Source: an optimization exercise on an open RTL-to-GDS flow (aim: small area). Production flows keep margins and buffers that such runs may drop. At most, simulation tests tie the RTL to the original design; equivalence was not proved. The series may have gaps, and a smaller design here may also do less where the tests do not look. Only the layout flow was run in run 7; the RTL was not checked for function there.

### flow/config.mk
export PLATFORM = sky130hd
export DESIGN_NAME = ibis_texture_mapper
export DESIGN_NICKNAME = ibis_texture_mapper
export VERILOG_FILES = /design/flow/design.v
export SDC_FILE = /design/flow/constraint.sdc
export NUM_CORES = 4
export LEC_CHECK = 0
export CAP_MARGIN = 20
export CORE_MARGIN = 2
export CORE_UTILIZATION = 40
export SLEW_MARGIN = 20
### flow/constraint.sdc
create_clock -name core_clock -period 10.0 [get_ports {aclk}]
set_input_delay 2.0000 -clock core_clock [delete_from_list [all_inputs] [get_ports {aclk}]]
set_output_delay 2.0000 -clock core_clock [all_outputs]
set_load 0.01 [all_outputs]
### flow/design.v
`timescale 1ns / 1ps
`default_nettype none
module ibis_texture_mapper
#(parameter TILE_SIZE_POW2_MAX = 9,
  parameter WIDTH = 11)
 (input wire logic aclk,
  input wire logic aresetn,
  input wire logic enable,
  input wire logic unsigned [6:0] write_registers,
  input wire logic unsigned [WIDTH - 1:0] x,
  input wire logic unsigned [WIDTH - 1:0] y,
  input wire logic unsigned [2:0] texture_power2,
  input wire logic signed [17:0] texture_matrixA,
  input wire logic signed [17:0] texture_matrixB,
  input wire logic signed [17:0] texture_matrixC,
  input wire logic signed [17:0] texture_matrixD,
  input wire logic signed [17:0] texture_translateX,
  input wire logic signed [17:0] texture_translateY,
  output logic unsigned [(TILE_SIZE_POW2_MAX * 2) - 1:0] map_address,
  output logic stencil_test,  
  output logic stencil_step,  
  output logic ready);
  logic unsigned [9:0] r_state;
  always_ff @(posedge aclk) begin: ibis_texture_mapper_statem
    if(!aresetn) begin
      r_state <= 10'b00000_00001;
    end else if(enable) begin
      r_state <= {r_state[8:0], r_state[9]};
    end
  end: ibis_texture_mapper_statem
  logic unsigned [3:0] r_texture_power2;
  always_ff @(posedge aclk) begin: ibis_texture_mapper_hold_power2
    if(!aresetn) begin
      r_texture_power2 <= 4'h5;
    end else if(enable & write_registers[6] & r_state[0]) begin
      r_texture_power2 <= {1'b0, texture_power2} + 4'h1;
    end
  end: ibis_texture_mapper_hold_power2
  logic signed [17:0] r_texture_matrix[8];
  always_ff @(posedge aclk) begin: ibis_texture_mapper_hold_A
    if(!aresetn) begin
      r_texture_matrix[0] <= 18'sh00100;
    end else if(enable & write_registers[0] & r_state[0]) begin
      r_texture_matrix[0] <= texture_matrixA;
    end
  end: ibis_texture_mapper_hold_A
  always_ff @(posedge aclk) begin: ibis_texture_mapper_hold_B
    if(!aresetn) begin
      r_texture_matrix[1] <= 18'sh00000;
    end else if(enable & write_registers[1] & r_state[0]) begin
      r_texture_matrix[1] <= texture_matrixB;
    end
  end: ibis_texture_mapper_hold_B
  always_ff @(posedge aclk) begin: ibis_texture_mapper_hold_C
    if(!aresetn) begin
      r_texture_matrix[2] <= 18'sh00000;
    end else if(enable & write_registers[2] & r_state[0]) begin
      r_texture_matrix[2] <= texture_matrixC;
    end
  end: ibis_texture_mapper_hold_C
  always_ff @(posedge aclk) begin: ibis_texture_mapper_hold_D
    if(!aresetn) begin
      r_texture_matrix[3] <= 18'sh00100;
    end else if(enable & write_registers[3] & r_state[0]) begin
      r_texture_matrix[3] <= texture_matrixD;
    end
  end: ibis_texture_mapper_hold_D
   always_ff @(posedge aclk) begin: ibis_texture_mapper_hold_Tx
    if(!aresetn) begin
      r_texture_matrix[4] <= 18'sh00000;
    end else if(enable & write_registers[4] & r_state[0]) begin
      r_texture_matrix[4] <= texture_translateX;
    end
  end: ibis_texture_mapper_hold_Tx
  always_ff @(posedge aclk) begin: ibis_texture_mapper_hold_Ty
    if(!aresetn) begin
      r_texture_matrix[5] <= 18'sh00000;
    end else if(enable & write_registers[5] & r_state[0]) begin
      r_texture_matrix[5] <= texture_translateY;
    end
  end: ibis_texture_mapper_hold_Ty
  always_ff @(posedge aclk) begin: ibis_texture_mapper_hold_X
    if(enable & r_state[1]) begin
      r_texture_matrix[6] <= signed'({1'b0, x[8:0], 8'h00}) - r_texture_matrix[4];
    end
  end: ibis_texture_mapper_hold_X
  always_ff @(posedge aclk) begin: ibis_texture_mapper_hold_Y
    if(enable & r_state[3]) begin
      r_texture_matrix[7] <= signed'({1'b0, y[8:0], 8'h00}) - r_texture_matrix[5];
    end
  end: ibis_texture_mapper_hold_Y
  logic signed [35:0] r_intermediaries[4];
  always_ff @(posedge aclk) begin: ibis_texture_mapper_calc_Ax
    if(!aresetn) begin
      r_intermediaries[0] <= 36'sh0;
    end else if(enable & r_state[2]) begin
      r_intermediaries[0] <= r_texture_matrix[0] * r_texture_matrix[6];
    end
  end: ibis_texture_mapper_calc_Ax
  always_ff @(posedge aclk) begin: ibis_texture_mapper_calc_By
    if(!aresetn) begin
      r_intermediaries[1] <= 36'sh0;
    end else if(enable & r_state[4]) begin
      r_intermediaries[1] <= r_texture_matrix[1] * r_texture_matrix[7];
    end
  end: ibis_texture_mapper_calc_By
  always_ff @(posedge aclk) begin: ibis_texture_mapper_calc_Cx
    if(!aresetn) begin
      r_intermediaries[2] <= 36'sh0;
    end else if(enable & r_state[2]) begin
      r_intermediaries[2] <= r_texture_matrix[2] * r_texture_matrix[6];
    end
  end: ibis_texture_mapper_calc_Cx
  always_ff @(posedge aclk) begin: ibis_texture_mapper_calc_Dy
    if(!aresetn) begin
      r_intermediaries[3] <= 36'sh0;
    end else if(enable & r_state[4]) begin
      r_intermediaries[3] <= r_texture_matrix[3] * r_texture_matrix[7];
    end
  end: ibis_texture_mapper_calc_Dy
  logic signed [35:0] r_final_sums[2];
  logic unsigned [1:0] r_stencil;
  logic unsigned [1:0] r_stencil_step;
  always_ff @(posedge aclk) begin: ibis_texture_mapper_calc_Xp
    if(!aresetn) begin
      r_final_sums[0] <= 36'sh0;
    end else if(enable & r_state[5]) begin
      r_final_sums[0] <= (r_intermediaries[0] + r_intermediaries[1]) + (36'sh10000 <<< r_texture_power2);
    end
  end: ibis_texture_mapper_calc_Xp
  always_ff @(posedge aclk) begin: ibis_texture_mapper_stencilX
    if(!aresetn) begin
      r_stencil[0] <= 1'b0;
    end else if(enable & r_state[6]) begin
      unique case(r_texture_power2)
        4'h1: r_stencil[0] <= ~|(r_final_sums[0][35:18]);
        4'h2: r_stencil[0] <= ~|(r_final_sums[0][35:19]);
        4'h3: r_stencil[0] <= ~|(r_final_sums[0][35:20]);
        4'h4: r_stencil[0] <= ~|(r_final_sums[0][35:21]);
        4'h5: r_stencil[0] <= ~|(r_final_sums[0][35:22]);
        4'h6: r_stencil[0] <= ~|(r_final_sums[0][35:23]);
        4'h7: r_stencil[0] <= ~|(r_final_sums[0][35:24]);
        4'h8: r_stencil[0] <= ~|(r_final_sums[0][35:25]);
        default: ;
      endcase
    end
  end: ibis_texture_mapper_stencilX
  always_ff @(posedge aclk) begin: ibis_texture_mapper_calc_Yp
    if(!aresetn) begin
      r_final_sums[1] <= 36'sh0;
    end else if(enable & r_state[7]) begin
      r_final_sums[1] <= (r_intermediaries[2] + r_intermediaries[3]) + (36'sh10000 <<< r_texture_power2);
    end
  end: ibis_texture_mapper_calc_Yp
  always_ff @(posedge aclk) begin: ibis_texture_mapper_stencilY
    if(!aresetn) begin
      r_stencil[1] <= 1'b0;
    end else if(enable & r_state[8]) begin
      unique case(r_texture_power2)
        4'h1: r_stencil[1] <= ~|(r_final_sums[1][35:18]);
        4'h2: r_stencil[1] <= ~|(r_final_sums[1][35:19]);
        4'h3: r_stencil[1] <= ~|(r_final_sums[1][35:20]);
        4'h4: r_stencil[1] <= ~|(r_final_sums[1][35:21]);
        4'h5: r_stencil[1] <= ~|(r_final_sums[1][35:22]);
        4'h6: r_stencil[1] <= ~|(r_final_sums[1][35:23]);
        4'h7: r_stencil[1] <= ~|(r_final_sums[1][35:24]);
        4'h8: r_stencil[1] <= ~|(r_final_sums[1][35:25]);
        default: ;
      endcase
    end
  end: ibis_texture_mapper_stencilY
  always_ff @(posedge aclk) begin: ibis_texture_mapper_stencil_stepX
    if(enable & r_state[8]) begin
      unique case(r_texture_power2)
        4'h1: r_stencil_step[0] <= ~r_final_sums[0][16];
        4'h2: r_stencil_step[0] <= ~r_final_sums[0][17];
        4'h3: r_stencil_step[0] <= ~r_final_sums[0][18];
        4'h4: r_stencil_step[0] <= ~r_final_sums[0][19];
        4'h5: r_stencil_step[0] <= ~r_final_sums[0][20];
        4'h6: r_stencil_step[0] <= ~r_final_sums[0][21];
        4'h7: r_stencil_step[0] <= ~r_final_sums[0][22];
        4'h8: r_stencil_step[0] <= ~r_final_sums[0][23];
        default: ;
      endcase
    end
  end: ibis_texture_mapper_stencil_stepX
  always_ff @(posedge aclk) begin: ibis_texture_mapper_stencil_stepY
    if(enable & r_state[8]) begin
      unique case(r_texture_power2)
        4'h1: r_stencil_step[1] <= ~r_final_sums[1][16];
        4'h2: r_stencil_step[1] <= ~r_final_sums[1][17];
        4'h3: r_stencil_step[1] <= ~r_final_sums[1][18];
        4'h4: r_stencil_step[1] <= ~r_final_sums[1][19];
        4'h5: r_stencil_step[1] <= ~r_final_sums[1][20];
        4'h6: r_stencil_step[1] <= ~r_final_sums[1][21];
        4'h7: r_stencil_step[1] <= ~r_final_sums[1][22];
        4'h8: r_stencil_step[1] <= ~r_final_sums[1][23];
        default: ;
      endcase
    end
  end: ibis_texture_mapper_stencil_stepY
  logic unsigned [(TILE_SIZE_POW2_MAX * 2) - 1:0] r_map_address;
  always_ff @(posedge aclk) begin: ibis_texture_mapper_address
    if(enable & r_state[9]) begin
      unique case(r_texture_power2)
        4'h1: r_map_address <= {14'b0, r_final_sums[1][17:16], r_final_sums[0][17:16]};
        4'h2: r_map_address <= {12'b0, r_final_sums[1][18:16], r_final_sums[0][18:16]};
        4'h3: r_map_address <= {10'b0, r_final_sums[1][19:16], r_final_sums[0][19:16]};
        4'h4: r_map_address <= {8'b0, r_final_sums[1][20:16], r_final_sums[0][20:16]};
        4'h5: r_map_address <= {6'b0, r_final_sums[1][21:16], r_final_sums[0][21:16]};
        4'h6: r_map_address <= {4'b0, r_final_sums[1][22:16], r_final_sums[0][22:16]};
        4'h7: r_map_address <= {2'b0, r_final_sums[1][23:16], r_final_sums[0][23:16]};
        4'h8: r_map_address <= {r_final_sums[1][24:16], r_final_sums[0][24:16]};
        default: ;
      endcase
    end
  end: ibis_texture_mapper_address
  assign map_address = r_map_address;
  assign ready = r_state[9];
  assign stencil_test = &r_stencil;
  assign stencil_step = &r_stencil_step;
endmodule
### flow/run.sh
#!/bin/bash
# synth_recipe.tcl (not shown) runs the flow's synth.tcl, then flattens the netlist and writes it again
# the make line also repeats each setting of config.mk as NAME=value (left out here)
make -C /OpenROAD-flow-scripts/flow DESIGN_CONFIG=/design/flow/config.mk WORK_HOME=/design/flow/orfs CLKGATE_MAP_FILE= SYNTH_SCRIPT=/design/flow/synth_recipe.tcl finish
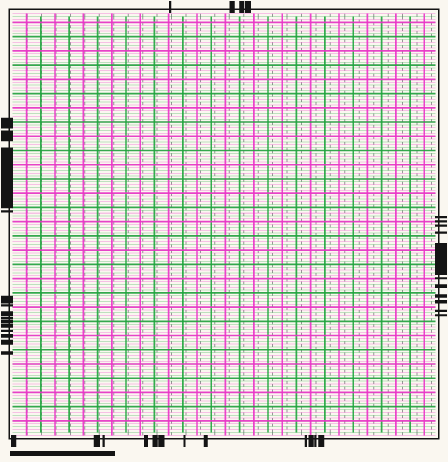
Figure 1: run 1, power grid.
Bar = 100 um. Pins as bars on the die edge. Tap cells in gray.
VDD -> green
VSS -> magenta
tap cells = 2175
met4 straps = 29
signal pins = 164
rows = 148

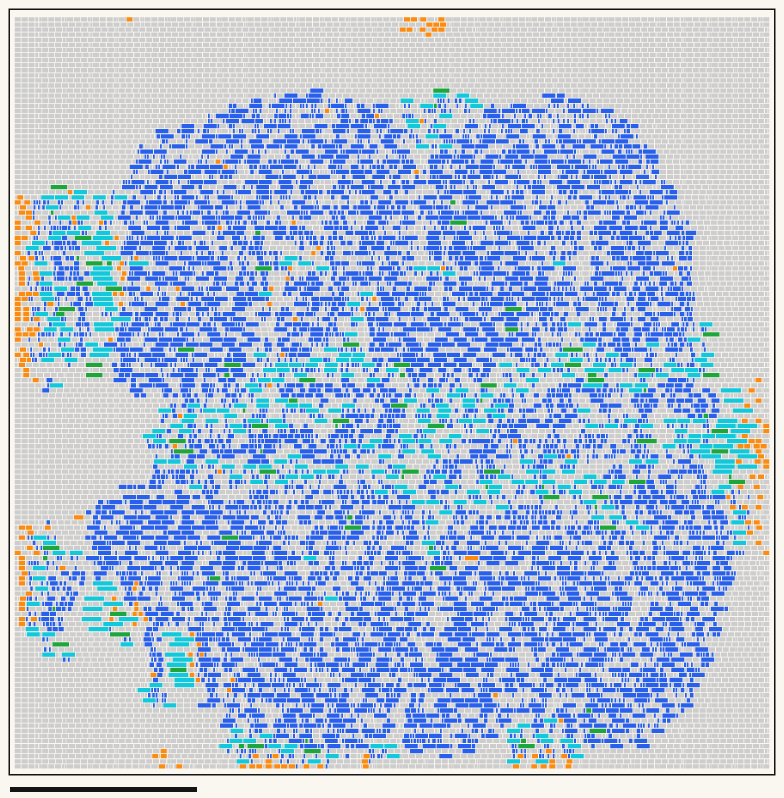
Figure 2: run 1, cell classes on the final placement.
Bar = 100 um. Fill, decap, tap and diode cells in gray.
flops -> cyan  # cells 364, share of their area 12%
combinational and other logic -> blue  # cells 6616, share of their area 83%
other buffers and delay cells -> orange  # cells 231, share of their area 3.2%
clock drivers and dummy loads -> green  # cells 85, share of their area 2.3%
summed area of non-filler cells in the final layout: 70700 um2
sequential share of cell area: 0.1110
share of the core filled with cells: 0.4344
# rows: 148
core area: 162800 um2

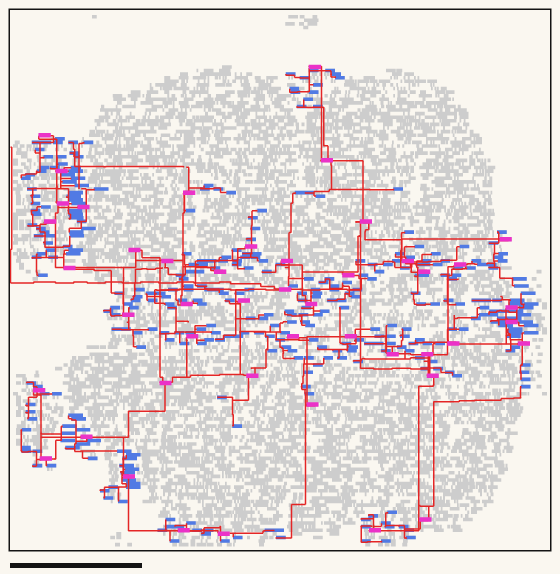
Figure 3: run 1, routed clock nets over the placement.
Bar = 100 um.
clock wires -> red  # length 7040 um
clock drivers -> magenta  # count 46
flip-flops -> blue  # count 364
routed clock nets = 47

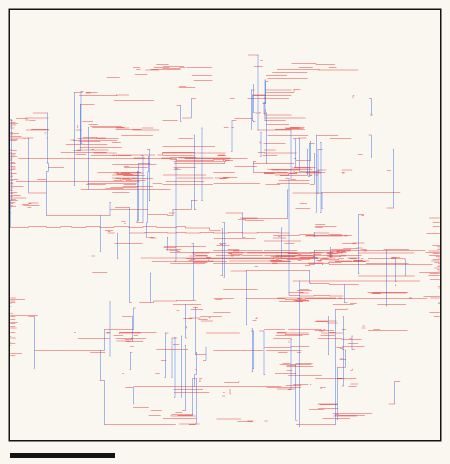
Figure 4: run 1, signal wires by layer.
Bar = 100 um. Only two layers are drawn.
metal 4 -> blue  # wire length 4100 um
metal 3 -> red  # wire length 11100 um
via total after detailed routing: 48041
Global Route Usage Sum: 0.2152
routed length per instance: 18.36 um
drt total wl: 173.9 mm

==> implementation parameters, run 1 <==
Parameter                              Value

Clocking
  Sinks on Clock Net    about 360
  Clock root buffer    sky130_fd_sc_hd__clkbuf_16
  Hold-fix buffers at CTS    0
  Setup Fix Bufs, Post-CTS    0
  TritonCTS clock tree    yes

Synthesis
  Compound-cell area share of the yosys netlist    0.07301
  Post-synthesis cell area    65600 um2
  Number of warning messages in the yosys log    4
  Simple-gate portion of the synthesized area    0.1663
  Syn nets    between 9000 and 10000
  Combinational family with the most area after synthesis    adder cells
  Post-synthesis cell type count    between 80 and 90
  Multiplexer fraction of the synthesized cell area    0.001831
  Primary flip-flop cell chosen by synthesis mapping    sky130_fd_sc_hd__dfxtp_1

Run status
  Result of the run    finished clean

STA
  Post-route minimum period    7.627 ns
  Final TNS setup    0 ns
  Worst slew margin relative to its limit    0.1005
  Max Clk Rate    approximately 130 MHz

Cells and area
  Count of antenna diodes in the layout    2
  Cell type taking the most area    multi-input combinational cells
  Area taken by flip-flops and latches    between 7000 and 8000 um2
  Number of logic inverters in the finished layout    about 1500
  Buffer count excluding the clock tree in the final layout    between 200 and 250
  Portion of the layout cell area used by clock cells    0.02256
  Commonest cells after routing, fill and taps aside    sky130_fd_sc_hd__inv_1 (1518), sky130_fd_sc_hd__fa_1 (1348), sky130_fd_sc_hd__nand2_1 (1086)
  Count of clock-net buffers in the final layout    55

Critical path
  Type of the worst setup path    register to register
  Req. time, crit path    about 11 ns
  Crit path max-delay family    adder cells
  Slack of the worst reg-to-reg path    approximately 2.4 ns
  Worst-path cell chain    buf_4 > nand2_1 > fa_1 > fa_1 > inv_1 > ha_1 > inv_1 > fa_1 > inv_1 > fa_1 > inv_1 > fa_1 > inv_1 > ha_1 > a21o_1 > a21oi_1 > nand2b_1 > o311ai_1 > o41ai_1 > o21ai_0 > a2111oi_1 > o2111ai_1 > o311ai_0
  Worst endpoint data arrival time    between 8 and 9 ns
  Crit Reg-Reg Endpoint    r_intermediaries[3][34]
  Capturing element of the worst setup path    r_intermediaries[3][34]

Placed design
  Total of buffers placed on input and output ports    159
  Detailed-placement wirelength estimate    around 140 mm

Routing
  Length of routed met2 wiring    just over 80 mm
  Met1 WL    around 77 mm

GRT
  Number of global-route vias before repair    approximately 52000
  GR Util met3    0.03087
  Total overflow reported by the global router    0
  Global routing usage on met2    0.3590
  GRT Max-Usage Layer    met2

Floorplan
  Number of tap cells inserted    approximately 2200
  Die outline width    409.0 um

Flow run
  Count of maximum capacitance violations    0
## run 1: cell usage after synthesis (all sizes together) (12+ instances only)
library cell	n	area share
inv	1521	0.087
fa	1348	0.41
nand2	1088	0.062
and2	675	0.064
ha	495	0.094
clkbuf	360	0.021
a21oi	351	0.027
dfxtp	308	0.094
nor2	188	0.011
xnor2	141	0.019
o21ai	129	0.0099
nand3	97	0.0074
a21o	71	0.0081
edfxtp	56	0.026
xor2	48	0.0064
nand2b	45	0.0043
nor3	44	0.0034
o21a	36	0.0041
or3	35	0.0034
a211oi	28	0.0033
nand4	22	0.0021
and3	21	0.0020
o211ai	21	0.0025
nor2b	17	0.0016
a22oi	16	0.0018
a31oi	14	0.0013
nor4	13	0.0012
o21bai	13	0.0015
mux2i	12	0.0018
## run 1: sequential cells by signal, indices dropped and copies added, names as in the netlist
signal and flops:
r_final_sums 40, r_intermediaries 144, r_texture_matrix 144, r_state 10
r_stencil 2, r_stencil_step 2, r_map_address 18, r_texture_power2 4
--- run 2 (changed files replaced; the others as in run 1) ---
==> flow/design.v <==
`timescale 1ns / 1ps
`default_nettype none
module ibis_texture_mapper
#(parameter TILE_SIZE_POW2_MAX = 9,
  parameter WIDTH = 11)
 (input wire logic aclk,
  input wire logic aresetn,
  input wire logic enable,
  input wire logic unsigned [6:0] write_registers,
  input wire logic unsigned [WIDTH - 1:0] x,
  input wire logic unsigned [WIDTH - 1:0] y,
  input wire logic unsigned [2:0] texture_power2,
  input wire logic signed [17:0] texture_matrixA,
  input wire logic signed [17:0] texture_matrixB,
  input wire logic signed [17:0] texture_matrixC,
  input wire logic signed [17:0] texture_matrixD,
  input wire logic signed [17:0] texture_translateX,
  input wire logic signed [17:0] texture_translateY,
  output logic unsigned [(TILE_SIZE_POW2_MAX * 2) - 1:0] map_address,
  output logic stencil_test,
  output logic stencil_step,
  output logic ready);
  logic [4:0] r_js;
  always_ff @(posedge aclk) begin
    if(!aresetn) r_js <= 5'b00000;
    else if(enable) r_js <= {r_js[3:0], ~r_js[4]};
  end
  wire ph0 = ~r_js[4] & ~r_js[0];
  wire ph1 =  r_js[0] & ~r_js[1];
  wire ph2 =  r_js[1] & ~r_js[2];
  wire ph3 =  r_js[2] & ~r_js[3];
  wire ph4 =  r_js[3] & ~r_js[4];
  wire ph5 =  r_js[4] &  r_js[0];
  wire ph6 = ~r_js[0] &  r_js[1];
  wire ph7 = ~r_js[1] &  r_js[2];
  wire ph8 = ~r_js[2] &  r_js[3];
  wire ph9 = ~r_js[3] &  r_js[4];
  logic [2:0] r_tp;  
  logic signed [17:0] r_A, r_B, r_C, r_D, r_Tx, r_Ty;
  wire wr = enable & ph0;
  always_ff @(posedge aclk) begin
    if(!aresetn) begin
      r_A <= 18'sh00100; r_B <= 18'sh0; r_C <= 18'sh0; r_D <= 18'sh00100;
      r_Tx <= 18'sh0; r_Ty <= 18'sh0; r_tp <= 3'd4;
    end else begin
      if(wr & write_registers[0]) r_A <= texture_matrixA;
      if(wr & write_registers[1]) r_B <= texture_matrixB;
      if(wr & write_registers[2]) r_C <= texture_matrixC;
      if(wr & write_registers[3]) r_D <= texture_matrixD;
      if(wr & write_registers[4]) r_Tx <= texture_translateX;
      if(wr & write_registers[5]) r_Ty <= texture_translateY;
      if(wr & write_registers[6]) r_tp <= texture_power2;
    end
  end
  logic [8:0] r_x, r_y;
  always_ff @(posedge aclk) begin
    if(enable & ph1) r_x <= x[8:0];
    if(enable & ph3) r_y <= y[8:0];
  end
  wire useY = ph3 | ph4 | ph6 | ph8;
  wire hi   = ph5 | ph6 | ph7 | ph8;
  logic [8:0] raw;
  always_comb begin
    if(ph1) raw = x[8:0];
    else if(ph3) raw = y[8:0];
    else if(useY) raw = r_y;
    else raw = r_x;
  end
  wire [17:0] tsel = useY ? r_Ty : r_Tx;
  wire [17:0] diff = {1'b0, raw, 8'h00} - tsel;
  wire signed [9:0] dig = hi ? {diff[17], diff[17:9]} : {1'b0, diff[8:0]};
  logic signed [17:0] msel;
  always_comb begin
    if(ph1 | ph5) msel = r_A;
    else if(ph3 | ph6) msel = r_B;
    else if(ph2 | ph7) msel = r_C;
    else msel = r_D;
  end
  logic signed [28:0] r_U, r_V;
  logic signed [28:0] acc_in;
  always_comb begin
    if(ph1 | ph2) acc_in = 29'sd1 << (17 + r_tp);
    else if(ph5) acc_in = r_U >>> 9;
    else if(ph7) acc_in = r_V >>> 9;
    else if(ph3 | ph6) acc_in = r_U;
    else acc_in = r_V;
  end
  wire signed [28:0] sum = acc_in + msel * dig;
  always_ff @(posedge aclk) begin
    if(enable & (ph1 | ph3 | ph5 | ph6)) r_U <= sum;
    if(enable & (ph2 | ph4 | ph7 | ph8)) r_V <= sum;
  end
  function automatic logic zero_hi(input logic [26:0] h, input logic [2:0] tp);
    logic [7:0] m;
    m = 8'hff << tp;  
    zero_hi = ~|h[26:17] & ~|(h[16:9] & m);
  endfunction
  logic r_sx, r_sy, r_tx, r_ty;
  always_ff @(posedge aclk) begin
    if(!aresetn) begin
      r_sx <= 1'b0;
      r_sy <= 1'b0;
    end else begin
      if(enable & ph6) r_sx <= zero_hi(sum[26:0], r_tp);
      if(enable & ph8) r_sy <= zero_hi(sum[26:0], r_tp);
    end
  end
  always_ff @(posedge aclk) begin
    if(enable & ph8) begin
      r_tx <= ~r_U[7 + r_tp];
      r_ty <= ~sum[7 + r_tp];
    end
  end
  logic [17:0] r_addr;
  logic [17:0] addr_n;
  always_comb begin
    addr_n = 18'b0;
    for(int i = 0; i < 9; i++) begin
      if(i <= r_tp + 1) begin
        addr_n[i] = r_U[7 + i];
      end
    end
    for(int i = 0; i < 9; i++) begin
      if(i <= r_tp + 1) begin
        addr_n[i + r_tp + 2] = r_V[7 + i];
      end
    end
  end
  always_ff @(posedge aclk) begin
    if(enable & ph9) r_addr <= addr_n;
  end
  assign map_address = r_addr;
  assign ready = ph9;
  assign stencil_test = r_sx & r_sy;
  assign stencil_step = r_tx & r_ty;
endmodule
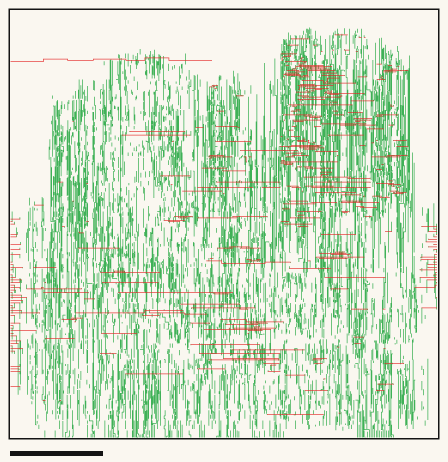
Figure 5: run 2, signal wires by layer.
Bar = 50 um. Only two layers are drawn.
metal 2 -> green  # wire length 30.8 mm
metal 3 -> red  # wire length 3240 um
via total after detailed routing: 18110
Global Route Usage Sum: 0.2479
drt total wl: 65.43 mm

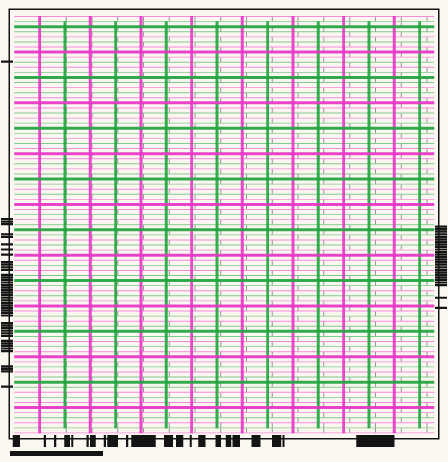
Figure 6: run 2, power grid.
Bar = 50 um. Pins as bars on the die edge. Tap cells in gray.
VDD -> green
VSS -> magenta
met1 rails = 83
tap cells = 672
signal pins = 164
met4 straps = 16

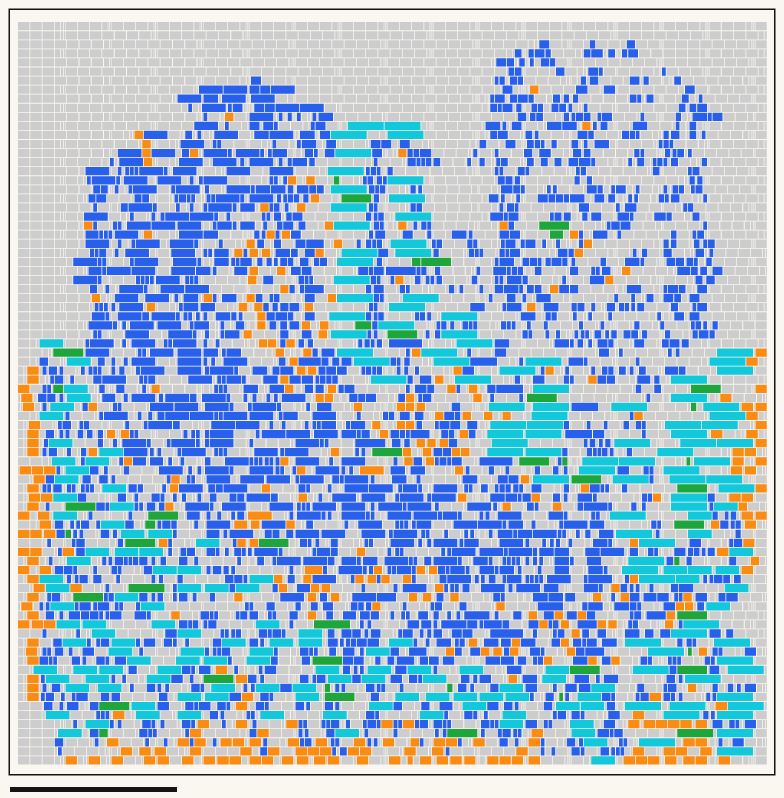
Figure 7: run 2, cell classes on the final placement.
Bar = 50 um. Fill, decap, tap and diode cells in gray.
clock drivers and dummy loads -> green  # cells 44, share of their area 3.4%
other buffers and delay cells -> orange  # cells 348, share of their area 13%
combinational and other logic -> blue  # cells 2056, share of their area 62%
flops -> cyan  # cells 214, share of their area 22%

==> implementation parameters, run 2 <==
Parameter                              Value

Critical path
  Crit path max-delay family    adder cells (unchanged)
  Crit Reg-Reg Endpoint    r_sx (was r_intermediaries[3][34])
  Slack of the worst reg-to-reg path    0.67 ns (was 2.37 ns)
  Worst endpoint data arrival time    10.17 ns (was 8.16 ns)
  Req. time, crit path    10.46 ns (was 10.53 ns)

GRT
  GR Util met3    0.02527 (was 0.03087)
  GRT Max-Usage Layer    met2 (unchanged)

Cells and area
  Count of antenna diodes in the layout    0 (was 2)
  Area taken by flip-flops and latches    5245 um2 (was 7849 um2)
  Commonest cells after routing, fill and taps aside    sky130_fd_sc_hd__nand2_1 (428), sky130_fd_sc_hd__inv_1 (237), sky130_fd_sc_hd__nor2_1 (236) (was sky130_fd_sc_hd__inv_1 (1518), sky130_fd_sc_hd__fa_1 (1348), sky130_fd_sc_hd__nand2_1 (1086))
  Summed area of non-filler cells in the final layout    24720 um2 (was 70700 um2)
  Largest registers    r_U x29, r_V x29 (was r_intermediaries x144, r_texture_matrix x144, r_final_sums x40)

Routing
  Met1 WL    28.96 mm (was 76.57 mm)
  Length of routed met2 wiring    30.84 mm (was 82.09 mm)

Placed design
  Detailed-placement wirelength estimate    51.61 mm (was 136.1 mm)

Synthesis
  Primary flip-flop cell chosen by synthesis mapping    sky130_fd_sc_hd__dfxtp_1 (unchanged)
  Synth top cells by count    sky130_fd_sc_hd__nand2_1 (428), sky130_fd_sc_hd__inv_1 (237), sky130_fd_sc_hd__nor2_1 (237) (was sky130_fd_sc_hd__inv_1 (1521), sky130_fd_sc_hd__fa_1 (1348), sky130_fd_sc_hd__nand2_1 (1088))
  Post-synthesis cell area    20300 um2 (was 65600 um2)
  Syn nets    2821 (was 9334)
  Fraction of post-synthesis cell area in the top cell type by area    0.1834 (was 0.4114)
  Most instantiated library cell after synthesis    sky130_fd_sc_hd__nand2_1 (was sky130_fd_sc_hd__inv_1)

Run status
  Result of the run    finished clean (unchanged)

Clocking
  Clock root buffer    sky130_fd_sc_hd__clkbuf_16 (unchanged)
  TritonCTS clock tree    yes (unchanged)
  Sinks on Clock Net    214 (was 364)

STA
  Max Clk Rate    103.0 MHz (was 131.1 MHz)
  Post-route minimum period    9.706 ns (was 7.627 ns)

Floorplan
  Core area    50170 um2 (was 162800 um2)
-- run 2: final cells by class --
cell class | count | area share
Timing Repair Buffer | 348 | 0.1230
Tap cell | 672 | 0.03401
Sequential cell | 214 | 0.2122
Clock inverter | 18 | 0.007288
Clock buffer | 26 | 0.02586
Inverter | 240 | 0.03654
Multi-Input combinational cell | 1816 | 0.5611
-- run 2: how the worst max path moves through the flow --
stage	to	from	cells past startpoint	slack, ns
6_report	r_sx	y[1]	35	0.29
5_1_grt	r_sy	y[2]	34	-0.02
4_1_cts	r_sy	y[4]	36	0.03
3_5_place_dp	r_sy	y[4]	36	-0.65
3_3_place_gp	r_sy	y[4]	36	-0.54
2_1_floorplan	r_sy	y[4]	31	0.70
-- run 2: what timing repair did --
action | in CTS | in global routing
pin swaps | 0 | 23
hold endpoints to repair | 0 | 0
setup endpoints to repair | 2 | 5
buffers inserted | 0 | 2
gates resized for setup | 1 | 36
hold buffers | 0 | 0
-- run 2: cell families (layout without fill, tap and decap cells) --
logic type	after synthesis	count (layout)	share of synthesized area
buf+inv	355	632	0.06731
simple gates	913	913	0.2008
xor+xnor	41	41	0.01769
flops	214	214	0.2584
mux	53	53	0.02866
fa+ha+maj	293	293	0.2494
compound gates	516	516	0.1778
Figure 8. Routed clock nets over the placement (run 2).
Bar = 50 um.
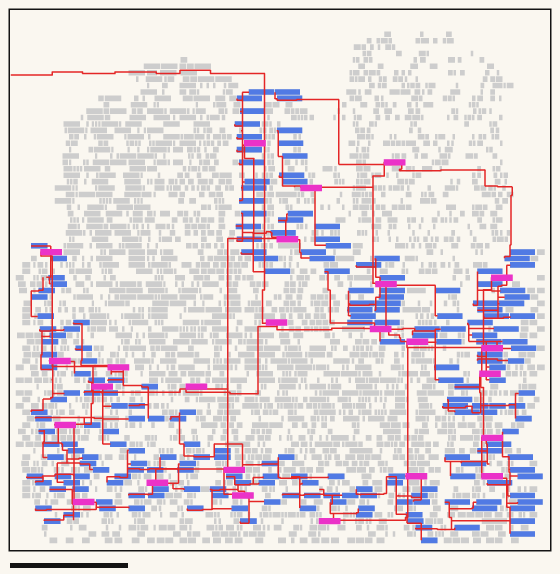

## Run 3: files that changed since run 2, shown whole
==> flow/design.v <==
`timescale 1ns / 1ps
`default_nettype none
module ibis_texture_mapper
#(parameter TILE_SIZE_POW2_MAX = 9,
  parameter WIDTH = 11)
 (input wire logic aclk,
  input wire logic aresetn,
  input wire logic enable,
  input wire logic unsigned [6:0] write_registers,
  input wire logic unsigned [WIDTH - 1:0] x,
  input wire logic unsigned [WIDTH - 1:0] y,
  input wire logic unsigned [2:0] texture_power2,
  input wire logic signed [17:0] texture_matrixA,
  input wire logic signed [17:0] texture_matrixB,
  input wire logic signed [17:0] texture_matrixC,
  input wire logic signed [17:0] texture_matrixD,
  input wire logic signed [17:0] texture_translateX,
  input wire logic signed [17:0] texture_translateY,
  output logic unsigned [(TILE_SIZE_POW2_MAX * 2) - 1:0] map_address,
  output logic stencil_test,
  output logic stencil_step,
  output logic ready);
  logic [4:0] r_js;
  always_ff @(posedge aclk) begin
    if(!aresetn) r_js <= 5'b00000;
    else if(enable) r_js <= {r_js[3:0], ~r_js[4]};
  end
  wire ph0 = ~r_js[4] & ~r_js[0];
  wire ph1 =  r_js[0] & ~r_js[1];
  wire ph2 =  r_js[1] & ~r_js[2];
  wire ph3 =  r_js[2] & ~r_js[3];
  wire ph4 =  r_js[3] & ~r_js[4];
  wire ph5 =  r_js[4] &  r_js[0];
  wire ph6 = ~r_js[0] &  r_js[1];
  wire ph7 = ~r_js[1] &  r_js[2];
  wire ph8 = ~r_js[2] &  r_js[3];
  wire ph9 = ~r_js[3] &  r_js[4];
  logic [2:0] r_tp;  
  logic signed [17:0] r_A, r_B, r_C, r_D, r_Tx, r_Ty;
  wire wr = enable & ph0;
  always_ff @(posedge aclk) begin
    if(!aresetn) begin
      r_A <= 18'sh00100; r_B <= 18'sh0; r_C <= 18'sh0; r_D <= 18'sh00100;
      r_Tx <= 18'sh0; r_Ty <= 18'sh0; r_tp <= 3'd4;
    end else begin
      if(wr & write_registers[0]) r_A <= texture_matrixA;
      if(wr & write_registers[1]) r_B <= texture_matrixB;
      if(wr & write_registers[2]) r_C <= texture_matrixC;
      if(wr & write_registers[3]) r_D <= texture_matrixD;
      if(wr & write_registers[4]) r_Tx <= texture_translateX;
      if(wr & write_registers[5]) r_Ty <= texture_translateY;
      if(wr & write_registers[6]) r_tp <= texture_power2;
    end
  end
  logic [9:0] r_xh, r_yh;
  always_ff @(posedge aclk) begin
    if(enable & ph1) r_xh <= {1'b0, x[8:0]} - r_Tx[17:8] - {9'b0, |r_Tx[7:0]};
    if(enable & ph3) r_yh <= {1'b0, y[8:0]} - r_Ty[17:8] - {9'b0, |r_Ty[7:0]};
  end
  wire useY = ph2 | ph4 | ph6 | ph8;
  wire hi   = ph3 | ph4 | ph7 | ph8;
  wire start = ph1 | ph5;
  wire [7:0] lo = -(useY ? r_Ty[7:0] : r_Tx[7:0]);
  wire [9:0] hv = useY ? r_yh : r_xh;
  wire [10:0] win = hi ? {hv, 1'b0} : {2'b00, lo, 1'b0};
  logic signed [17:0] msel;
  always_comb begin
    if(ph1 | ph3) msel = r_A;
    else if(ph2 | ph4) msel = r_B;
    else if(ph5 | ph7) msel = r_C;
    else msel = r_D;
  end
  logic signed [27:0] r_S;
  logic signed [27:0] acc_in;
  always_comb begin
    if(start) acc_in = 28'sd1 << (17 + r_tp);
    else if(ph3 | ph7) acc_in = r_S >>> 8;
    else acc_in = r_S;
  end
  localparam logic [27:0] BOOTH_C = -(28'd341 << 18);
  logic [27:0] pp_sum;
  always_comb begin
    logic [18:0] sel, r;
    logic neg, one, two;
    pp_sum = BOOTH_C;
    for(int j = 0; j < 5; j++) begin
      neg = win[2*j+2];
      one = win[2*j+1] ^ win[2*j];
      two = (win[2*j+2] & ~win[2*j+1] & ~win[2*j]) | (~win[2*j+2] & win[2*j+1] & win[2*j]);
      sel = one ? {msel[17], msel} : (two ? {msel, 1'b0} : 19'b0);
      r = sel ^ {19{neg}};
      pp_sum = pp_sum + ({9'b0, ~r[18], r[17:0]} << (2*j)) + ({27'b0, neg} << (2*j));
    end
  end
  wire [27:0] sum = acc_in + pp_sum;
  always_ff @(posedge aclk) begin
    if(enable & ~ph9 & ~ph0) r_S <= sum;
  end
  function automatic logic zero_hi(input logic [27:0] h, input logic [2:0] tp);
    logic [7:0] m;
    m = 8'hff << tp;  
    zero_hi = ~|h[27:18] & ~|(h[17:10] & m);
  endfunction
  logic [8:0] r_uk;  
  logic r_zu;        
  always_ff @(posedge aclk) begin
    if(enable & ph4) begin
      r_uk <= sum[16:8];
      r_zu <= zero_hi(sum, r_tp);
    end
  end
  logic r_sx, r_sy, r_tx, r_ty;
  always_ff @(posedge aclk) begin
    if(!aresetn) begin
      r_sx <= 1'b0;
      r_sy <= 1'b0;
    end else begin
      if(enable & ph6) r_sx <= r_zu;
      if(enable & ph8) r_sy <= zero_hi(sum, r_tp);
    end
  end
  always_ff @(posedge aclk) begin
    if(enable & ph8) begin
      r_tx <= ~r_uk[r_tp];
      r_ty <= ~sum[8 + r_tp];
    end
  end
  logic [17:0] r_addr;
  logic [17:0] addr_n;
  always_comb begin
    addr_n = 18'b0;
    for(int i = 0; i < 9; i++) begin
      if(i <= r_tp + 1) begin
        addr_n[i] = r_uk[i];
      end
    end
    for(int i = 0; i < 9; i++) begin
      if(i <= r_tp + 1) begin
        addr_n[i + r_tp + 2] = r_S[8 + i];
      end
    end
  end
  always_ff @(posedge aclk) begin
    if(enable & ph9) r_addr <= addr_n;
  end
  assign map_address = r_addr;
  assign ready = ph9;
  assign stencil_test = r_sx & r_sy;
  assign stencil_step = r_tx & r_ty;
endmodule
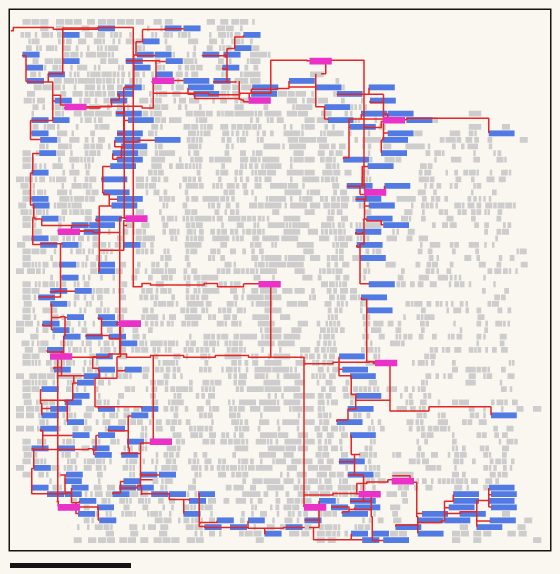
Figure 9: run 3, routed clock nets over the placement.
Bar = 50 um.
flip-flops -> blue  # count 196
clock drivers -> magenta  # count 17
clock wires -> red  # length 2870 um
routed clock nets = 18
flops lie = spread over the die
clock insertion delay at the later pin of the skew report: 0.50 ns
final worst clock skew: 0.01332 ns

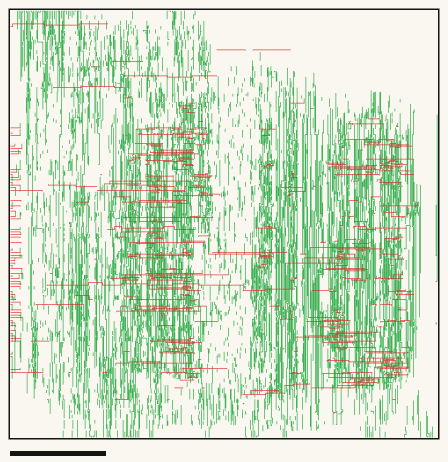
Figure 10: run 3, signal wires by layer.
Bar = 50 um. Only two layers are drawn.
metal 3 -> red  # wire length 3870 um
metal 2 -> green  # wire length 32.1 mm

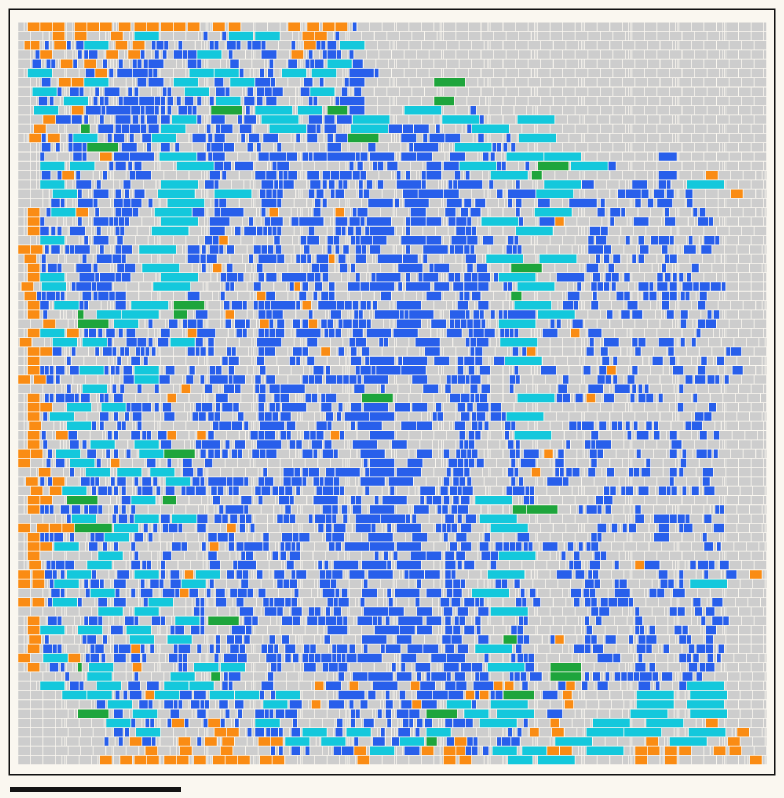
Figure 11: run 3, cell classes on the final placement.
Bar = 50 um. Fill, decap, tap and diode cells in gray.
clock drivers and dummy loads -> green  # cells 32, share of their area 2.9%
other buffers and delay cells -> orange  # cells 210, share of their area 9.3%
flops -> cyan  # cells 196, share of their area 22%
combinational and other logic -> blue  # cells 2072, share of their area 66%

==> implementation parameters, run 3 <==
Parameter                              Value

Routing
  Via total after detailed routing    18647 (was 18110)
  Length of routed met2 wiring    32.10 mm (was 30.84 mm)
  Drt total wl    67.80 mm (was 65.43 mm)
  Routed length per instance    21.70 um (was 19.63 um)
  Met1 WL    27.90 mm (was 28.96 mm)

Cells and area
  Summed area of non-filler cells in the final layout    21890 um2 (was 24720 um2)
  Count of antenna diodes in the layout    0 (unchanged)
  Number of flip-flops in the largest register    28
  Commonest cells after routing, fill and taps aside    sky130_fd_sc_hd__nand2_1 (438), sky130_fd_sc_hd__nor2_1 (161), sky130_fd_sc_hd__a21oi_1 (161) (was sky130_fd_sc_hd__nand2_1 (428), sky130_fd_sc_hd__inv_1 (237), sky130_fd_sc_hd__nor2_1 (236))
  Biggest register    r_S
  Share of the core filled with cells    0.4585 (was 0.4928)

Synthesis
  Number of warning messages in the yosys log    1 (unchanged)
  Syn nets    2803 (was 2821)
  Multiplexer fraction of the synthesized cell area    0.03288 (was 0.02866)
  Xor and xnor fraction of the mapped netlist area    0.02796 (was 0.01769)
  Primary flip-flop cell chosen by synthesis mapping    sky130_fd_sc_hd__dfxtp_1 (unchanged)
  Post-synthesis cell area    19330 um2 (was 20300 um2)
  Simple-gate portion of the synthesized area    0.1848 (was 0.2008)
  Compound-cell area share of the yosys netlist    0.2769 (was 0.1778)
  Combinational family with the most area after synthesis    compound AO/OA/AOI/OAI gates (was adder cells)
  Synth top cells by count    sky130_fd_sc_hd__nand2_1 (438), sky130_fd_sc_hd__nor2_1 (164), sky130_fd_sc_hd__a21oi_1 (161) (was sky130_fd_sc_hd__nand2_1 (428), sky130_fd_sc_hd__inv_1 (237), sky130_fd_sc_hd__nor2_1 (237))
  Fraction of post-synthesis cell area in the top cell type by area    0.1222 (was 0.1834)
  Most area-consuming cells after synthesis    sky130_fd_sc_hd__dfxtp_1 (12%), sky130_fd_sc_hd__edfxtp_1 (12%), sky130_fd_sc_hd__nand2_1 (8.5%), sky130_fd_sc_hd__ha_1 (8.1%), sky130_fd_sc_hd__fa_1 (7.8%) (was sky130_fd_sc_hd__fa_1 (18%), sky130_fd_sc_hd__edfxtp_1 (14%), sky130_fd_sc_hd__dfxtp_1 (12%), sky130_fd_sc_hd__nand2_1 (7.9%), sky130_fd_sc_hd__ha_1 (6.6%))

Critical path
  Req. time, crit path    10.40 ns (was 10.46 ns)
  Worst endpoint data arrival time    9.07 ns (was 10.17 ns)
  Worst-path cell chain    nand2_2 > a22oi_4 > nor2_1 > a21oi_1 > mux2i_4 > buf_4 > nor2_1 > a22oi_1 > fa_1 > inv_1 > fa_1 > fa_1 > inv_1 > fa_1 > inv_1 > ha_1 > nand4b_1 > a21oi_2 > o21ai_0 > nor3_1 > o221ai_1 > or3_1 > or3_1 > o32ai_2
  Crit path max-delay family    adder cells (unchanged)

GRT
  Number of global-route vias before repair    17691 (was 18450)
  Total overflow reported by the global router    0 (unchanged)
  GR Util met3    0.03791 (was 0.02527)
  Global Route Usage Sum    0.2681 (was 0.2479)
  GRT Max-Usage Layer    met2 (unchanged)

STA
  Post-route minimum period    8.668 ns (was 9.706 ns)
  Final TNS setup    0 ns (unchanged)
  Worst slew margin relative to its limit    0.2362 (was 0.1960)

Clocking
  TritonCTS clock tree    yes (unchanged)
  Clock root buffer    sky130_fd_sc_hd__clkbuf_16 (unchanged)
  Sinks on Clock Net    196 (was 214)
  Setup Fix Bufs, Post-CTS    0 (unchanged)
  Cts repair resizes    0 (was 1)
  Hold-fix buffers at CTS    0 (unchanged)

Floorplan
  Core area    47750 um2 (was 50170 um2)

Flow run
  Count of maximum capacitance violations    0 (unchanged)

Placed design
  Detailed-placement wirelength estimate    51.88 mm (was 51.61 mm)
  Total of buffers placed on input and output ports    159 (unchanged)

Run status
  Result of the run    finished clean (unchanged)
run 3: final cells by class:
| class | instances | share of cell area |
|---|---|---|
| clock buffers | 19 | 0.02075 |
| inverters | 147 | 0.02521 |
| multi-input cells | 1925 | 0.6072 |
| clock inverters | 13 | 0.007031 |
| flip-flops and latches | 196 | 0.2149 |
| repair buffers | 210 | 0.08974 |
| well taps | 615 | 0.03515 |
run 3: final timing paths:
| kind | from | to | slack [ns] | depth (start not counted) |
|---|---|---|---|---|
| hold reg to reg | r_D[3] | r_D[3] | 0.47 | 2 |
| setup / recovery | r_js[2] | r_sy | 1.33 | 24 |
| hold / removal | r_D[3] | r_D[3] | 0.47 | 2 |
| setup reg to reg | r_js[2] | r_sy | 1.33 | 24 |
--- run 4 (changed files replaced; the others as in run 3) ---
removed: flow/run.sh
==> flow/design.v <==
`timescale 1ns / 1ps
`default_nettype none
module ibis_texture_mapper
#(parameter TILE_SIZE_POW2_MAX = 9,
  parameter WIDTH = 11)
 (input wire logic aclk,
  input wire logic aresetn,
  input wire logic enable,
  input wire logic unsigned [6:0] write_registers,
  input wire logic unsigned [WIDTH - 1:0] x,
  input wire logic unsigned [WIDTH - 1:0] y,
  input wire logic unsigned [2:0] texture_power2,
  input wire logic signed [17:0] texture_matrixA,
  input wire logic signed [17:0] texture_matrixB,
  input wire logic signed [17:0] texture_matrixC,
  input wire logic signed [17:0] texture_matrixD,
  input wire logic signed [17:0] texture_translateX,
  input wire logic signed [17:0] texture_translateY,
  output logic unsigned [(TILE_SIZE_POW2_MAX * 2) - 1:0] map_address,
  output logic stencil_test,
  output logic stencil_step,
  output logic ready);
  logic [4:0] r_js;
  always_ff @(posedge aclk) begin
    if(!aresetn) r_js <= 5'b00000;
    else if(enable) r_js <= {r_js[3:0], ~r_js[4]};
  end
  wire ph0 = ~r_js[4] & ~r_js[0];
  wire ph1 =  r_js[0] & ~r_js[1];
  wire ph2 =  r_js[1] & ~r_js[2];
  wire ph3 =  r_js[2] & ~r_js[3];
  wire ph4 =  r_js[3] & ~r_js[4];
  wire ph5 =  r_js[4] &  r_js[0];
  wire ph6 = ~r_js[0] &  r_js[1];
  wire ph7 = ~r_js[1] &  r_js[2];
  wire ph8 = ~r_js[2] &  r_js[3];
  wire ph9 = ~r_js[3] &  r_js[4];
  logic [2:0] r_tp;  
  logic signed [17:0] r_A, r_B, r_C, r_D, r_Tx, r_Ty;
  wire wr = enable & ph0;
  always_ff @(posedge aclk) begin
    if(!aresetn) begin
      r_A <= 18'sh00100; r_B <= 18'sh0; r_C <= 18'sh0; r_D <= 18'sh00100;
      r_Tx <= 18'sh0; r_Ty <= 18'sh0; r_tp <= 3'd4;
    end else begin
      if(wr & write_registers[0]) r_A <= texture_matrixA;
      if(wr & write_registers[1]) r_B <= texture_matrixB;
      if(wr & write_registers[2]) r_C <= texture_matrixC;
      if(wr & write_registers[3]) r_D <= texture_matrixD;
      if(wr & write_registers[4]) r_Tx <= texture_translateX;
      if(wr & write_registers[5]) r_Ty <= texture_translateY;
      if(wr & write_registers[6]) r_tp <= texture_power2;
    end
  end
  logic [9:0] r_xh, r_yh;
  always_ff @(posedge aclk) begin
    if(enable & ph1) r_xh <= {1'b0, x[8:0]} - r_Tx[17:8] - {9'b0, |r_Tx[7:0]};
    if(enable & ph3) r_yh <= {1'b0, y[8:0]} - r_Ty[17:8] - {9'b0, |r_Ty[7:0]};
  end
  wire useY = ph2 | ph4 | ph6 | ph8;
  wire hi   = ph3 | ph4 | ph7 | ph8;
  wire start = ph1 | ph5;
  wire [7:0] lo = -(useY ? r_Ty[7:0] : r_Tx[7:0]);
  wire [9:0] hv = useY ? r_yh : r_xh;
  wire [9:0] dig = hi ? hv : {2'b00, lo};
  logic signed [17:0] msel;
  always_comb begin
    if(ph1 | ph3) msel = r_A;
    else if(ph2 | ph4) msel = r_B;
    else if(ph5 | ph7) msel = r_C;
    else msel = r_D;
  end
  logic signed [27:0] r_S;
  logic signed [27:0] acc_in;
  always_comb begin
    if(start) acc_in = 28'sd1 << (17 + r_tp);
    else if(ph3 | ph7) acc_in = r_S >>> 8;
    else acc_in = r_S;
  end
  wire [27:0] sum;
  ibis_tm_mac u_mac(.m(msel), .d(dig), .acc(acc_in), .sum(sum));
  always_ff @(posedge aclk) begin
    if(enable & ~ph9 & ~ph0) r_S <= sum;
  end
  function automatic logic zero_hi(input logic [27:0] h, input logic [2:0] tp);
    logic [7:0] m;
    m = 8'hff << tp;  
    zero_hi = ~|h[27:18] & ~|(h[17:10] & m);
  endfunction
  logic [8:0] r_uk;  
  logic r_zu;        
  always_ff @(posedge aclk) begin
    if(enable & ph4) begin
      r_uk <= sum[16:8];
      r_zu <= zero_hi(sum, r_tp);
    end
  end
  logic r_sx, r_sy, r_tx, r_ty;
  always_ff @(posedge aclk) begin
    if(!aresetn) begin
      r_sx <= 1'b0;
      r_sy <= 1'b0;
    end else begin
      if(enable & ph6) r_sx <= r_zu;
      if(enable & ph8) r_sy <= zero_hi(sum, r_tp);
    end
  end
  always_ff @(posedge aclk) begin
    if(enable & ph8) begin
      r_tx <= ~r_uk[r_tp];
      r_ty <= ~sum[8 + r_tp];
    end
  end
  logic [17:0] r_addr;
  logic [17:0] addr_n;
  always_comb begin
    addr_n = 18'b0;
    for(int i = 0; i < 9; i++) begin
      if(i <= r_tp + 1) begin
        addr_n[i] = r_uk[i];
      end
    end
    for(int i = 0; i < 9; i++) begin
      if(i <= r_tp + 1) begin
        addr_n[i + r_tp + 2] = r_S[8 + i];
      end
    end
  end
  always_ff @(posedge aclk) begin
    if(enable & ph9) r_addr <= addr_n;
  end
  assign map_address = r_addr;
  assign ready = ph9;
  assign stencil_test = r_sx & r_sy;
  assign stencil_step = r_tx & r_ty;
endmodule
module ibis_tm_mac(input wire [17:0] m, input wire [9:0] d, input wire [27:0] acc, output wire [27:0] sum);
  wire t1 = (m[0] & d[8]) ^ (m[1] & d[7]);
  wire t2 = (m[0] & d[8]) & (m[1] & d[7]);
  wire t3 = 1'b1 ^ ~(m[0] & d[9]) ^ (m[1] & d[8]);
  wire t4 = (1'b1 & ~(m[0] & d[9])) | (1'b1 & (m[1] & d[8])) | (~(m[0] & d[9]) & (m[1] & d[8]));
  wire t5 = (m[2] & d[7]) ^ (m[3] & d[6]) ^ (m[4] & d[5]);
  wire t6 = ((m[2] & d[7]) & (m[3] & d[6])) | ((m[2] & d[7]) & (m[4] & d[5])) | ((m[3] & d[6]) & (m[4] & d[5]));
  wire t7 = ~(m[1] & d[9]) ^ (m[2] & d[8]) ^ (m[3] & d[7]);
  wire t8 = (~(m[1] & d[9]) & (m[2] & d[8])) | (~(m[1] & d[9]) & (m[3] & d[7])) | ((m[2] & d[8]) & (m[3] & d[7]));
  wire t9 = (m[4] & d[6]) ^ (m[5] & d[5]) ^ (m[6] & d[4]);
  wire t10 = ((m[4] & d[6]) & (m[5] & d[5])) | ((m[4] & d[6]) & (m[6] & d[4])) | ((m[5] & d[5]) & (m[6] & d[4]));
  wire t11 = ~(m[2] & d[9]) ^ (m[3] & d[8]) ^ (m[4] & d[7]);
  wire t12 = (~(m[2] & d[9]) & (m[3] & d[8])) | (~(m[2] & d[9]) & (m[4] & d[7])) | ((m[3] & d[8]) & (m[4] & d[7]));
  wire t13 = (m[5] & d[6]) ^ (m[6] & d[5]) ^ (m[7] & d[4]);
  wire t14 = ((m[5] & d[6]) & (m[6] & d[5])) | ((m[5] & d[6]) & (m[7] & d[4])) | ((m[6] & d[5]) & (m[7] & d[4]));
  wire t15 = ~(m[3] & d[9]) ^ (m[4] & d[8]) ^ (m[5] & d[7]);
  wire t16 = (~(m[3] & d[9]) & (m[4] & d[8])) | (~(m[3] & d[9]) & (m[5] & d[7])) | ((m[4] & d[8]) & (m[5] & d[7]));
  wire t17 = (m[6] & d[6]) ^ (m[7] & d[5]) ^ (m[8] & d[4]);
  wire t18 = ((m[6] & d[6]) & (m[7] & d[5])) | ((m[6] & d[6]) & (m[8] & d[4])) | ((m[7] & d[5]) & (m[8] & d[4]));
  wire t19 = ~(m[4] & d[9]) ^ (m[5] & d[8]) ^ (m[6] & d[7]);
  wire t20 = (~(m[4] & d[9]) & (m[5] & d[8])) | (~(m[4] & d[9]) & (m[6] & d[7])) | ((m[5] & d[8]) & (m[6] & d[7]));
  wire t21 = (m[7] & d[6]) ^ (m[8] & d[5]) ^ (m[9] & d[4]);
  wire t22 = ((m[7] & d[6]) & (m[8] & d[5])) | ((m[7] & d[6]) & (m[9] & d[4])) | ((m[8] & d[5]) & (m[9] & d[4]));
  wire t23 = ~(m[5] & d[9]) ^ (m[6] & d[8]) ^ (m[7] & d[7]);
  wire t24 = (~(m[5] & d[9]) & (m[6] & d[8])) | (~(m[5] & d[9]) & (m[7] & d[7])) | ((m[6] & d[8]) & (m[7] & d[7]));
  wire t25 = (m[8] & d[6]) ^ (m[9] & d[5]) ^ (m[10] & d[4]);
  wire t26 = ((m[8] & d[6]) & (m[9] & d[5])) | ((m[8] & d[6]) & (m[10] & d[4])) | ((m[9] & d[5]) & (m[10] & d[4]));
  wire t27 = ~(m[6] & d[9]) ^ (m[7] & d[8]) ^ (m[8] & d[7]);
  wire t28 = (~(m[6] & d[9]) & (m[7] & d[8])) | (~(m[6] & d[9]) & (m[8] & d[7])) | ((m[7] & d[8]) & (m[8] & d[7]));
  wire t29 = (m[9] & d[6]) ^ (m[10] & d[5]) ^ (m[11] & d[4]);
  wire t30 = ((m[9] & d[6]) & (m[10] & d[5])) | ((m[9] & d[6]) & (m[11] & d[4])) | ((m[10] & d[5]) & (m[11] & d[4]));
  wire t31 = ~(m[7] & d[9]) ^ (m[8] & d[8]) ^ (m[9] & d[7]);
  wire t32 = (~(m[7] & d[9]) & (m[8] & d[8])) | (~(m[7] & d[9]) & (m[9] & d[7])) | ((m[8] & d[8]) & (m[9] & d[7]));
  wire t33 = (m[10] & d[6]) ^ (m[11] & d[5]) ^ (m[12] & d[4]);
  wire t34 = ((m[10] & d[6]) & (m[11] & d[5])) | ((m[10] & d[6]) & (m[12] & d[4])) | ((m[11] & d[5]) & (m[12] & d[4]));
  wire t35 = 1'b1 ^ ~(m[8] & d[9]) ^ (m[9] & d[8]);
  wire t36 = (1'b1 & ~(m[8] & d[9])) | (1'b1 & (m[9] & d[8])) | (~(m[8] & d[9]) & (m[9] & d[8]));
  wire t37 = (m[10] & d[7]) ^ (m[11] & d[6]) ^ (m[12] & d[5]);
  wire t38 = ((m[10] & d[7]) & (m[11] & d[6])) | ((m[10] & d[7]) & (m[12] & d[5])) | ((m[11] & d[6]) & (m[12] & d[5]));
  wire t39 = (m[13] & d[4]) ^ (m[14] & d[3]);
  wire t40 = (m[13] & d[4]) & (m[14] & d[3]);
  wire t41 = ~(m[9] & d[9]) ^ (m[10] & d[8]) ^ (m[11] & d[7]);
  wire t42 = (~(m[9] & d[9]) & (m[10] & d[8])) | (~(m[9] & d[9]) & (m[11] & d[7])) | ((m[10] & d[8]) & (m[11] & d[7]));
  wire t43 = (m[12] & d[6]) ^ (m[13] & d[5]) ^ (m[14] & d[4]);
  wire t44 = ((m[12] & d[6]) & (m[13] & d[5])) | ((m[12] & d[6]) & (m[14] & d[4])) | ((m[13] & d[5]) & (m[14] & d[4]));
  wire t45 = ~(m[10] & d[9]) ^ (m[11] & d[8]) ^ (m[12] & d[7]);
  wire t46 = (~(m[10] & d[9]) & (m[11] & d[8])) | (~(m[10] & d[9]) & (m[12] & d[7])) | ((m[11] & d[8]) & (m[12] & d[7]));
  wire t47 = (m[0] & d[5]) ^ (m[1] & d[4]);
  wire t48 = (m[0] & d[5]) & (m[1] & d[4]);
  wire t49 = (m[0] & d[6]) ^ (m[1] & d[5]) ^ (m[2] & d[4]);
  wire t50 = ((m[0] & d[6]) & (m[1] & d[5])) | ((m[0] & d[6]) & (m[2] & d[4])) | ((m[1] & d[5]) & (m[2] & d[4]));
  wire t51 = (m[3] & d[3]) ^ (m[4] & d[2]);
  wire t52 = (m[3] & d[3]) & (m[4] & d[2]);
  wire t53 = (m[0] & d[7]) ^ (m[1] & d[6]) ^ (m[2] & d[5]);
  wire t54 = ((m[0] & d[7]) & (m[1] & d[6])) | ((m[0] & d[7]) & (m[2] & d[5])) | ((m[1] & d[6]) & (m[2] & d[5]));
  wire t55 = (m[3] & d[4]) ^ (m[4] & d[3]) ^ (m[5] & d[2]);
  wire t56 = ((m[3] & d[4]) & (m[4] & d[3])) | ((m[3] & d[4]) & (m[5] & d[2])) | ((m[4] & d[3]) & (m[5] & d[2]));
  wire t57 = (m[6] & d[1]) ^ (m[7] & d[0]);
  wire t58 = (m[6] & d[1]) & (m[7] & d[0]);
  wire t59 = t1 ^ (m[2] & d[6]) ^ (m[3] & d[5]);
  wire t60 = (t1 & (m[2] & d[6])) | (t1 & (m[3] & d[5])) | ((m[2] & d[6]) & (m[3] & d[5]));
  wire t61 = (m[4] & d[4]) ^ (m[5] & d[3]) ^ (m[6] & d[2]);
  wire t62 = ((m[4] & d[4]) & (m[5] & d[3])) | ((m[4] & d[4]) & (m[6] & d[2])) | ((m[5] & d[3]) & (m[6] & d[2]));
  wire t63 = (m[7] & d[1]) ^ (m[8] & d[0]) ^ acc[8];
  wire t64 = ((m[7] & d[1]) & (m[8] & d[0])) | ((m[7] & d[1]) & acc[8]) | ((m[8] & d[0]) & acc[8]);
  wire t65 = t3 ^ t5 ^ (m[5] & d[4]);
  wire t66 = (t3 & t5) | (t3 & (m[5] & d[4])) | (t5 & (m[5] & d[4]));
  wire t67 = (m[6] & d[3]) ^ (m[7] & d[2]) ^ (m[8] & d[1]);
  wire t68 = ((m[6] & d[3]) & (m[7] & d[2])) | ((m[6] & d[3]) & (m[8] & d[1])) | ((m[7] & d[2]) & (m[8] & d[1]));
  wire t69 = (m[9] & d[0]) ^ acc[9] ^ t2;
  wire t70 = ((m[9] & d[0]) & acc[9]) | ((m[9] & d[0]) & t2) | (acc[9] & t2);
  wire t71 = t7 ^ t9 ^ (m[7] & d[3]);
  wire t72 = (t7 & t9) | (t7 & (m[7] & d[3])) | (t9 & (m[7] & d[3]));
  wire t73 = (m[8] & d[2]) ^ (m[9] & d[1]) ^ (m[10] & d[0]);
  wire t74 = ((m[8] & d[2]) & (m[9] & d[1])) | ((m[8] & d[2]) & (m[10] & d[0])) | ((m[9] & d[1]) & (m[10] & d[0]));
  wire t75 = acc[10] ^ t4 ^ t6;
  wire t76 = (acc[10] & t4) | (acc[10] & t6) | (t4 & t6);
  wire t77 = t11 ^ t13 ^ (m[8] & d[3]);
  wire t78 = (t11 & t13) | (t11 & (m[8] & d[3])) | (t13 & (m[8] & d[3]));
  wire t79 = (m[9] & d[2]) ^ (m[10] & d[1]) ^ (m[11] & d[0]);
  wire t80 = ((m[9] & d[2]) & (m[10] & d[1])) | ((m[9] & d[2]) & (m[11] & d[0])) | ((m[10] & d[1]) & (m[11] & d[0]));
  wire t81 = acc[11] ^ t8 ^ t10;
  wire t82 = (acc[11] & t8) | (acc[11] & t10) | (t8 & t10);
  wire t83 = t15 ^ t17 ^ (m[9] & d[3]);
  wire t84 = (t15 & t17) | (t15 & (m[9] & d[3])) | (t17 & (m[9] & d[3]));
  wire t85 = (m[10] & d[2]) ^ (m[11] & d[1]) ^ (m[12] & d[0]);
  wire t86 = ((m[10] & d[2]) & (m[11] & d[1])) | ((m[10] & d[2]) & (m[12] & d[0])) | ((m[11] & d[1]) & (m[12] & d[0]));
  wire t87 = acc[12] ^ t12 ^ t14;
  wire t88 = (acc[12] & t12) | (acc[12] & t14) | (t12 & t14);
  wire t89 = t19 ^ t21 ^ (m[10] & d[3]);
  wire t90 = (t19 & t21) | (t19 & (m[10] & d[3])) | (t21 & (m[10] & d[3]));
  wire t91 = (m[11] & d[2]) ^ (m[12] & d[1]) ^ (m[13] & d[0]);
  wire t92 = ((m[11] & d[2]) & (m[12] & d[1])) | ((m[11] & d[2]) & (m[13] & d[0])) | ((m[12] & d[1]) & (m[13] & d[0]));
  wire t93 = acc[13] ^ t16 ^ t18;
  wire t94 = (acc[13] & t16) | (acc[13] & t18) | (t16 & t18);
  wire t95 = t23 ^ t25 ^ (m[11] & d[3]);
  wire t96 = (t23 & t25) | (t23 & (m[11] & d[3])) | (t25 & (m[11] & d[3]));
  wire t97 = (m[12] & d[2]) ^ (m[13] & d[1]) ^ (m[14] & d[0]);
  wire t98 = ((m[12] & d[2]) & (m[13] & d[1])) | ((m[12] & d[2]) & (m[14] & d[0])) | ((m[13] & d[1]) & (m[14] & d[0]));
  wire t99 = acc[14] ^ t20 ^ t22;
  wire t100 = (acc[14] & t20) | (acc[14] & t22) | (t20 & t22);
  wire t101 = t27 ^ t29 ^ (m[12] & d[3]);
  wire t102 = (t27 & t29) | (t27 & (m[12] & d[3])) | (t29 & (m[12] & d[3]));
  wire t103 = (m[13] & d[2]) ^ (m[14] & d[1]) ^ (m[15] & d[0]);
  wire t104 = ((m[13] & d[2]) & (m[14] & d[1])) | ((m[13] & d[2]) & (m[15] & d[0])) | ((m[14] & d[1]) & (m[15] & d[0]));
  wire t105 = acc[15] ^ t24 ^ t26;
  wire t106 = (acc[15] & t24) | (acc[15] & t26) | (t24 & t26);
  wire t107 = t31 ^ t33 ^ (m[13] & d[3]);
  wire t108 = (t31 & t33) | (t31 & (m[13] & d[3])) | (t33 & (m[13] & d[3]));
  wire t109 = (m[14] & d[2]) ^ (m[15] & d[1]) ^ (m[16] & d[0]);
  wire t110 = ((m[14] & d[2]) & (m[15] & d[1])) | ((m[14] & d[2]) & (m[16] & d[0])) | ((m[15] & d[1]) & (m[16] & d[0]));
  wire t111 = acc[16] ^ t28 ^ t30;
  wire t112 = (acc[16] & t28) | (acc[16] & t30) | (t28 & t30);
  wire t113 = t35 ^ t37 ^ t39;
  wire t114 = (t35 & t37) | (t35 & t39) | (t37 & t39);
  wire t115 = (m[15] & d[2]) ^ (m[16] & d[1]) ^ ~(m[17] & d[0]);
  wire t116 = ((m[15] & d[2]) & (m[16] & d[1])) | ((m[15] & d[2]) & ~(m[17] & d[0])) | ((m[16] & d[1]) & ~(m[17] & d[0]));
  wire t117 = acc[17] ^ t32 ^ t34;
  wire t118 = (acc[17] & t32) | (acc[17] & t34) | (t32 & t34);
  wire t119 = t41 ^ t43 ^ (m[15] & d[3]);
  wire t120 = (t41 & t43) | (t41 & (m[15] & d[3])) | (t43 & (m[15] & d[3]));
  wire t121 = (m[16] & d[2]) ^ ~(m[17] & d[1]) ^ acc[18];
  wire t122 = ((m[16] & d[2]) & ~(m[17] & d[1])) | ((m[16] & d[2]) & acc[18]) | (~(m[17] & d[1]) & acc[18]);
  wire t123 = t36 ^ t38 ^ t40;
  wire t124 = (t36 & t38) | (t36 & t40) | (t38 & t40);
  wire t125 = t45 ^ (m[13] & d[6]) ^ (m[14] & d[5]);
  wire t126 = (t45 & (m[13] & d[6])) | (t45 & (m[14] & d[5])) | ((m[13] & d[6]) & (m[14] & d[5]));
  wire t127 = (m[15] & d[4]) ^ (m[16] & d[3]) ^ ~(m[17] & d[2]);
  wire t128 = ((m[15] & d[4]) & (m[16] & d[3])) | ((m[15] & d[4]) & ~(m[17] & d[2])) | ((m[16] & d[3]) & ~(m[17] & d[2]));
  wire t129 = acc[19] ^ t42 ^ t44;
  wire t130 = (acc[19] & t42) | (acc[19] & t44) | (t42 & t44);
  wire t131 = ~(m[11] & d[9]) ^ (m[12] & d[8]) ^ (m[13] & d[7]);
  wire t132 = (~(m[11] & d[9]) & (m[12] & d[8])) | (~(m[11] & d[9]) & (m[13] & d[7])) | ((m[12] & d[8]) & (m[13] & d[7]));
  wire t133 = (m[14] & d[6]) ^ (m[15] & d[5]) ^ (m[16] & d[4]);
  wire t134 = ((m[14] & d[6]) & (m[15] & d[5])) | ((m[14] & d[6]) & (m[16] & d[4])) | ((m[15] & d[5]) & (m[16] & d[4]));
  wire t135 = ~(m[17] & d[3]) ^ acc[20] ^ t46;
  wire t136 = (~(m[17] & d[3]) & acc[20]) | (~(m[17] & d[3]) & t46) | (acc[20] & t46);
  wire t137 = ~(m[12] & d[9]) ^ (m[13] & d[8]) ^ (m[14] & d[7]);
  wire t138 = (~(m[12] & d[9]) & (m[13] & d[8])) | (~(m[12] & d[9]) & (m[14] & d[7])) | ((m[13] & d[8]) & (m[14] & d[7]));
  wire t139 = (m[15] & d[6]) ^ (m[16] & d[5]) ^ ~(m[17] & d[4]);
  wire t140 = ((m[15] & d[6]) & (m[16] & d[5])) | ((m[15] & d[6]) & ~(m[17] & d[4])) | ((m[16] & d[5]) & ~(m[17] & d[4]));
  wire t141 = ~(m[13] & d[9]) ^ (m[14] & d[8]) ^ (m[15] & d[7]);
  wire t142 = (~(m[13] & d[9]) & (m[14] & d[8])) | (~(m[13] & d[9]) & (m[15] & d[7])) | ((m[14] & d[8]) & (m[15] & d[7]));
  wire t143 = (m[0] & d[3]) ^ (m[1] & d[2]);
  wire t144 = (m[0] & d[3]) & (m[1] & d[2]);
  wire t145 = (m[0] & d[4]) ^ (m[1] & d[3]) ^ (m[2] & d[2]);
  wire t146 = ((m[0] & d[4]) & (m[1] & d[3])) | ((m[0] & d[4]) & (m[2] & d[2])) | ((m[1] & d[3]) & (m[2] & d[2]));
  wire t147 = (m[3] & d[1]) ^ (m[4] & d[0]);
  wire t148 = (m[3] & d[1]) & (m[4] & d[0]);
  wire t149 = t47 ^ (m[2] & d[3]) ^ (m[3] & d[2]);
  wire t150 = (t47 & (m[2] & d[3])) | (t47 & (m[3] & d[2])) | ((m[2] & d[3]) & (m[3] & d[2]));
  wire t151 = (m[4] & d[1]) ^ (m[5] & d[0]) ^ acc[5];
  wire t152 = ((m[4] & d[1]) & (m[5] & d[0])) | ((m[4] & d[1]) & acc[5]) | ((m[5] & d[0]) & acc[5]);
  wire t153 = t49 ^ t51 ^ (m[5] & d[1]);
  wire t154 = (t49 & t51) | (t49 & (m[5] & d[1])) | (t51 & (m[5] & d[1]));
  wire t155 = (m[6] & d[0]) ^ acc[6] ^ t48;
  wire t156 = ((m[6] & d[0]) & acc[6]) | ((m[6] & d[0]) & t48) | (acc[6] & t48);
  wire t157 = t53 ^ t55 ^ t57;
  wire t158 = (t53 & t55) | (t53 & t57) | (t55 & t57);
  wire t159 = acc[7] ^ t50 ^ t52;
  wire t160 = (acc[7] & t50) | (acc[7] & t52) | (t50 & t52);
  wire t161 = t59 ^ t61 ^ t63;
  wire t162 = (t59 & t61) | (t59 & t63) | (t61 & t63);
  wire t163 = t54 ^ t56 ^ t58;
  wire t164 = (t54 & t56) | (t54 & t58) | (t56 & t58);
  wire t165 = t65 ^ t67 ^ t69;
  wire t166 = (t65 & t67) | (t65 & t69) | (t67 & t69);
  wire t167 = t60 ^ t62 ^ t64;
  wire t168 = (t60 & t62) | (t60 & t64) | (t62 & t64);
  wire t169 = t71 ^ t73 ^ t75;
  wire t170 = (t71 & t73) | (t71 & t75) | (t73 & t75);
  wire t171 = t66 ^ t68 ^ t70;
  wire t172 = (t66 & t68) | (t66 & t70) | (t68 & t70);
  wire t173 = t77 ^ t79 ^ t81;
  wire t174 = (t77 & t79) | (t77 & t81) | (t79 & t81);
  wire t175 = t72 ^ t74 ^ t76;
  wire t176 = (t72 & t74) | (t72 & t76) | (t74 & t76);
  wire t177 = t83 ^ t85 ^ t87;
  wire t178 = (t83 & t85) | (t83 & t87) | (t85 & t87);
  wire t179 = t78 ^ t80 ^ t82;
  wire t180 = (t78 & t80) | (t78 & t82) | (t80 & t82);
  wire t181 = t89 ^ t91 ^ t93;
  wire t182 = (t89 & t91) | (t89 & t93) | (t91 & t93);
  wire t183 = t84 ^ t86 ^ t88;
  wire t184 = (t84 & t86) | (t84 & t88) | (t86 & t88);
  wire t185 = t95 ^ t97 ^ t99;
  wire t186 = (t95 & t97) | (t95 & t99) | (t97 & t99);
  wire t187 = t90 ^ t92 ^ t94;
  wire t188 = (t90 & t92) | (t90 & t94) | (t92 & t94);
  wire t189 = t101 ^ t103 ^ t105;
  wire t190 = (t101 & t103) | (t101 & t105) | (t103 & t105);
  wire t191 = t96 ^ t98 ^ t100;
  wire t192 = (t96 & t98) | (t96 & t100) | (t98 & t100);
  wire t193 = t107 ^ t109 ^ t111;
  wire t194 = (t107 & t109) | (t107 & t111) | (t109 & t111);
  wire t195 = t102 ^ t104 ^ t106;
  wire t196 = (t102 & t104) | (t102 & t106) | (t104 & t106);
  wire t197 = t113 ^ t115 ^ t117;
  wire t198 = (t113 & t115) | (t113 & t117) | (t115 & t117);
  wire t199 = t108 ^ t110 ^ t112;
  wire t200 = (t108 & t110) | (t108 & t112) | (t110 & t112);
  wire t201 = t119 ^ t121 ^ t123;
  wire t202 = (t119 & t121) | (t119 & t123) | (t121 & t123);
  wire t203 = t114 ^ t116 ^ t118;
  wire t204 = (t114 & t116) | (t114 & t118) | (t116 & t118);
  wire t205 = t125 ^ t127 ^ t129;
  wire t206 = (t125 & t127) | (t125 & t129) | (t127 & t129);
  wire t207 = t120 ^ t122 ^ t124;
  wire t208 = (t120 & t122) | (t120 & t124) | (t122 & t124);
  wire t209 = t131 ^ t133 ^ t135;
  wire t210 = (t131 & t133) | (t131 & t135) | (t133 & t135);
  wire t211 = t126 ^ t128 ^ t130;
  wire t212 = (t126 & t128) | (t126 & t130) | (t128 & t130);
  wire t213 = t137 ^ t139 ^ acc[21];
  wire t214 = (t137 & t139) | (t137 & acc[21]) | (t139 & acc[21]);
  wire t215 = t132 ^ t134 ^ t136;
  wire t216 = (t132 & t134) | (t132 & t136) | (t134 & t136);
  wire t217 = t141 ^ (m[16] & d[6]) ^ ~(m[17] & d[5]);
  wire t218 = (t141 & (m[16] & d[6])) | (t141 & ~(m[17] & d[5])) | ((m[16] & d[6]) & ~(m[17] & d[5]));
  wire t219 = acc[22] ^ t138 ^ t140;
  wire t220 = (acc[22] & t138) | (acc[22] & t140) | (t138 & t140);
  wire t221 = ~(m[14] & d[9]) ^ (m[15] & d[8]) ^ (m[16] & d[7]);
  wire t222 = (~(m[14] & d[9]) & (m[15] & d[8])) | (~(m[14] & d[9]) & (m[16] & d[7])) | ((m[15] & d[8]) & (m[16] & d[7]));
  wire t223 = ~(m[17] & d[6]) ^ acc[23] ^ t142;
  wire t224 = (~(m[17] & d[6]) & acc[23]) | (~(m[17] & d[6]) & t142) | (acc[23] & t142);
  wire t225 = ~(m[15] & d[9]) ^ (m[16] & d[8]) ^ ~(m[17] & d[7]);
  wire t226 = (~(m[15] & d[9]) & (m[16] & d[8])) | (~(m[15] & d[9]) & ~(m[17] & d[7])) | ((m[16] & d[8]) & ~(m[17] & d[7]));
  wire t227 = (m[0] & d[2]) ^ (m[1] & d[1]);
  wire t228 = (m[0] & d[2]) & (m[1] & d[1]);
  wire t229 = t143 ^ (m[2] & d[1]) ^ (m[3] & d[0]);
  wire t230 = (t143 & (m[2] & d[1])) | (t143 & (m[3] & d[0])) | ((m[2] & d[1]) & (m[3] & d[0]));
  wire t231 = t145 ^ t147 ^ acc[4];
  wire t232 = (t145 & t147) | (t145 & acc[4]) | (t147 & acc[4]);
  wire t233 = t149 ^ t151 ^ t146;
  wire t234 = (t149 & t151) | (t149 & t146) | (t151 & t146);
  wire t235 = t153 ^ t155 ^ t150;
  wire t236 = (t153 & t155) | (t153 & t150) | (t155 & t150);
  wire t237 = t157 ^ t159 ^ t154;
  wire t238 = (t157 & t159) | (t157 & t154) | (t159 & t154);
  wire t239 = t161 ^ t163 ^ t158;
  wire t240 = (t161 & t163) | (t161 & t158) | (t163 & t158);
  wire t241 = t165 ^ t167 ^ t162;
  wire t242 = (t165 & t167) | (t165 & t162) | (t167 & t162);
  wire t243 = t169 ^ t171 ^ t166;
  wire t244 = (t169 & t171) | (t169 & t166) | (t171 & t166);
  wire t245 = t173 ^ t175 ^ t170;
  wire t246 = (t173 & t175) | (t173 & t170) | (t175 & t170);
  wire t247 = t177 ^ t179 ^ t174;
  wire t248 = (t177 & t179) | (t177 & t174) | (t179 & t174);
  wire t249 = t181 ^ t183 ^ t178;
  wire t250 = (t181 & t183) | (t181 & t178) | (t183 & t178);
  wire t251 = t185 ^ t187 ^ t182;
  wire t252 = (t185 & t187) | (t185 & t182) | (t187 & t182);
  wire t253 = t189 ^ t191 ^ t186;
  wire t254 = (t189 & t191) | (t189 & t186) | (t191 & t186);
  wire t255 = t193 ^ t195 ^ t190;
  wire t256 = (t193 & t195) | (t193 & t190) | (t195 & t190);
  wire t257 = t197 ^ t199 ^ t194;
  wire t258 = (t197 & t199) | (t197 & t194) | (t199 & t194);
  wire t259 = t201 ^ t203 ^ t198;
  wire t260 = (t201 & t203) | (t201 & t198) | (t203 & t198);
  wire t261 = t205 ^ t207 ^ t202;
  wire t262 = (t205 & t207) | (t205 & t202) | (t207 & t202);
  wire t263 = t209 ^ t211 ^ t206;
  wire t264 = (t209 & t211) | (t209 & t206) | (t211 & t206);
  wire t265 = t213 ^ t215 ^ t210;
  wire t266 = (t213 & t215) | (t213 & t210) | (t215 & t210);
  wire t267 = t217 ^ t219 ^ t214;
  wire t268 = (t217 & t219) | (t217 & t214) | (t219 & t214);
  wire t269 = t221 ^ t223 ^ t218;
  wire t270 = (t221 & t223) | (t221 & t218) | (t223 & t218);
  wire t271 = t225 ^ acc[24] ^ t222;
  wire t272 = (t225 & acc[24]) | (t225 & t222) | (acc[24] & t222);
  wire t273 = ~(m[16] & d[9]) ^ ~(m[17] & d[8]) ^ acc[25];
  wire t274 = (~(m[16] & d[9]) & ~(m[17] & d[8])) | (~(m[16] & d[9]) & acc[25]) | (~(m[17] & d[8]) & acc[25]);
  wire t275 = (m[0] & d[1]) ^ (m[1] & d[0]);
  wire t276 = (m[0] & d[1]) & (m[1] & d[0]);
  wire t277 = t227 ^ (m[2] & d[0]) ^ acc[2];
  wire t278 = (t227 & (m[2] & d[0])) | (t227 & acc[2]) | ((m[2] & d[0]) & acc[2]);
  wire t279 = t229 ^ acc[3] ^ t228;
  wire t280 = (t229 & acc[3]) | (t229 & t228) | (acc[3] & t228);
  wire t281 = t231 ^ t144 ^ t230;
  wire t282 = (t231 & t144) | (t231 & t230) | (t144 & t230);
  wire t283 = t233 ^ t148 ^ t232;
  wire t284 = (t233 & t148) | (t233 & t232) | (t148 & t232);
  wire t285 = t235 ^ t152 ^ t234;
  wire t286 = (t235 & t152) | (t235 & t234) | (t152 & t234);
  wire t287 = t237 ^ t156 ^ t236;
  wire t288 = (t237 & t156) | (t237 & t236) | (t156 & t236);
  wire t289 = t239 ^ t160 ^ t238;
  wire t290 = (t239 & t160) | (t239 & t238) | (t160 & t238);
  wire t291 = t241 ^ t164 ^ t240;
  wire t292 = (t241 & t164) | (t241 & t240) | (t164 & t240);
  wire t293 = t243 ^ t168 ^ t242;
  wire t294 = (t243 & t168) | (t243 & t242) | (t168 & t242);
  wire t295 = t245 ^ t172 ^ t244;
  wire t296 = (t245 & t172) | (t245 & t244) | (t172 & t244);
  wire t297 = t247 ^ t176 ^ t246;
  wire t298 = (t247 & t176) | (t247 & t246) | (t176 & t246);
  wire t299 = t249 ^ t180 ^ t248;
  wire t300 = (t249 & t180) | (t249 & t248) | (t180 & t248);
  wire t301 = t251 ^ t184 ^ t250;
  wire t302 = (t251 & t184) | (t251 & t250) | (t184 & t250);
  wire t303 = t253 ^ t188 ^ t252;
  wire t304 = (t253 & t188) | (t253 & t252) | (t188 & t252);
  wire t305 = t255 ^ t192 ^ t254;
  wire t306 = (t255 & t192) | (t255 & t254) | (t192 & t254);
  wire t307 = t257 ^ t196 ^ t256;
  wire t308 = (t257 & t196) | (t257 & t256) | (t196 & t256);
  wire t309 = t259 ^ t200 ^ t258;
  wire t310 = (t259 & t200) | (t259 & t258) | (t200 & t258);
  wire t311 = t261 ^ t204 ^ t260;
  wire t312 = (t261 & t204) | (t261 & t260) | (t204 & t260);
  wire t313 = t263 ^ t208 ^ t262;
  wire t314 = (t263 & t208) | (t263 & t262) | (t208 & t262);
  wire t315 = t265 ^ t212 ^ t264;
  wire t316 = (t265 & t212) | (t265 & t264) | (t212 & t264);
  wire t317 = t267 ^ t216 ^ t266;
  wire t318 = (t267 & t216) | (t267 & t266) | (t216 & t266);
  wire t319 = t269 ^ t220 ^ t268;
  wire t320 = (t269 & t220) | (t269 & t268) | (t220 & t268);
  wire t321 = t271 ^ t224 ^ t270;
  wire t322 = (t271 & t224) | (t271 & t270) | (t224 & t270);
  wire t323 = t273 ^ t226 ^ t272;
  wire t324 = (t273 & t226) | (t273 & t272) | (t226 & t272);
  wire t325 = (m[17] & d[9]) ^ acc[26] ^ t274;
  wire t326 = ((m[17] & d[9]) & acc[26]) | ((m[17] & d[9]) & t274) | (acc[26] & t274);
  wire t327 = 1'b1 ^ acc[27];
  wire t328 = 1'b1 & acc[27];
  wire [27:0] t329 = {t327, t325, t323, t321, t319, t317, t315, t313, t311, t309, t307, t305, t303, t301, t299, t297, t295, t293, t291, t289, t287, t285, t283, t281, t279, t277, t275, (m[0] & d[0])};
  wire [27:0] t330 = {t326, t324, t322, t320, t318, t316, t314, t312, t310, t308, t306, t304, t302, t300, t298, t296, t294, t292, t290, t288, t286, t284, t282, t280, t278, t276, acc[1], acc[0]};
  assign sum = (t329 + t330);
endmodule
==> flow/flow/run.sh <==
#!/bin/bash
set -euo pipefail
export BUFFER_PORTS_ARGS="-buffer_cell sky130_fd_sc_hd__buf_1"
export RECOVER_POWER=100
bash standard.sh > standard.log 2>&1
==> flow/standard.sh <==
#!/bin/bash
# synth_recipe.tcl (not shown) runs the flow's synth.tcl, then flattens the netlist and writes it again
# the make line also repeats each setting of config.mk as NAME=value (left out here)
make -C /OpenROAD-flow-scripts/flow DESIGN_CONFIG=/design/flow/config.mk WORK_HOME=/design/flow/orfs CLKGATE_MAP_FILE= SYNTH_SCRIPT=/design/flow/synth_recipe.tcl "${@:-finish}"
==> implementation parameters, run 4 <==
Parameter                              Value

Synthesis
  Fraction of post-synthesis cell area in the top cell type by area    0.1715 (was 0.1222)
  Primary flip-flop cell chosen by synthesis mapping    sky130_fd_sc_hd__dfxtp_1 (unchanged)
  Arithmetic-cell share of the synthesized area counting full adders, half adders and majority gates    0.2357 (was 0.1613)
  Most instantiated library cell after synthesis    sky130_fd_sc_hd__nand2_1 (unchanged)
  Post-synthesis cell area    18330 um2 (was 19330 um2)
  Syn nets    2585 (was 2803)
  Simple-gate portion of the synthesized area    0.2064 (was 0.1848)

Run status
  Result of the run    complete, but fails checks (was finished clean)
  Causes of the layout check failure    capacitance limit, slew limit

GRT
  Number of global-route vias before repair    16267 (was 17691)
  Total overflow reported by the global router    0 (unchanged)

Clocking
  Hold-fix buffers at CTS    0 (unchanged)
  Setup Fix Bufs, Post-CTS    0 (unchanged)
  Clock root buffer    sky130_fd_sc_hd__clkbuf_16 (unchanged)
  Sinks on Clock Net    196 (unchanged)

Cells and area
  Count of antenna diodes in the layout    0 (unchanged)
  Commonest cells after routing, fill and taps aside    sky130_fd_sc_hd__nand2_1 (393), sky130_fd_sc_hd__nor2_1 (216), sky130_fd_sc_hd__inv_1 (215) (was sky130_fd_sc_hd__nand2_1 (438), sky130_fd_sc_hd__nor2_1 (161), sky130_fd_sc_hd__a21oi_1 (161))
  Biggest register    r_S (unchanged)
  Area taken by flip-flops and latches    4705 um2 (unchanged)

Floorplan
  # rows    78 (was 80)
  Die outline width    218.1 um (was 223.8 um)

STA
  Max Clk Rate    108.9 MHz (was 115.4 MHz)
  Final TNS setup    0 ns (unchanged)
  Post-route minimum period    9.185 ns (was 8.668 ns)
  Final Slew Violations    149 (was 0)

Flow run
  Count of maximum capacitance violations    2 (was 0)

Critical path
  Crit path max-delay family    adder cells (unchanged)
  Type of the worst setup path    register to register (unchanged)

Routing
  Routed length per instance    19.87 um (was 21.70 um)
  Via total after detailed routing    16004 (was 18647)
run 4: path summary, 6_finish.rpt:
path	start	end	slack, ns	cells after the start
setup reg to reg	r_js[1]	r_sy	0.82	24
setup / recovery	r_js[1]	r_sy	0.82	24
hold reg to reg	r_C[5]	r_C[5]	0.47	2
hold / removal	r_C[5]	r_C[5]	0.47	2
run 4: through the flow:
step                  util  hold WS (ns)  cell area, um2  setup slack, ns
global route        0.4429        0.4809           20060           0.3305
floorplan                -        0.4214           18330            2.509
finish              0.4429        0.4693           20060           0.8154
global placement    0.4314        0.4542           19540            1.121
CTS                 0.4448        0.4706           20140            1.037
detailed placement  0.4314        0.4596           19540            1.035
run 4: final cells by class:
cell class,instances,area share
Timing Repair Buffer,197,0.04236
Tap cell,600,0.03743
Clock inverter,15,0.008921
Multi-Input combinational cell,1663,0.6149
Inverter,217,0.04061
Clock buffer,17,0.02121
Sequential cell,196,0.2346
run 4: layer usage:
metal | vias to the layer above | share of wire | global-route usage
li1 | 7587 | - | -
met1 | 7676 | 0.41 | 0.3071
met2 | 611 | 0.49 | 0.4302
met3 | 130 | 0.058 | 0.03835
met4 | 0 | 0.042 | 0.1066
met5 | - | 0 | 0
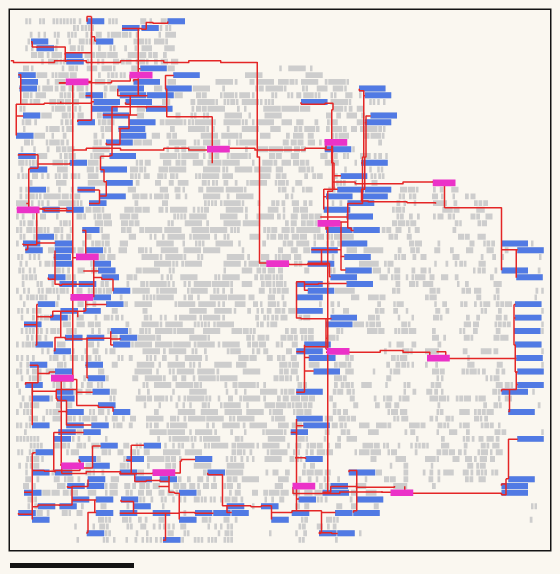
Figure 12: run 4, routed clock nets over the placement.
Bar = 50 um.
clock drivers -> magenta  # count 17
flip-flops -> blue  # count 196
clock wires -> red  # length 2870 um
routed clock nets = 18
final worst clock skew: 0.01626 ns
clock insertion delay at the later pin of the skew report: 0.49 ns

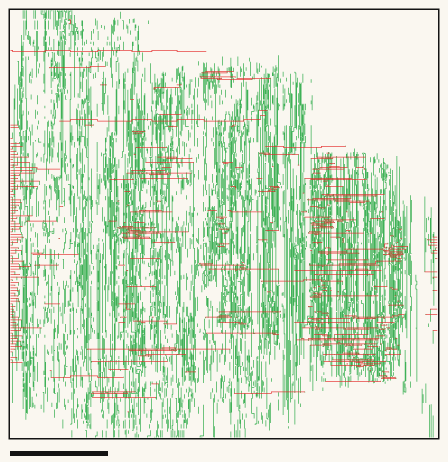
Figure 13: run 4, signal wires by layer.
Bar = 50 um. Only two layers are drawn.
metal 2 -> green  # wire length 28.1 mm
metal 3 -> red  # wire length 3330 um

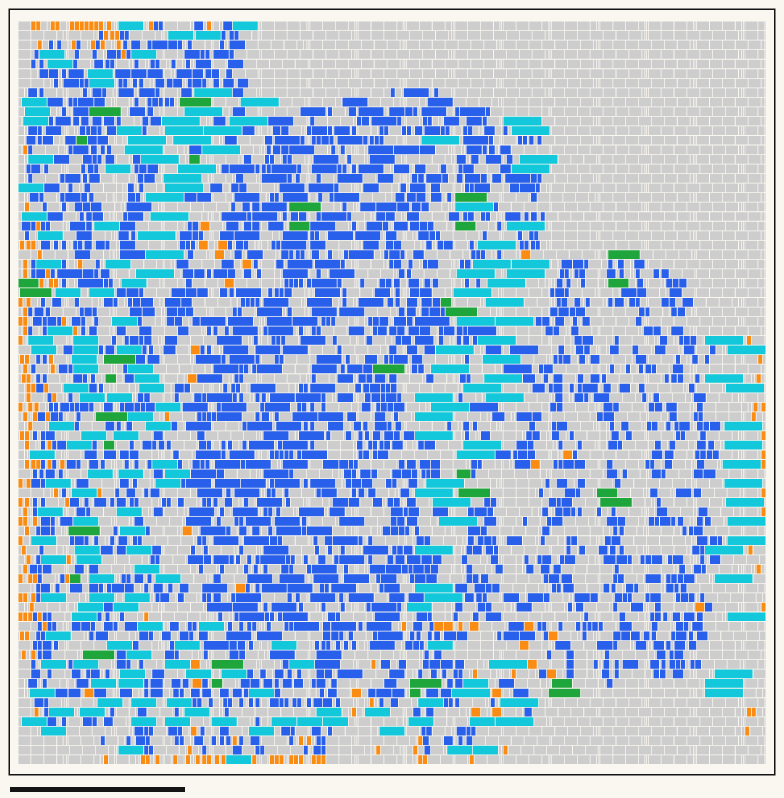
Figure 14: run 4, cell classes on the final placement.
Bar = 50 um. Fill, decap, tap and diode cells in gray.
other buffers and delay cells -> orange  # cells 197, share of their area 4.4%
clock drivers and dummy loads -> green  # cells 32, share of their area 3.1%
combinational and other logic -> blue  # cells 1880, share of their area 68%
flops -> cyan  # cells 196, share of their area 24%

==> run 5: changes to the inputs <==
==> flow/flow/run.sh (replaced) <==
#!/bin/bash
set -euo pipefail
export BUFFER_PORTS_ARGS="-buffer_cell sky130_fd_sc_hd__buf_1"
bash standard.sh > standard.log 2>&1
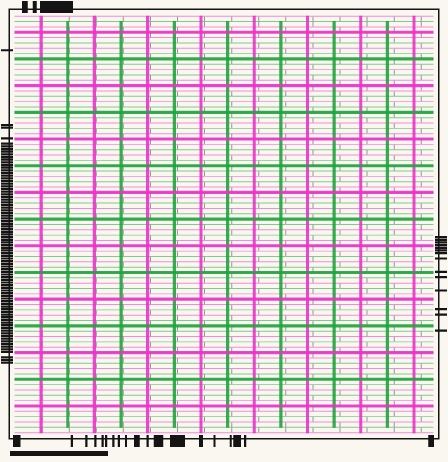
Figure 15: run 5, power grid.
Bar = 50 um. Pins as bars on the die edge. Tap cells in gray.
VSS -> magenta
VDD -> green
tap cells = 600
signal pins = 164

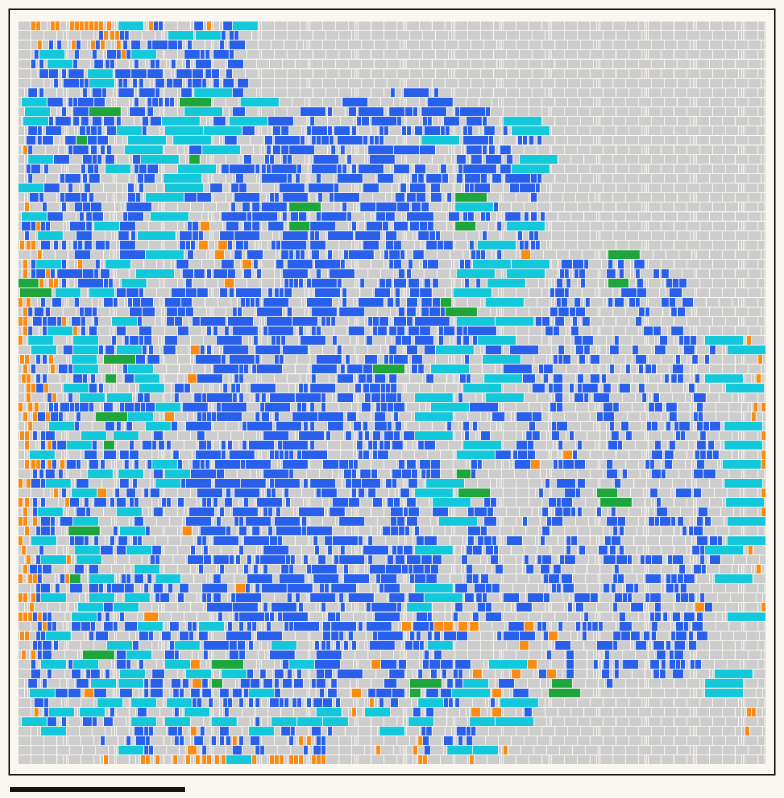
Figure 16: run 5, cell classes on the final placement.
Bar = 50 um. Fill, decap, tap and diode cells in gray.
combinational and other logic -> blue  # cells 1880, share of their area 68%
flops -> cyan  # cells 196, share of their area 24%
other buffers and delay cells -> orange  # cells 197, share of their area 4.6%
clock drivers and dummy loads -> green  # cells 32, share of their area 3.1%
summed area of non-filler cells in the final layout: 20170 um2
# rows: 78
core area: 45280 um2
share of the core filled with cells: 0.4453

==> implementation parameters, run 5 <==
Parameter                              Value

Run status
  Result of the run    finished clean (was complete, but fails checks)

Critical path
  Startpoint of the most critical register-to-register path    r_js[2] (was r_js[1])
  Type of the worst setup path    register to register (unchanged)
  Launch point of the critical path    r_js[2] (was r_js[1])
  Number of cells on the worst reg-to-reg path    26 (was 24)
  Critical path depth in cells    26 (was 24)
  Worst endpoint data arrival time    9.42 ns (was 9.61 ns)
  Req. time, crit path    10.43 ns (was 10.42 ns)
  Capturing element of the worst setup path    r_sy (unchanged)
  Slack of the worst reg-to-reg path    1.01 ns (was 0.82 ns)
  Crit path max-delay family    adder cells (unchanged)

Cells and area
  Biggest register    r_S (unchanged)
  Count of antenna diodes in the layout    0 (unchanged)
  Area taken by flip-flops and latches    4705 um2 (unchanged)
  Sequential share of cell area    0.2333 (was 0.2346)
  Portion of the layout cell area used by clock cells    0.02997 (was 0.03013)
  Count of clock-net buffers in the final layout    17 (unchanged)
  Commonest cells after routing, fill and taps aside    sky130_fd_sc_hd__nand2_1 (393), sky130_fd_sc_hd__nor2_1 (216), sky130_fd_sc_hd__inv_1 (215) (unchanged)
  Final non-clock buffer share    0.04399 (was 0.04236)
  Seq_cells    196 (unchanged)
  Fraction of area in multi-input gates    0.6151 (was 0.6149)
  Buffer count excluding the clock tree in the final layout    197 (unchanged)

STA
  Final Slew Violations    0 (was 149)
  Worst slew margin relative to its limit    0.2248 (was -1.762)
  Final TNS setup    0 ns (unchanged)
  Max Clk Rate    111.2 MHz (was 108.9 MHz)
  Worst Hold Slack    0.4680 ns (was 0.4693 ns)
  Post-route minimum period    8.990 ns (was 9.185 ns)
  Final worst clock skew    0.01591 ns (was 0.01626 ns)

Synthesis
  Post-synthesis cell area    18330 um2 (unchanged)
  Syn nets    2585 (unchanged)
  Most area-consuming cells after synthesis    sky130_fd_sc_hd__fa_1 (17%), sky130_fd_sc_hd__dfxtp_1 (13%), sky130_fd_sc_hd__edfxtp_1 (13%), sky130_fd_sc_hd__nand2_1 (8.0%), sky130_fd_sc_hd__ha_1 (6.4%) (unchanged)
  Post-synthesis cell type count    84 (unchanged)
  Most instantiated library cell after synthesis    sky130_fd_sc_hd__nand2_1 (unchanged)

Clocking
  Clock root buffer    sky130_fd_sc_hd__clkbuf_16 (unchanged)
  Setup Fix Bufs, Post-CTS    0 (unchanged)
  Cts repair resizes    0 (unchanged)
  Hold-fix buffers at CTS    0 (unchanged)

Placed design
  Detailed-placement wirelength estimate    45.50 mm (unchanged)

Floorplan
  Number of tap cells inserted    600 (unchanged)

Flow run
  Count of maximum capacitance violations    0 (was 2)

GRT
  Global Route Usage Sum    0.2487 (unchanged)

Worst hold path
  Hold path cells    2 (unchanged)

Routing
  Routed length per instance    19.88 um (was 19.87 um)
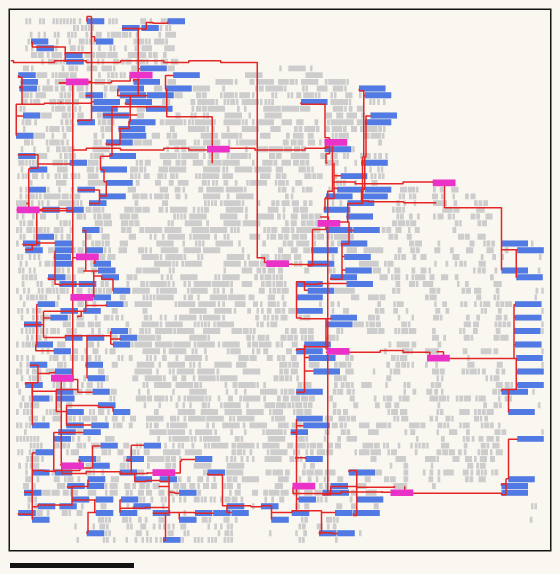
Figure 17: run 5, routed clock nets over the placement.
Bar = 50 um.
clock wires -> red  # length 2880 um
clock drivers -> magenta  # count 17
flip-flops -> blue  # count 196
routed clock nets = 18

-- run 5: cell counts after synthesis --
Identical to the previous run, type by type.
-- run 5: metal layers --
layer  up-vias  GRT usage  wire [um]
li1       7589          -          -
met1      7684     0.3071      24160
met2       572     0.4302      28160
met3       126    0.03835       3133
met4         0     0.1066       2281
met5         -          0          0
-- run 5: through the flow --
| stage | util | setup slack, ns |
|---|---|---|
| floorplan | - | 2.509 |
| global placement | 0.4314 | 1.121 |
| detailed placement | 0.4314 | 1.035 |
| CTS | 0.4448 | 1.037 |
| global route | 0.4453 | 0.5020 |
| finish | 0.4453 | 1.010 |
-- run 5: logic make-up (layout without fill, tap and decap cells) --
| group | after synthesis | in the layout | synth area share |
|---|---|---|---|
| fa+ha+maj | 251 | 251 | 0.2357 |
| simple gates | 853 | 853 | 0.2064 |
| compound gates | 460 | 460 | 0.1781 |
| flops | 196 | 196 | 0.2567 |
| buf+inv | 332 | 446 | 0.06888 |
| mux | 57 | 57 | 0.03413 |
| xor+xnor | 42 | 42 | 0.02007 |
==> run 6: changes to the inputs <==
==> flow/run.sh (new file) <==
#!/bin/bash
# synth_recipe.tcl (not shown) runs the flow's synth.tcl, then flattens the netlist and writes it again
# the make line also repeats each setting of config.mk as NAME=value (left out here)
make -C /OpenROAD-flow-scripts/flow DESIGN_CONFIG=/design/flow/config.mk WORK_HOME=/design/flow/orfs CLKGATE_MAP_FILE= SYNTH_SCRIPT=/design/flow/synth_recipe.tcl finish
removed: flow/flow/run.sh
removed: flow/standard.sh
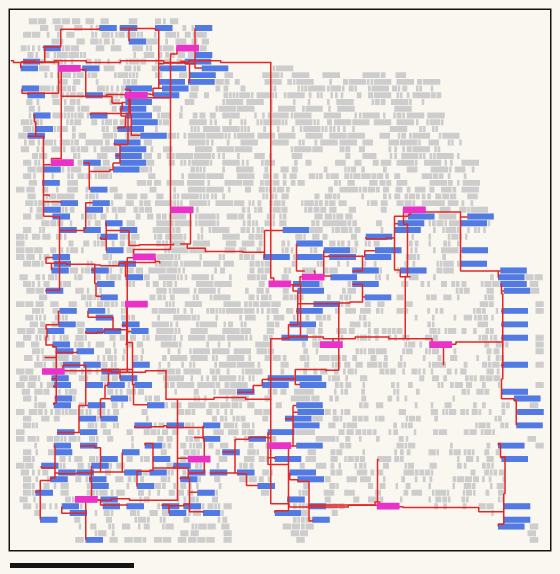
Figure 18: run 6, routed clock nets over the placement.
Bar = 50 um.
clock wires -> red  # length 2920 um
clock drivers -> magenta  # count 17
flip-flops -> blue  # count 196
routed clock nets = 18

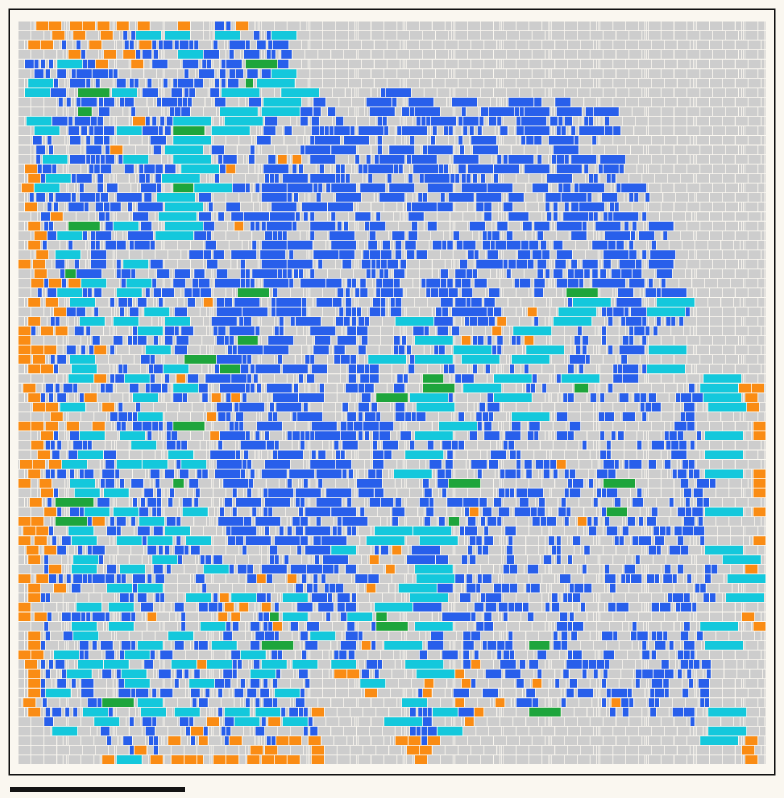
Figure 19: run 6, cell classes on the final placement.
Bar = 50 um. Fill, decap, tap and diode cells in gray.
flops -> cyan  # cells 196, share of their area 23%
clock drivers and dummy loads -> green  # cells 32, share of their area 3.0%
combinational and other logic -> blue  # cells 1880, share of their area 65%
other buffers and delay cells -> orange  # cells 205, share of their area 9.4%

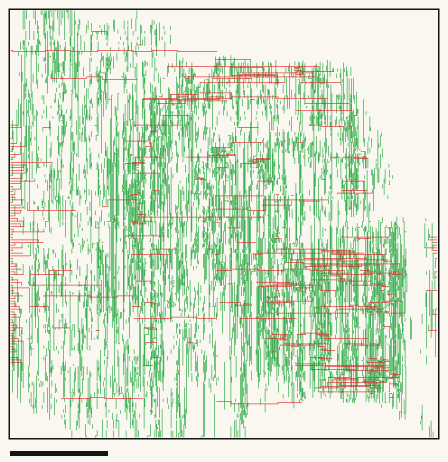
Figure 20: run 6, signal wires by layer.
Bar = 50 um. Only two layers are drawn.
metal 2 -> green  # wire length 28.0 mm
metal 3 -> red  # wire length 3660 um

==> implementation parameters, run 6 <==
Parameter                              Value

Clocking
  Cts repair resizes    0 (unchanged)
  Setup Fix Bufs, Post-CTS    0 (unchanged)
  Clock insertion delay at the later pin of the skew report    0.50 ns (was 0.49 ns)
  Hold-fix buffers at CTS    0 (unchanged)
  TritonCTS clock tree    yes (unchanged)

Synthesis
  Post-synthesis cell type count    84 (unchanged)
  Cell taking the most area after synthesis    sky130_fd_sc_hd__fa_1 (unchanged)
  Xor and xnor fraction of the mapped netlist area    0.02007 (unchanged)
  Compound-cell area share of the yosys netlist    0.1781 (unchanged)
  Synth top cells by count    sky130_fd_sc_hd__nand2_1 (393), sky130_fd_sc_hd__nor2_1 (216), sky130_fd_sc_hd__inv_1 (215) (unchanged)
  Combinational family with the most area after synthesis    adder cells (unchanged)
  Primary flip-flop cell chosen by synthesis mapping    sky130_fd_sc_hd__dfxtp_1 (unchanged)
  Post-synthesis cell area    18330 um2 (unchanged)
  Number of warning messages in the yosys log    1 (unchanged)
  Most area-consuming cells after synthesis    sky130_fd_sc_hd__fa_1 (17%), sky130_fd_sc_hd__dfxtp_1 (13%), sky130_fd_sc_hd__edfxtp_1 (13%), sky130_fd_sc_hd__nand2_1 (8.0%), sky130_fd_sc_hd__ha_1 (6.4%) (unchanged)
  Most instantiated library cell after synthesis    sky130_fd_sc_hd__nand2_1 (unchanged)
  Simple-gate portion of the synthesized area    0.2064 (unchanged)

STA
  Final worst clock skew    0.01518 ns (was 0.01591 ns)
  Max Clk Rate    111.2 MHz (about the same)
  Final TNS setup    0 ns (unchanged)
  Final Slew Violations    0 (unchanged)
  Post-route minimum period    8.994 ns (was 8.990 ns)

Cells and area
  Final non-clock buffer share    0.09096 (was 0.04399)
  Commonest cells after routing, fill and taps aside    sky130_fd_sc_hd__nand2_1 (393), sky130_fd_sc_hd__nor2_1 (216), sky130_fd_sc_hd__inv_1 (215) (unchanged)
  Number of multi-input logic gates    1663 (unchanged)
  Number of flip-flops in the largest register    28 (unchanged)
  Portion of the layout cell area used by clock cells    0.02940 (was 0.02997)
  Buffer count excluding the clock tree in the final layout    205 (was 197)
  Fraction of area in multi-input gates    0.5845 (was 0.6151)
  Sequential share of cell area    0.2215 (was 0.2333)
  Biggest register    r_S (unchanged)
  Summed area of non-filler cells in the final layout    21240 um2 (was 20170 um2)

Critical path
  Worst endpoint data arrival time    9.44 ns (was 9.42 ns)

Placed design
  Total of buffers placed on input and output ports    159 (unchanged)
  Detailed-placement wirelength estimate    46.02 mm (was 45.50 mm)
  Post-detailed-placement cell area    20610 um2 (was 19540 um2)

Run status
  Result of the run    finished clean (unchanged)

Floorplan
  Number of tap cells inserted    600 (unchanged)
  # rows    78 (unchanged)
  Die outline width    218.1 um (unchanged)

Routing
  Drt total wl    59.05 mm (was 57.74 mm)
  Via total after detailed routing    16176 (was 15971)
run 6: cell counts after synthesis:
Identical to the previous run, type by type.
run 6: layer usage:
layer | GRT usage | vias to the layer above | share of wire
li1 | - | 7599 | -
met1 | 0.3166 | 7818 | 0.42
met2 | 0.4222 | 616 | 0.47
met3 | 0.04923 | 143 | 0.062
met4 | 0.1175 | 0 | 0.039
met5 | 0 | - | 0
run 6: metrics by stage:
step / utilization / instances
6_report: 0.4690 / 2913
5_1_grt: 0.4690 / 2913
4_1_cts: 0.4689 / 2913
3_5_place_dp: 0.4552 / 2881
3_3_place_gp: 0.4551 / 2881
2_1_floorplan: - / 2191
run 6: worst paths after layout:
path	from	end	slack, ns	cells after the start
max	r_js[2]	r_sy	1.01	26
min	r_C[17]	r_C[17]	0.47	2
max reg2reg	r_js[2]	r_sy	1.01	26
min reg2reg	r_C[17]	r_C[17]	0.47	2
==> run 7: changes to the inputs <==
--- a/flow/design.v
+++ b/flow/design.v
@@ -37,39 +37,53 @@
   wire ph9 = ~r_js[3] &  r_js[4];
   logic [2:0] r_tp;  
   logic signed [17:0] r_A, r_B, r_C, r_D, r_Tx, r_Ty;
+  logic [3:0] r_w;
   wire wr = enable & ph0;
   always_ff @(posedge aclk) begin
     if(!aresetn) begin
-      r_A <= 18'sh00100; r_B <= 18'sh0; r_C <= 18'sh0; r_D <= 18'sh00100;
       r_Tx <= 18'sh0; r_Ty <= 18'sh0; r_tp <= 3'd4;
+      r_w <= 4'b0;
     end else begin
-      if(wr & write_registers[0]) r_A <= texture_matrixA;
-      if(wr & write_registers[1]) r_B <= texture_matrixB;
-      if(wr & write_registers[2]) r_C <= texture_matrixC;
-      if(wr & write_registers[3]) r_D <= texture_matrixD;
       if(wr & write_registers[4]) r_Tx <= texture_translateX;
       if(wr & write_registers[5]) r_Ty <= texture_translateY;
       if(wr & write_registers[6]) r_tp <= texture_power2;
+      if(wr) r_w <= r_w | write_registers[3:0];
     end
   end
+  always_ff @(posedge aclk) begin
+    if(wr & write_registers[0]) r_A <= texture_matrixA;
+    if(wr & write_registers[1]) r_B <= texture_matrixB;
+    if(wr & write_registers[2]) r_C <= texture_matrixC;
+    if(wr & write_registers[3]) r_D <= texture_matrixD;
+  end
   logic [9:0] r_xh, r_yh;
+  wire [9:0] xh_n, yh_n;
+  ibis_tm_rca #(10) u_xh(.a({1'b0, x[8:0]}), .b(~r_Tx[17:8]), .ci(~|r_Tx[7:0]), .s(xh_n));
+  ibis_tm_rca #(10) u_yh(.a({1'b0, y[8:0]}), .b(~r_Ty[17:8]), .ci(~|r_Ty[7:0]), .s(yh_n));
   always_ff @(posedge aclk) begin
-    if(enable & ph1) r_xh <= {1'b0, x[8:0]} - r_Tx[17:8] - {9'b0, |r_Tx[7:0]};
-    if(enable & ph3) r_yh <= {1'b0, y[8:0]} - r_Ty[17:8] - {9'b0, |r_Ty[7:0]};
+    if(enable & ph1) r_xh <= xh_n;
+    if(enable & ph3) r_yh <= yh_n;
   end
   wire useY = ph2 | ph4 | ph6 | ph8;
   wire hi   = ph3 | ph4 | ph7 | ph8;
   wire start = ph1 | ph5;
-  wire [7:0] lo = -(useY ? r_Ty[7:0] : r_Tx[7:0]);
+  wire [7:0] tlo = useY ? r_Ty[7:0] : r_Tx[7:0];
+  wire [8:0] lo_c;
+  wire [7:0] lo;  
+  assign lo_c[0] = 1'b1;
+  for(genvar i = 0; i < 8; i++) begin: g_neg
+    assign lo[i] = ~tlo[i] ^ lo_c[i];
+    assign lo_c[i + 1] = ~tlo[i] & lo_c[i];
+  end
   wire [9:0] hv = useY ? r_yh : r_xh;
   wire [9:0] dig = hi ? hv : {2'b00, lo};
-  logic signed [17:0] msel;
-  always_comb begin
-    if(ph1 | ph3) msel = r_A;
-    else if(ph2 | ph4) msel = r_B;
-    else if(ph5 | ph7) msel = r_C;
-    else msel = r_D;
-  end
+  wire selA = ph1 | ph3;
+  wire selB = ph2 | ph4;
+  wire selC = ph5 | ph7;
+  wire selD = ph6 | ph8;
+  wire [17:0] msel = ({18{selA & r_w[0]}} & r_A) | ({18{selB & r_w[1]}} & r_B)
+                   | ({18{selC & r_w[2]}} & r_C) | ({18{selD & r_w[3]}} & r_D)
+                   | {9'b0, (selA & ~r_w[0]) | (selD & ~r_w[3]), 8'b0};
   logic signed [27:0] r_S;
   logic signed [27:0] acc_in;
   always_comb begin
@@ -112,20 +126,13 @@
     end
   end
   logic [17:0] r_addr;
-  logic [17:0] addr_n;
-  always_comb begin
-    addr_n = 18'b0;
-    for(int i = 0; i < 9; i++) begin
-      if(i <= r_tp + 1) begin
-        addr_n[i] = r_uk[i];
-      end
-    end
-    for(int i = 0; i < 9; i++) begin
-      if(i <= r_tp + 1) begin
-        addr_n[i + r_tp + 2] = r_S[8 + i];
-      end
-    end
-  end
+  wire [17:0] addr_n;
+  wire [8:0] amask = ~(9'h1fc << r_tp);
+  wire [17:0] av = {9'b0, r_S[16:8] & amask} << 2;
+  wire [17:0] av1 = r_tp[0] ? {av[16:0], 1'b0} : av;
+  wire [17:0] av2 = r_tp[1] ? {av1[15:0], 2'b0} : av1;
+  wire [17:0] av3 = r_tp[2] ? {av2[13:0], 4'b0} : av2;
+  assign addr_n = av3 | {9'b0, r_uk & amask};
   always_ff @(posedge aclk) begin
     if(enable & ph9) r_addr <= addr_n;
   end
@@ -467,3 +474,15 @@
   wire [27:0] t330 = {t326, t324, t322, t320, t318, t316, t314, t312, t310, t308, t306, t304, t302, t300, t298, t296, t294, t292, t290, t288, t286, t284, t282, t280, t278, t276, acc[1], acc[0]};
   assign sum = (t329 + t330);
 endmodule
+module ibis_tm_rca #(parameter N = 10)
+ (input wire logic [N - 1:0] a,
+  input wire logic [N - 1:0] b,
+  input wire logic ci,
+  output logic [N - 1:0] s);
+  wire [N:0] c;
+  assign c[0] = ci;
+  for(genvar i = 0; i < N; i++) begin: g_bit
+    assign s[i] = a[i] ^ b[i] ^ c[i];
+    assign c[i + 1] = (a[i] & b[i]) | (a[i] & c[i]) | (b[i] & c[i]);
+  end
+endmodule
==> flow/flow/run.sh (new file) <==
#!/bin/bash
set -euo pipefail
export BUFFER_PORTS_ARGS="-buffer_cell sky130_fd_sc_hd__buf_1"
bash standard.sh > standard.log 2>&1
==> flow/standard.sh (new file) <==
#!/bin/bash
# synth_recipe.tcl (not shown) runs the flow's synth.tcl, then flattens the netlist and writes it again
# the make line also repeats each setting of config.mk as NAME=value (left out here)
make -C /OpenROAD-flow-scripts/flow DESIGN_CONFIG=/design/flow/config.mk WORK_HOME=/design/flow/orfs CLKGATE_MAP_FILE= SYNTH_SCRIPT=/design/flow/synth_recipe.tcl "${@:-finish}"
removed: flow/run.sh
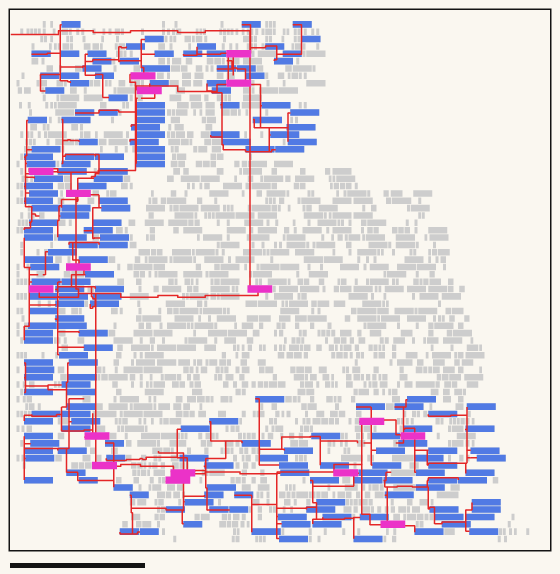
Figure 21: run 7, routed clock nets over the placement.
Bar = 50 um.
clock wires -> red  # length 2440 um
clock drivers -> magenta  # count 17
flip-flops -> blue  # count 200
flops lie = spread over the die
routed clock nets = 18

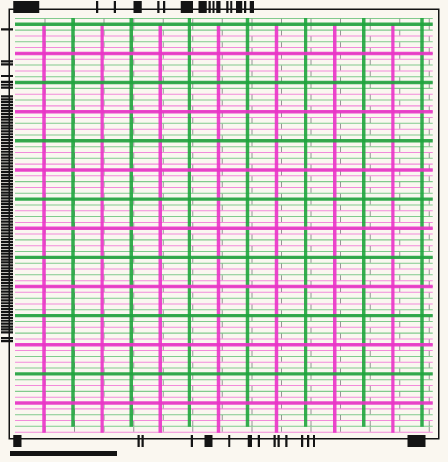
Figure 22: run 7, power grid.
Bar = 50 um. Pins as bars on the die edge. Tap cells in gray.
VDD -> green
VSS -> magenta
met4 straps = 14
met5 straps = 14

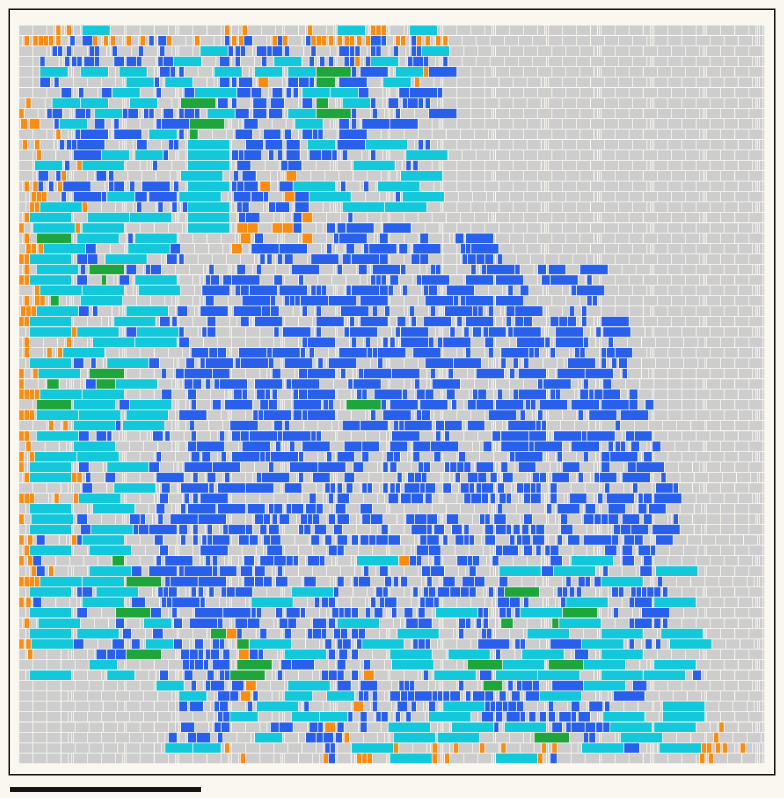
Figure 23: run 7, cell classes on the final placement.
Bar = 50 um. Fill, decap, tap and diode cells in gray.
flops -> cyan  # cells 200, share of their area 34%
clock drivers and dummy loads -> green  # cells 32, share of their area 3.6%
other buffers and delay cells -> orange  # cells 180, share of their area 4.6%
combinational and other logic -> blue  # cells 1255, share of their area 58%
# rows: 71
core area: 37670 um2

==> implementation parameters, run 7 <==
Parameter                              Value

Critical path
  Req. time, crit path    10.25 ns (was 10.44 ns)
  Crit Reg-Reg Endpoint    r_zu (was r_sy)
  Capturing element of the worst setup path    r_zu (was r_sy)
  Worst endpoint data arrival time    9.28 ns (was 9.44 ns)
  Crit path max-delay family    adder cells (unchanged)
  Startpoint of the most critical register-to-register path    r_js[2] (unchanged)

Clocking
  Cts repair resizes    0 (unchanged)
  Hold-fix buffers at CTS    0 (unchanged)
  Setup Fix Bufs, Post-CTS    0 (unchanged)
  Clock root buffer    sky130_fd_sc_hd__clkbuf_16 (unchanged)
  Sinks on Clock Net    200 (was 196)
  Clock insertion delay at the later pin of the skew report    0.47 ns (was 0.50 ns)

Synthesis
  Most instantiated library cell after synthesis    sky130_fd_sc_hd__nand2_1 (unchanged)
  Xor and xnor fraction of the mapped netlist area    0.01257 (was 0.02007)
  Number of warning messages in the yosys log    1 (unchanged)
  Arithmetic-cell share of the synthesized area counting full adders, half adders and majority gates    0.2608 (was 0.2357)
  Fraction of post-synthesis cell area in the top cell type by area    0.2938 (was 0.1715)
  Syn nets    1880 (was 2585)
  Combinational family with the most area after synthesis    adder cells (unchanged)
  Multiplexer fraction of the synthesized cell area    0.02889 (was 0.03413)

GRT
  Global routing usage on met2    0.3210 (was 0.4222)
  Met1 Use GR    0.2842 (was 0.3166)
  Total overflow reported by the global router    0 (unchanged)
  Global Route Usage Sum    0.2019 (was 0.2535)

STA
  Final TNS setup    0 ns (unchanged)
  Max Clk Rate    110.7 MHz (was 111.2 MHz)
  Final Slew Violations    0 (unchanged)
  Post-route minimum period    9.034 ns (was 8.994 ns)
  Worst Hold Slack    0.4597 ns (was 0.4659 ns)
  Final worst clock skew    0.01589 ns (was 0.01518 ns)
  Worst slew margin relative to its limit    0.3264 (was 0.2127)

Placed design
  Total of buffers placed on input and output ports    159 (unchanged)
  Placed Instances    2146 (was 2881)

Worst hold path
  Hold path cells    1 (was 2)
  Endpoint, Worst Hold    r_w[2] (was r_C[17])
  Start point of the worst min-delay path    r_w[2] (was r_C[17])

Cells and area
  Cell Count, Final, Fillers Out    2179 (was 2913)
  Share of the core filled with cells    0.4532 (was 0.4690)
  Number of flip-flops in the largest register    28 (unchanged)
  Summed area of non-filler cells in the final layout    17070 um2 (was 21240 um2)
  Area taken by flip-flops and latches    5505 um2 (was 4705 um2)

Routing
  Top Layer Used    met4 (unchanged)
  Length of routed met2 wiring    18.47 mm (was 28.02 mm)
  Drt total wl    39.09 mm (was 59.05 mm)

Run status
  Result of the run    finished clean (unchanged)
-- run 7: cell count changes after synthesis, moves of 26 or more --
cell | before | now
sky130_fd_sc_hd__nand3_1 | 56 | 19
sky130_fd_sc_hd__nand2_1 | 393 | 260
sky130_fd_sc_hd__dfxtp_1 | 118 | 50
sky130_fd_sc_hd__nand2b_1 | 38 | 6
sky130_fd_sc_hd__edfxtp_1 | 78 | 150
sky130_fd_sc_hd__nor2_1 | 216 | 52
sky130_fd_sc_hd__or2_2 | 27 | 1
sky130_fd_sc_hd__a21boi_0 | 117 | 38
sky130_fd_sc_hd__and2_1 | 25 | 118
sky130_fd_sc_hd__clkbuf_1 | 98 | 52
sky130_fd_sc_hd__ha_1 | 94 | 46
-- run 7: area by class of cell --
type	count	share of cell area
Clock inverter	10	0.004471
Clock buffer	22	0.03027
Tap cell	511	0.03745
Timing Repair Buffer	180	0.04427
Multi-Input combinational cell	1053	0.5165
Sequential cell	200	0.3225
Antenna cell	1	0.0001466
Inverter	202	0.04442
Figure 24. Signal wires by layer (run 7).
Bar = 50 um. Only two layers are drawn.
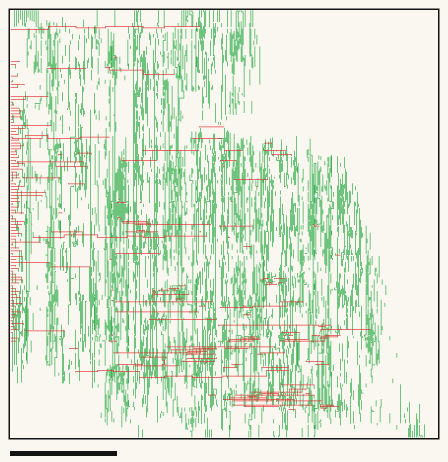

--- run 8: outline of the changes from run 7 ---
flow/design.v: 488 -> 669 lines; modules unchanged: 1
  ibis_texture_mapper: edited, 141 -> 143 lines
  ibis_tm_mac: edited, 333 -> 512 lines
==> flow/flow/run.sh (replaced) <==
#!/bin/bash
set -euo pipefail
export BUFFER_PORTS_ARGS="-buffer_cell sky130_fd_sc_hd__buf_1"
export CTS_ARGS="-sink_clustering_enable -repair_clock_nets -dont_use_dummy_load -buf_list sky130_fd_sc_hd__clkbuf_8"
bash standard.sh > standard.log 2>&1
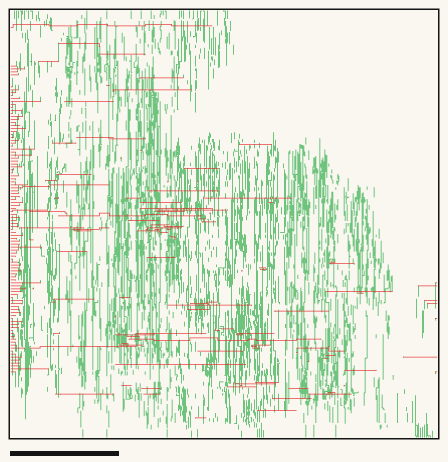
Figure 25: run 8, signal wires by layer.
Bar = 50 um. Only two layers are drawn.
metal 2 -> green  # wire length 16000 um
metal 3 -> red  # wire length 1920 um
drt total wl: 35.09 mm
Global Route Usage Sum: 0.1892
routed length per instance: 17.97 um

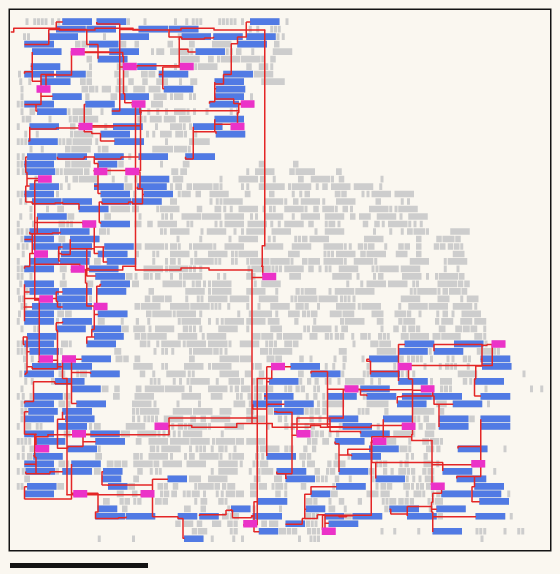
Figure 26: run 8, routed clock nets over the placement.
Bar = 50 um.
clock wires -> red  # length 2910 um
flip-flops -> blue  # count 202
clock drivers -> magenta  # count 36
routed clock nets = 37
final worst clock skew: 0.07056 ns

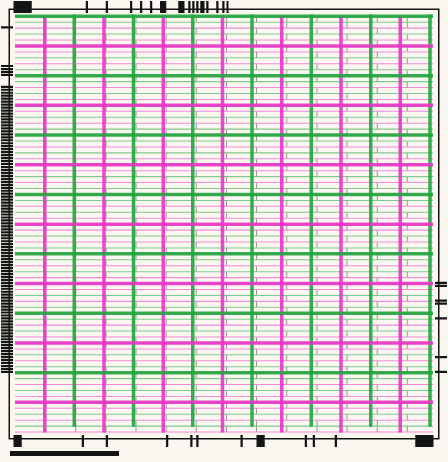
Figure 27: run 8, power grid.
Bar = 50 um. Pins as bars on the die edge. Tap cells in gray.
VSS -> magenta
VDD -> green
tap cells = 468
signal pins = 164
rows = 70
die outline width: 196.0 um
core area: 36430 um2
die span in y: 196.0 um

==> implementation parameters, run 8 <==
Parameter                              Value

Run status
  Result of the run    finished clean (unchanged)

Cells and area
  Biggest register    r_S (unchanged)
  Number of flip-flops in the largest register    28 (unchanged)
  Count of antenna diodes in the layout    0 (was 1)
  Share of the core filled with cells    0.4487 (was 0.4532)
  Summed area of non-filler cells in the final layout    16350 um2 (was 17070 um2)

GRT
  Total overflow reported by the global router    0 (unchanged)
  Number of global-route vias before repair    10346 (was 11285)

STA
  Final Slew Violations    0 (unchanged)
  Max Clk Rate    106.2 MHz (was 110.7 MHz)
  Worst Hold Slack    0.4534 ns (was 0.4597 ns)
  Worst slew margin relative to its limit    0.3189 (was 0.3264)

Critical path
  Worst endpoint data arrival time    9.76 ns (was 9.28 ns)
  Capturing element of the worst setup path    r_zu (unchanged)
  Number of cells on the worst reg-to-reg path    33 (was 32)
  Slack of the worst reg-to-reg path    0.58 ns (was 0.97 ns)
  Startpoint of the most critical register-to-register path    r_js[2] (unchanged)
  Crit Reg-Reg Endpoint    r_zu (unchanged)
  Type of the worst setup path    register to register (unchanged)
  Crit path max-delay family    adder cells (unchanged)
  Critical path depth in cells    33 (was 32)
  Launch point of the critical path    r_js[2] (unchanged)

Placed design
  Placed Instances    1917 (was 2146)
  DP Worst Slack    0.4611 ns (was 1.023 ns)
  Detailed-placement wirelength estimate    27.13 mm (was 30.13 mm)
  Total of buffers placed on input and output ports    159 (unchanged)

Worst hold path
  Endpoint, Worst Hold    r_w[2] (unchanged)
  Start point of the worst min-delay path    r_w[2] (unchanged)
  Hold path cells    1 (unchanged)

Routing
  Via total after detailed routing    9890 (was 11389)

Synthesis
  Most instantiated library cell after synthesis    sky130_fd_sc_hd__nand2_1 (unchanged)
  Post-synthesis cell type count    58 (was 69)
  Post-synthesis cell area    14740 um2 (was 15330 um2)
  Primary flip-flop cell chosen by synthesis mapping    sky130_fd_sc_hd__edfxtp_1 (unchanged)
  Cell taking the most area after synthesis    sky130_fd_sc_hd__edfxtp_1 (unchanged)
  Syn nets    1689 (was 1880)

Clocking
  Setup Fix Bufs, Post-CTS    0 (unchanged)
  Cts repair resizes    0 (unchanged)
  Hold-fix buffers at CTS    0 (unchanged)
  Clock insertion delay at the later pin of the skew report    0.57 ns (was 0.47 ns)
  Sinks on Clock Net    202 (was 200)

Flow run
  Count of maximum capacitance violations    0 (unchanged)
## run 8: cells by family (layout without fill, tap and decap cells)
logic type / count (synthesis) / count (layout) / share of synthesized area
compound gates: 171 / 171 / 0.07951
simple gates: 417 / 417 / 0.1336
flops: 202 / 202 / 0.4005
buf+inv: 262 / 429 / 0.07086
fa+ha+maj: 228 / 228 / 0.2872
mux: 21 / 21 / 0.01825
xor+xnor: 17 / 17 / 0.01010
## run 8: final cells by class
cell class                      instances  area, um2  share of cell area
Multi-Input combinational cell        854       7802              0.4773
Sequential cell                       202       5906              0.3613
Inverter                              212      795.8             0.04868
Timing Repair Buffer                  181      762.0             0.04661
Tap cell                              468      585.6             0.03582
Clock buffer                           36      495.5             0.03031
## run 8: per-layer routing
layer  GRT usage  up-vias  part of all wire
met5           0        -                 0
met4     0.06734        0             0.028
met3     0.03937       46             0.055
met2      0.2967      291              0.46
met1      0.2621     4944              0.46
li1            -     4609                 -

static timing again, ports no longer ideal:
Ports are ideal in the flow. The routed layouts listed here were re-timed in OpenROAD.
Step 1 (the two cells are an assumption about what drives the block):
set clk [get_ports {aclk}]
set_driving_cell -lib_cell sky130_fd_sc_hd__clkbuf_16 $clk
set_driving_cell -lib_cell sky130_fd_sc_hd__buf_2 [delete_from_list [all_inputs] $clk]
Step 2 also shifts input and output timing later by t, the mid clock arrival at the registers, as if the neighbouring blocks saw the same clock.
a / b / c = ideal ports / drivers / drivers and shift; a / b = the first two.
run | t (ns) | slack for setup (ns) | worst register clock-pin slew, ns | worst slew at a driven data input, ns
run 1 | 0.710 | 2.373 / 2.373 / 2.373 | 0.08 / 0.08 | 0.07
run 2 | 0.589 | 0.294 / 0.314 / -0.275 | 0.08 / 0.08 | 0.06
run 3 | 0.548 | 1.332 / 1.332 / 1.332 | 0.08 / 0.08 | 0.07
run 4 | 0.540 | 0.815 / 0.815 / 0.815 | 0.09 / 0.09 | 0.05
run 5 | 0.539 | 1.010 / 1.010 / 1.010 | 0.09 / 0.09 | 0.05
run 6 | 0.552 | 1.006 / 1.006 / 1.006 | 0.08 / 0.08 | 0.06
run 7 | 0.517 | 0.966 / 0.966 / 0.966 | 0.08 / 0.08 | 0.05
run 8 | 0.587 | 0.581 / 0.581 / 0.581 | 0.06 / 0.06 | 0.04
With both steps, setup timing fails in run 2, where it was met with ideal ports. The setup slack of run 2, which loses most, moves by +0.020 ns with the drivers and by -0.569 ns with both steps.
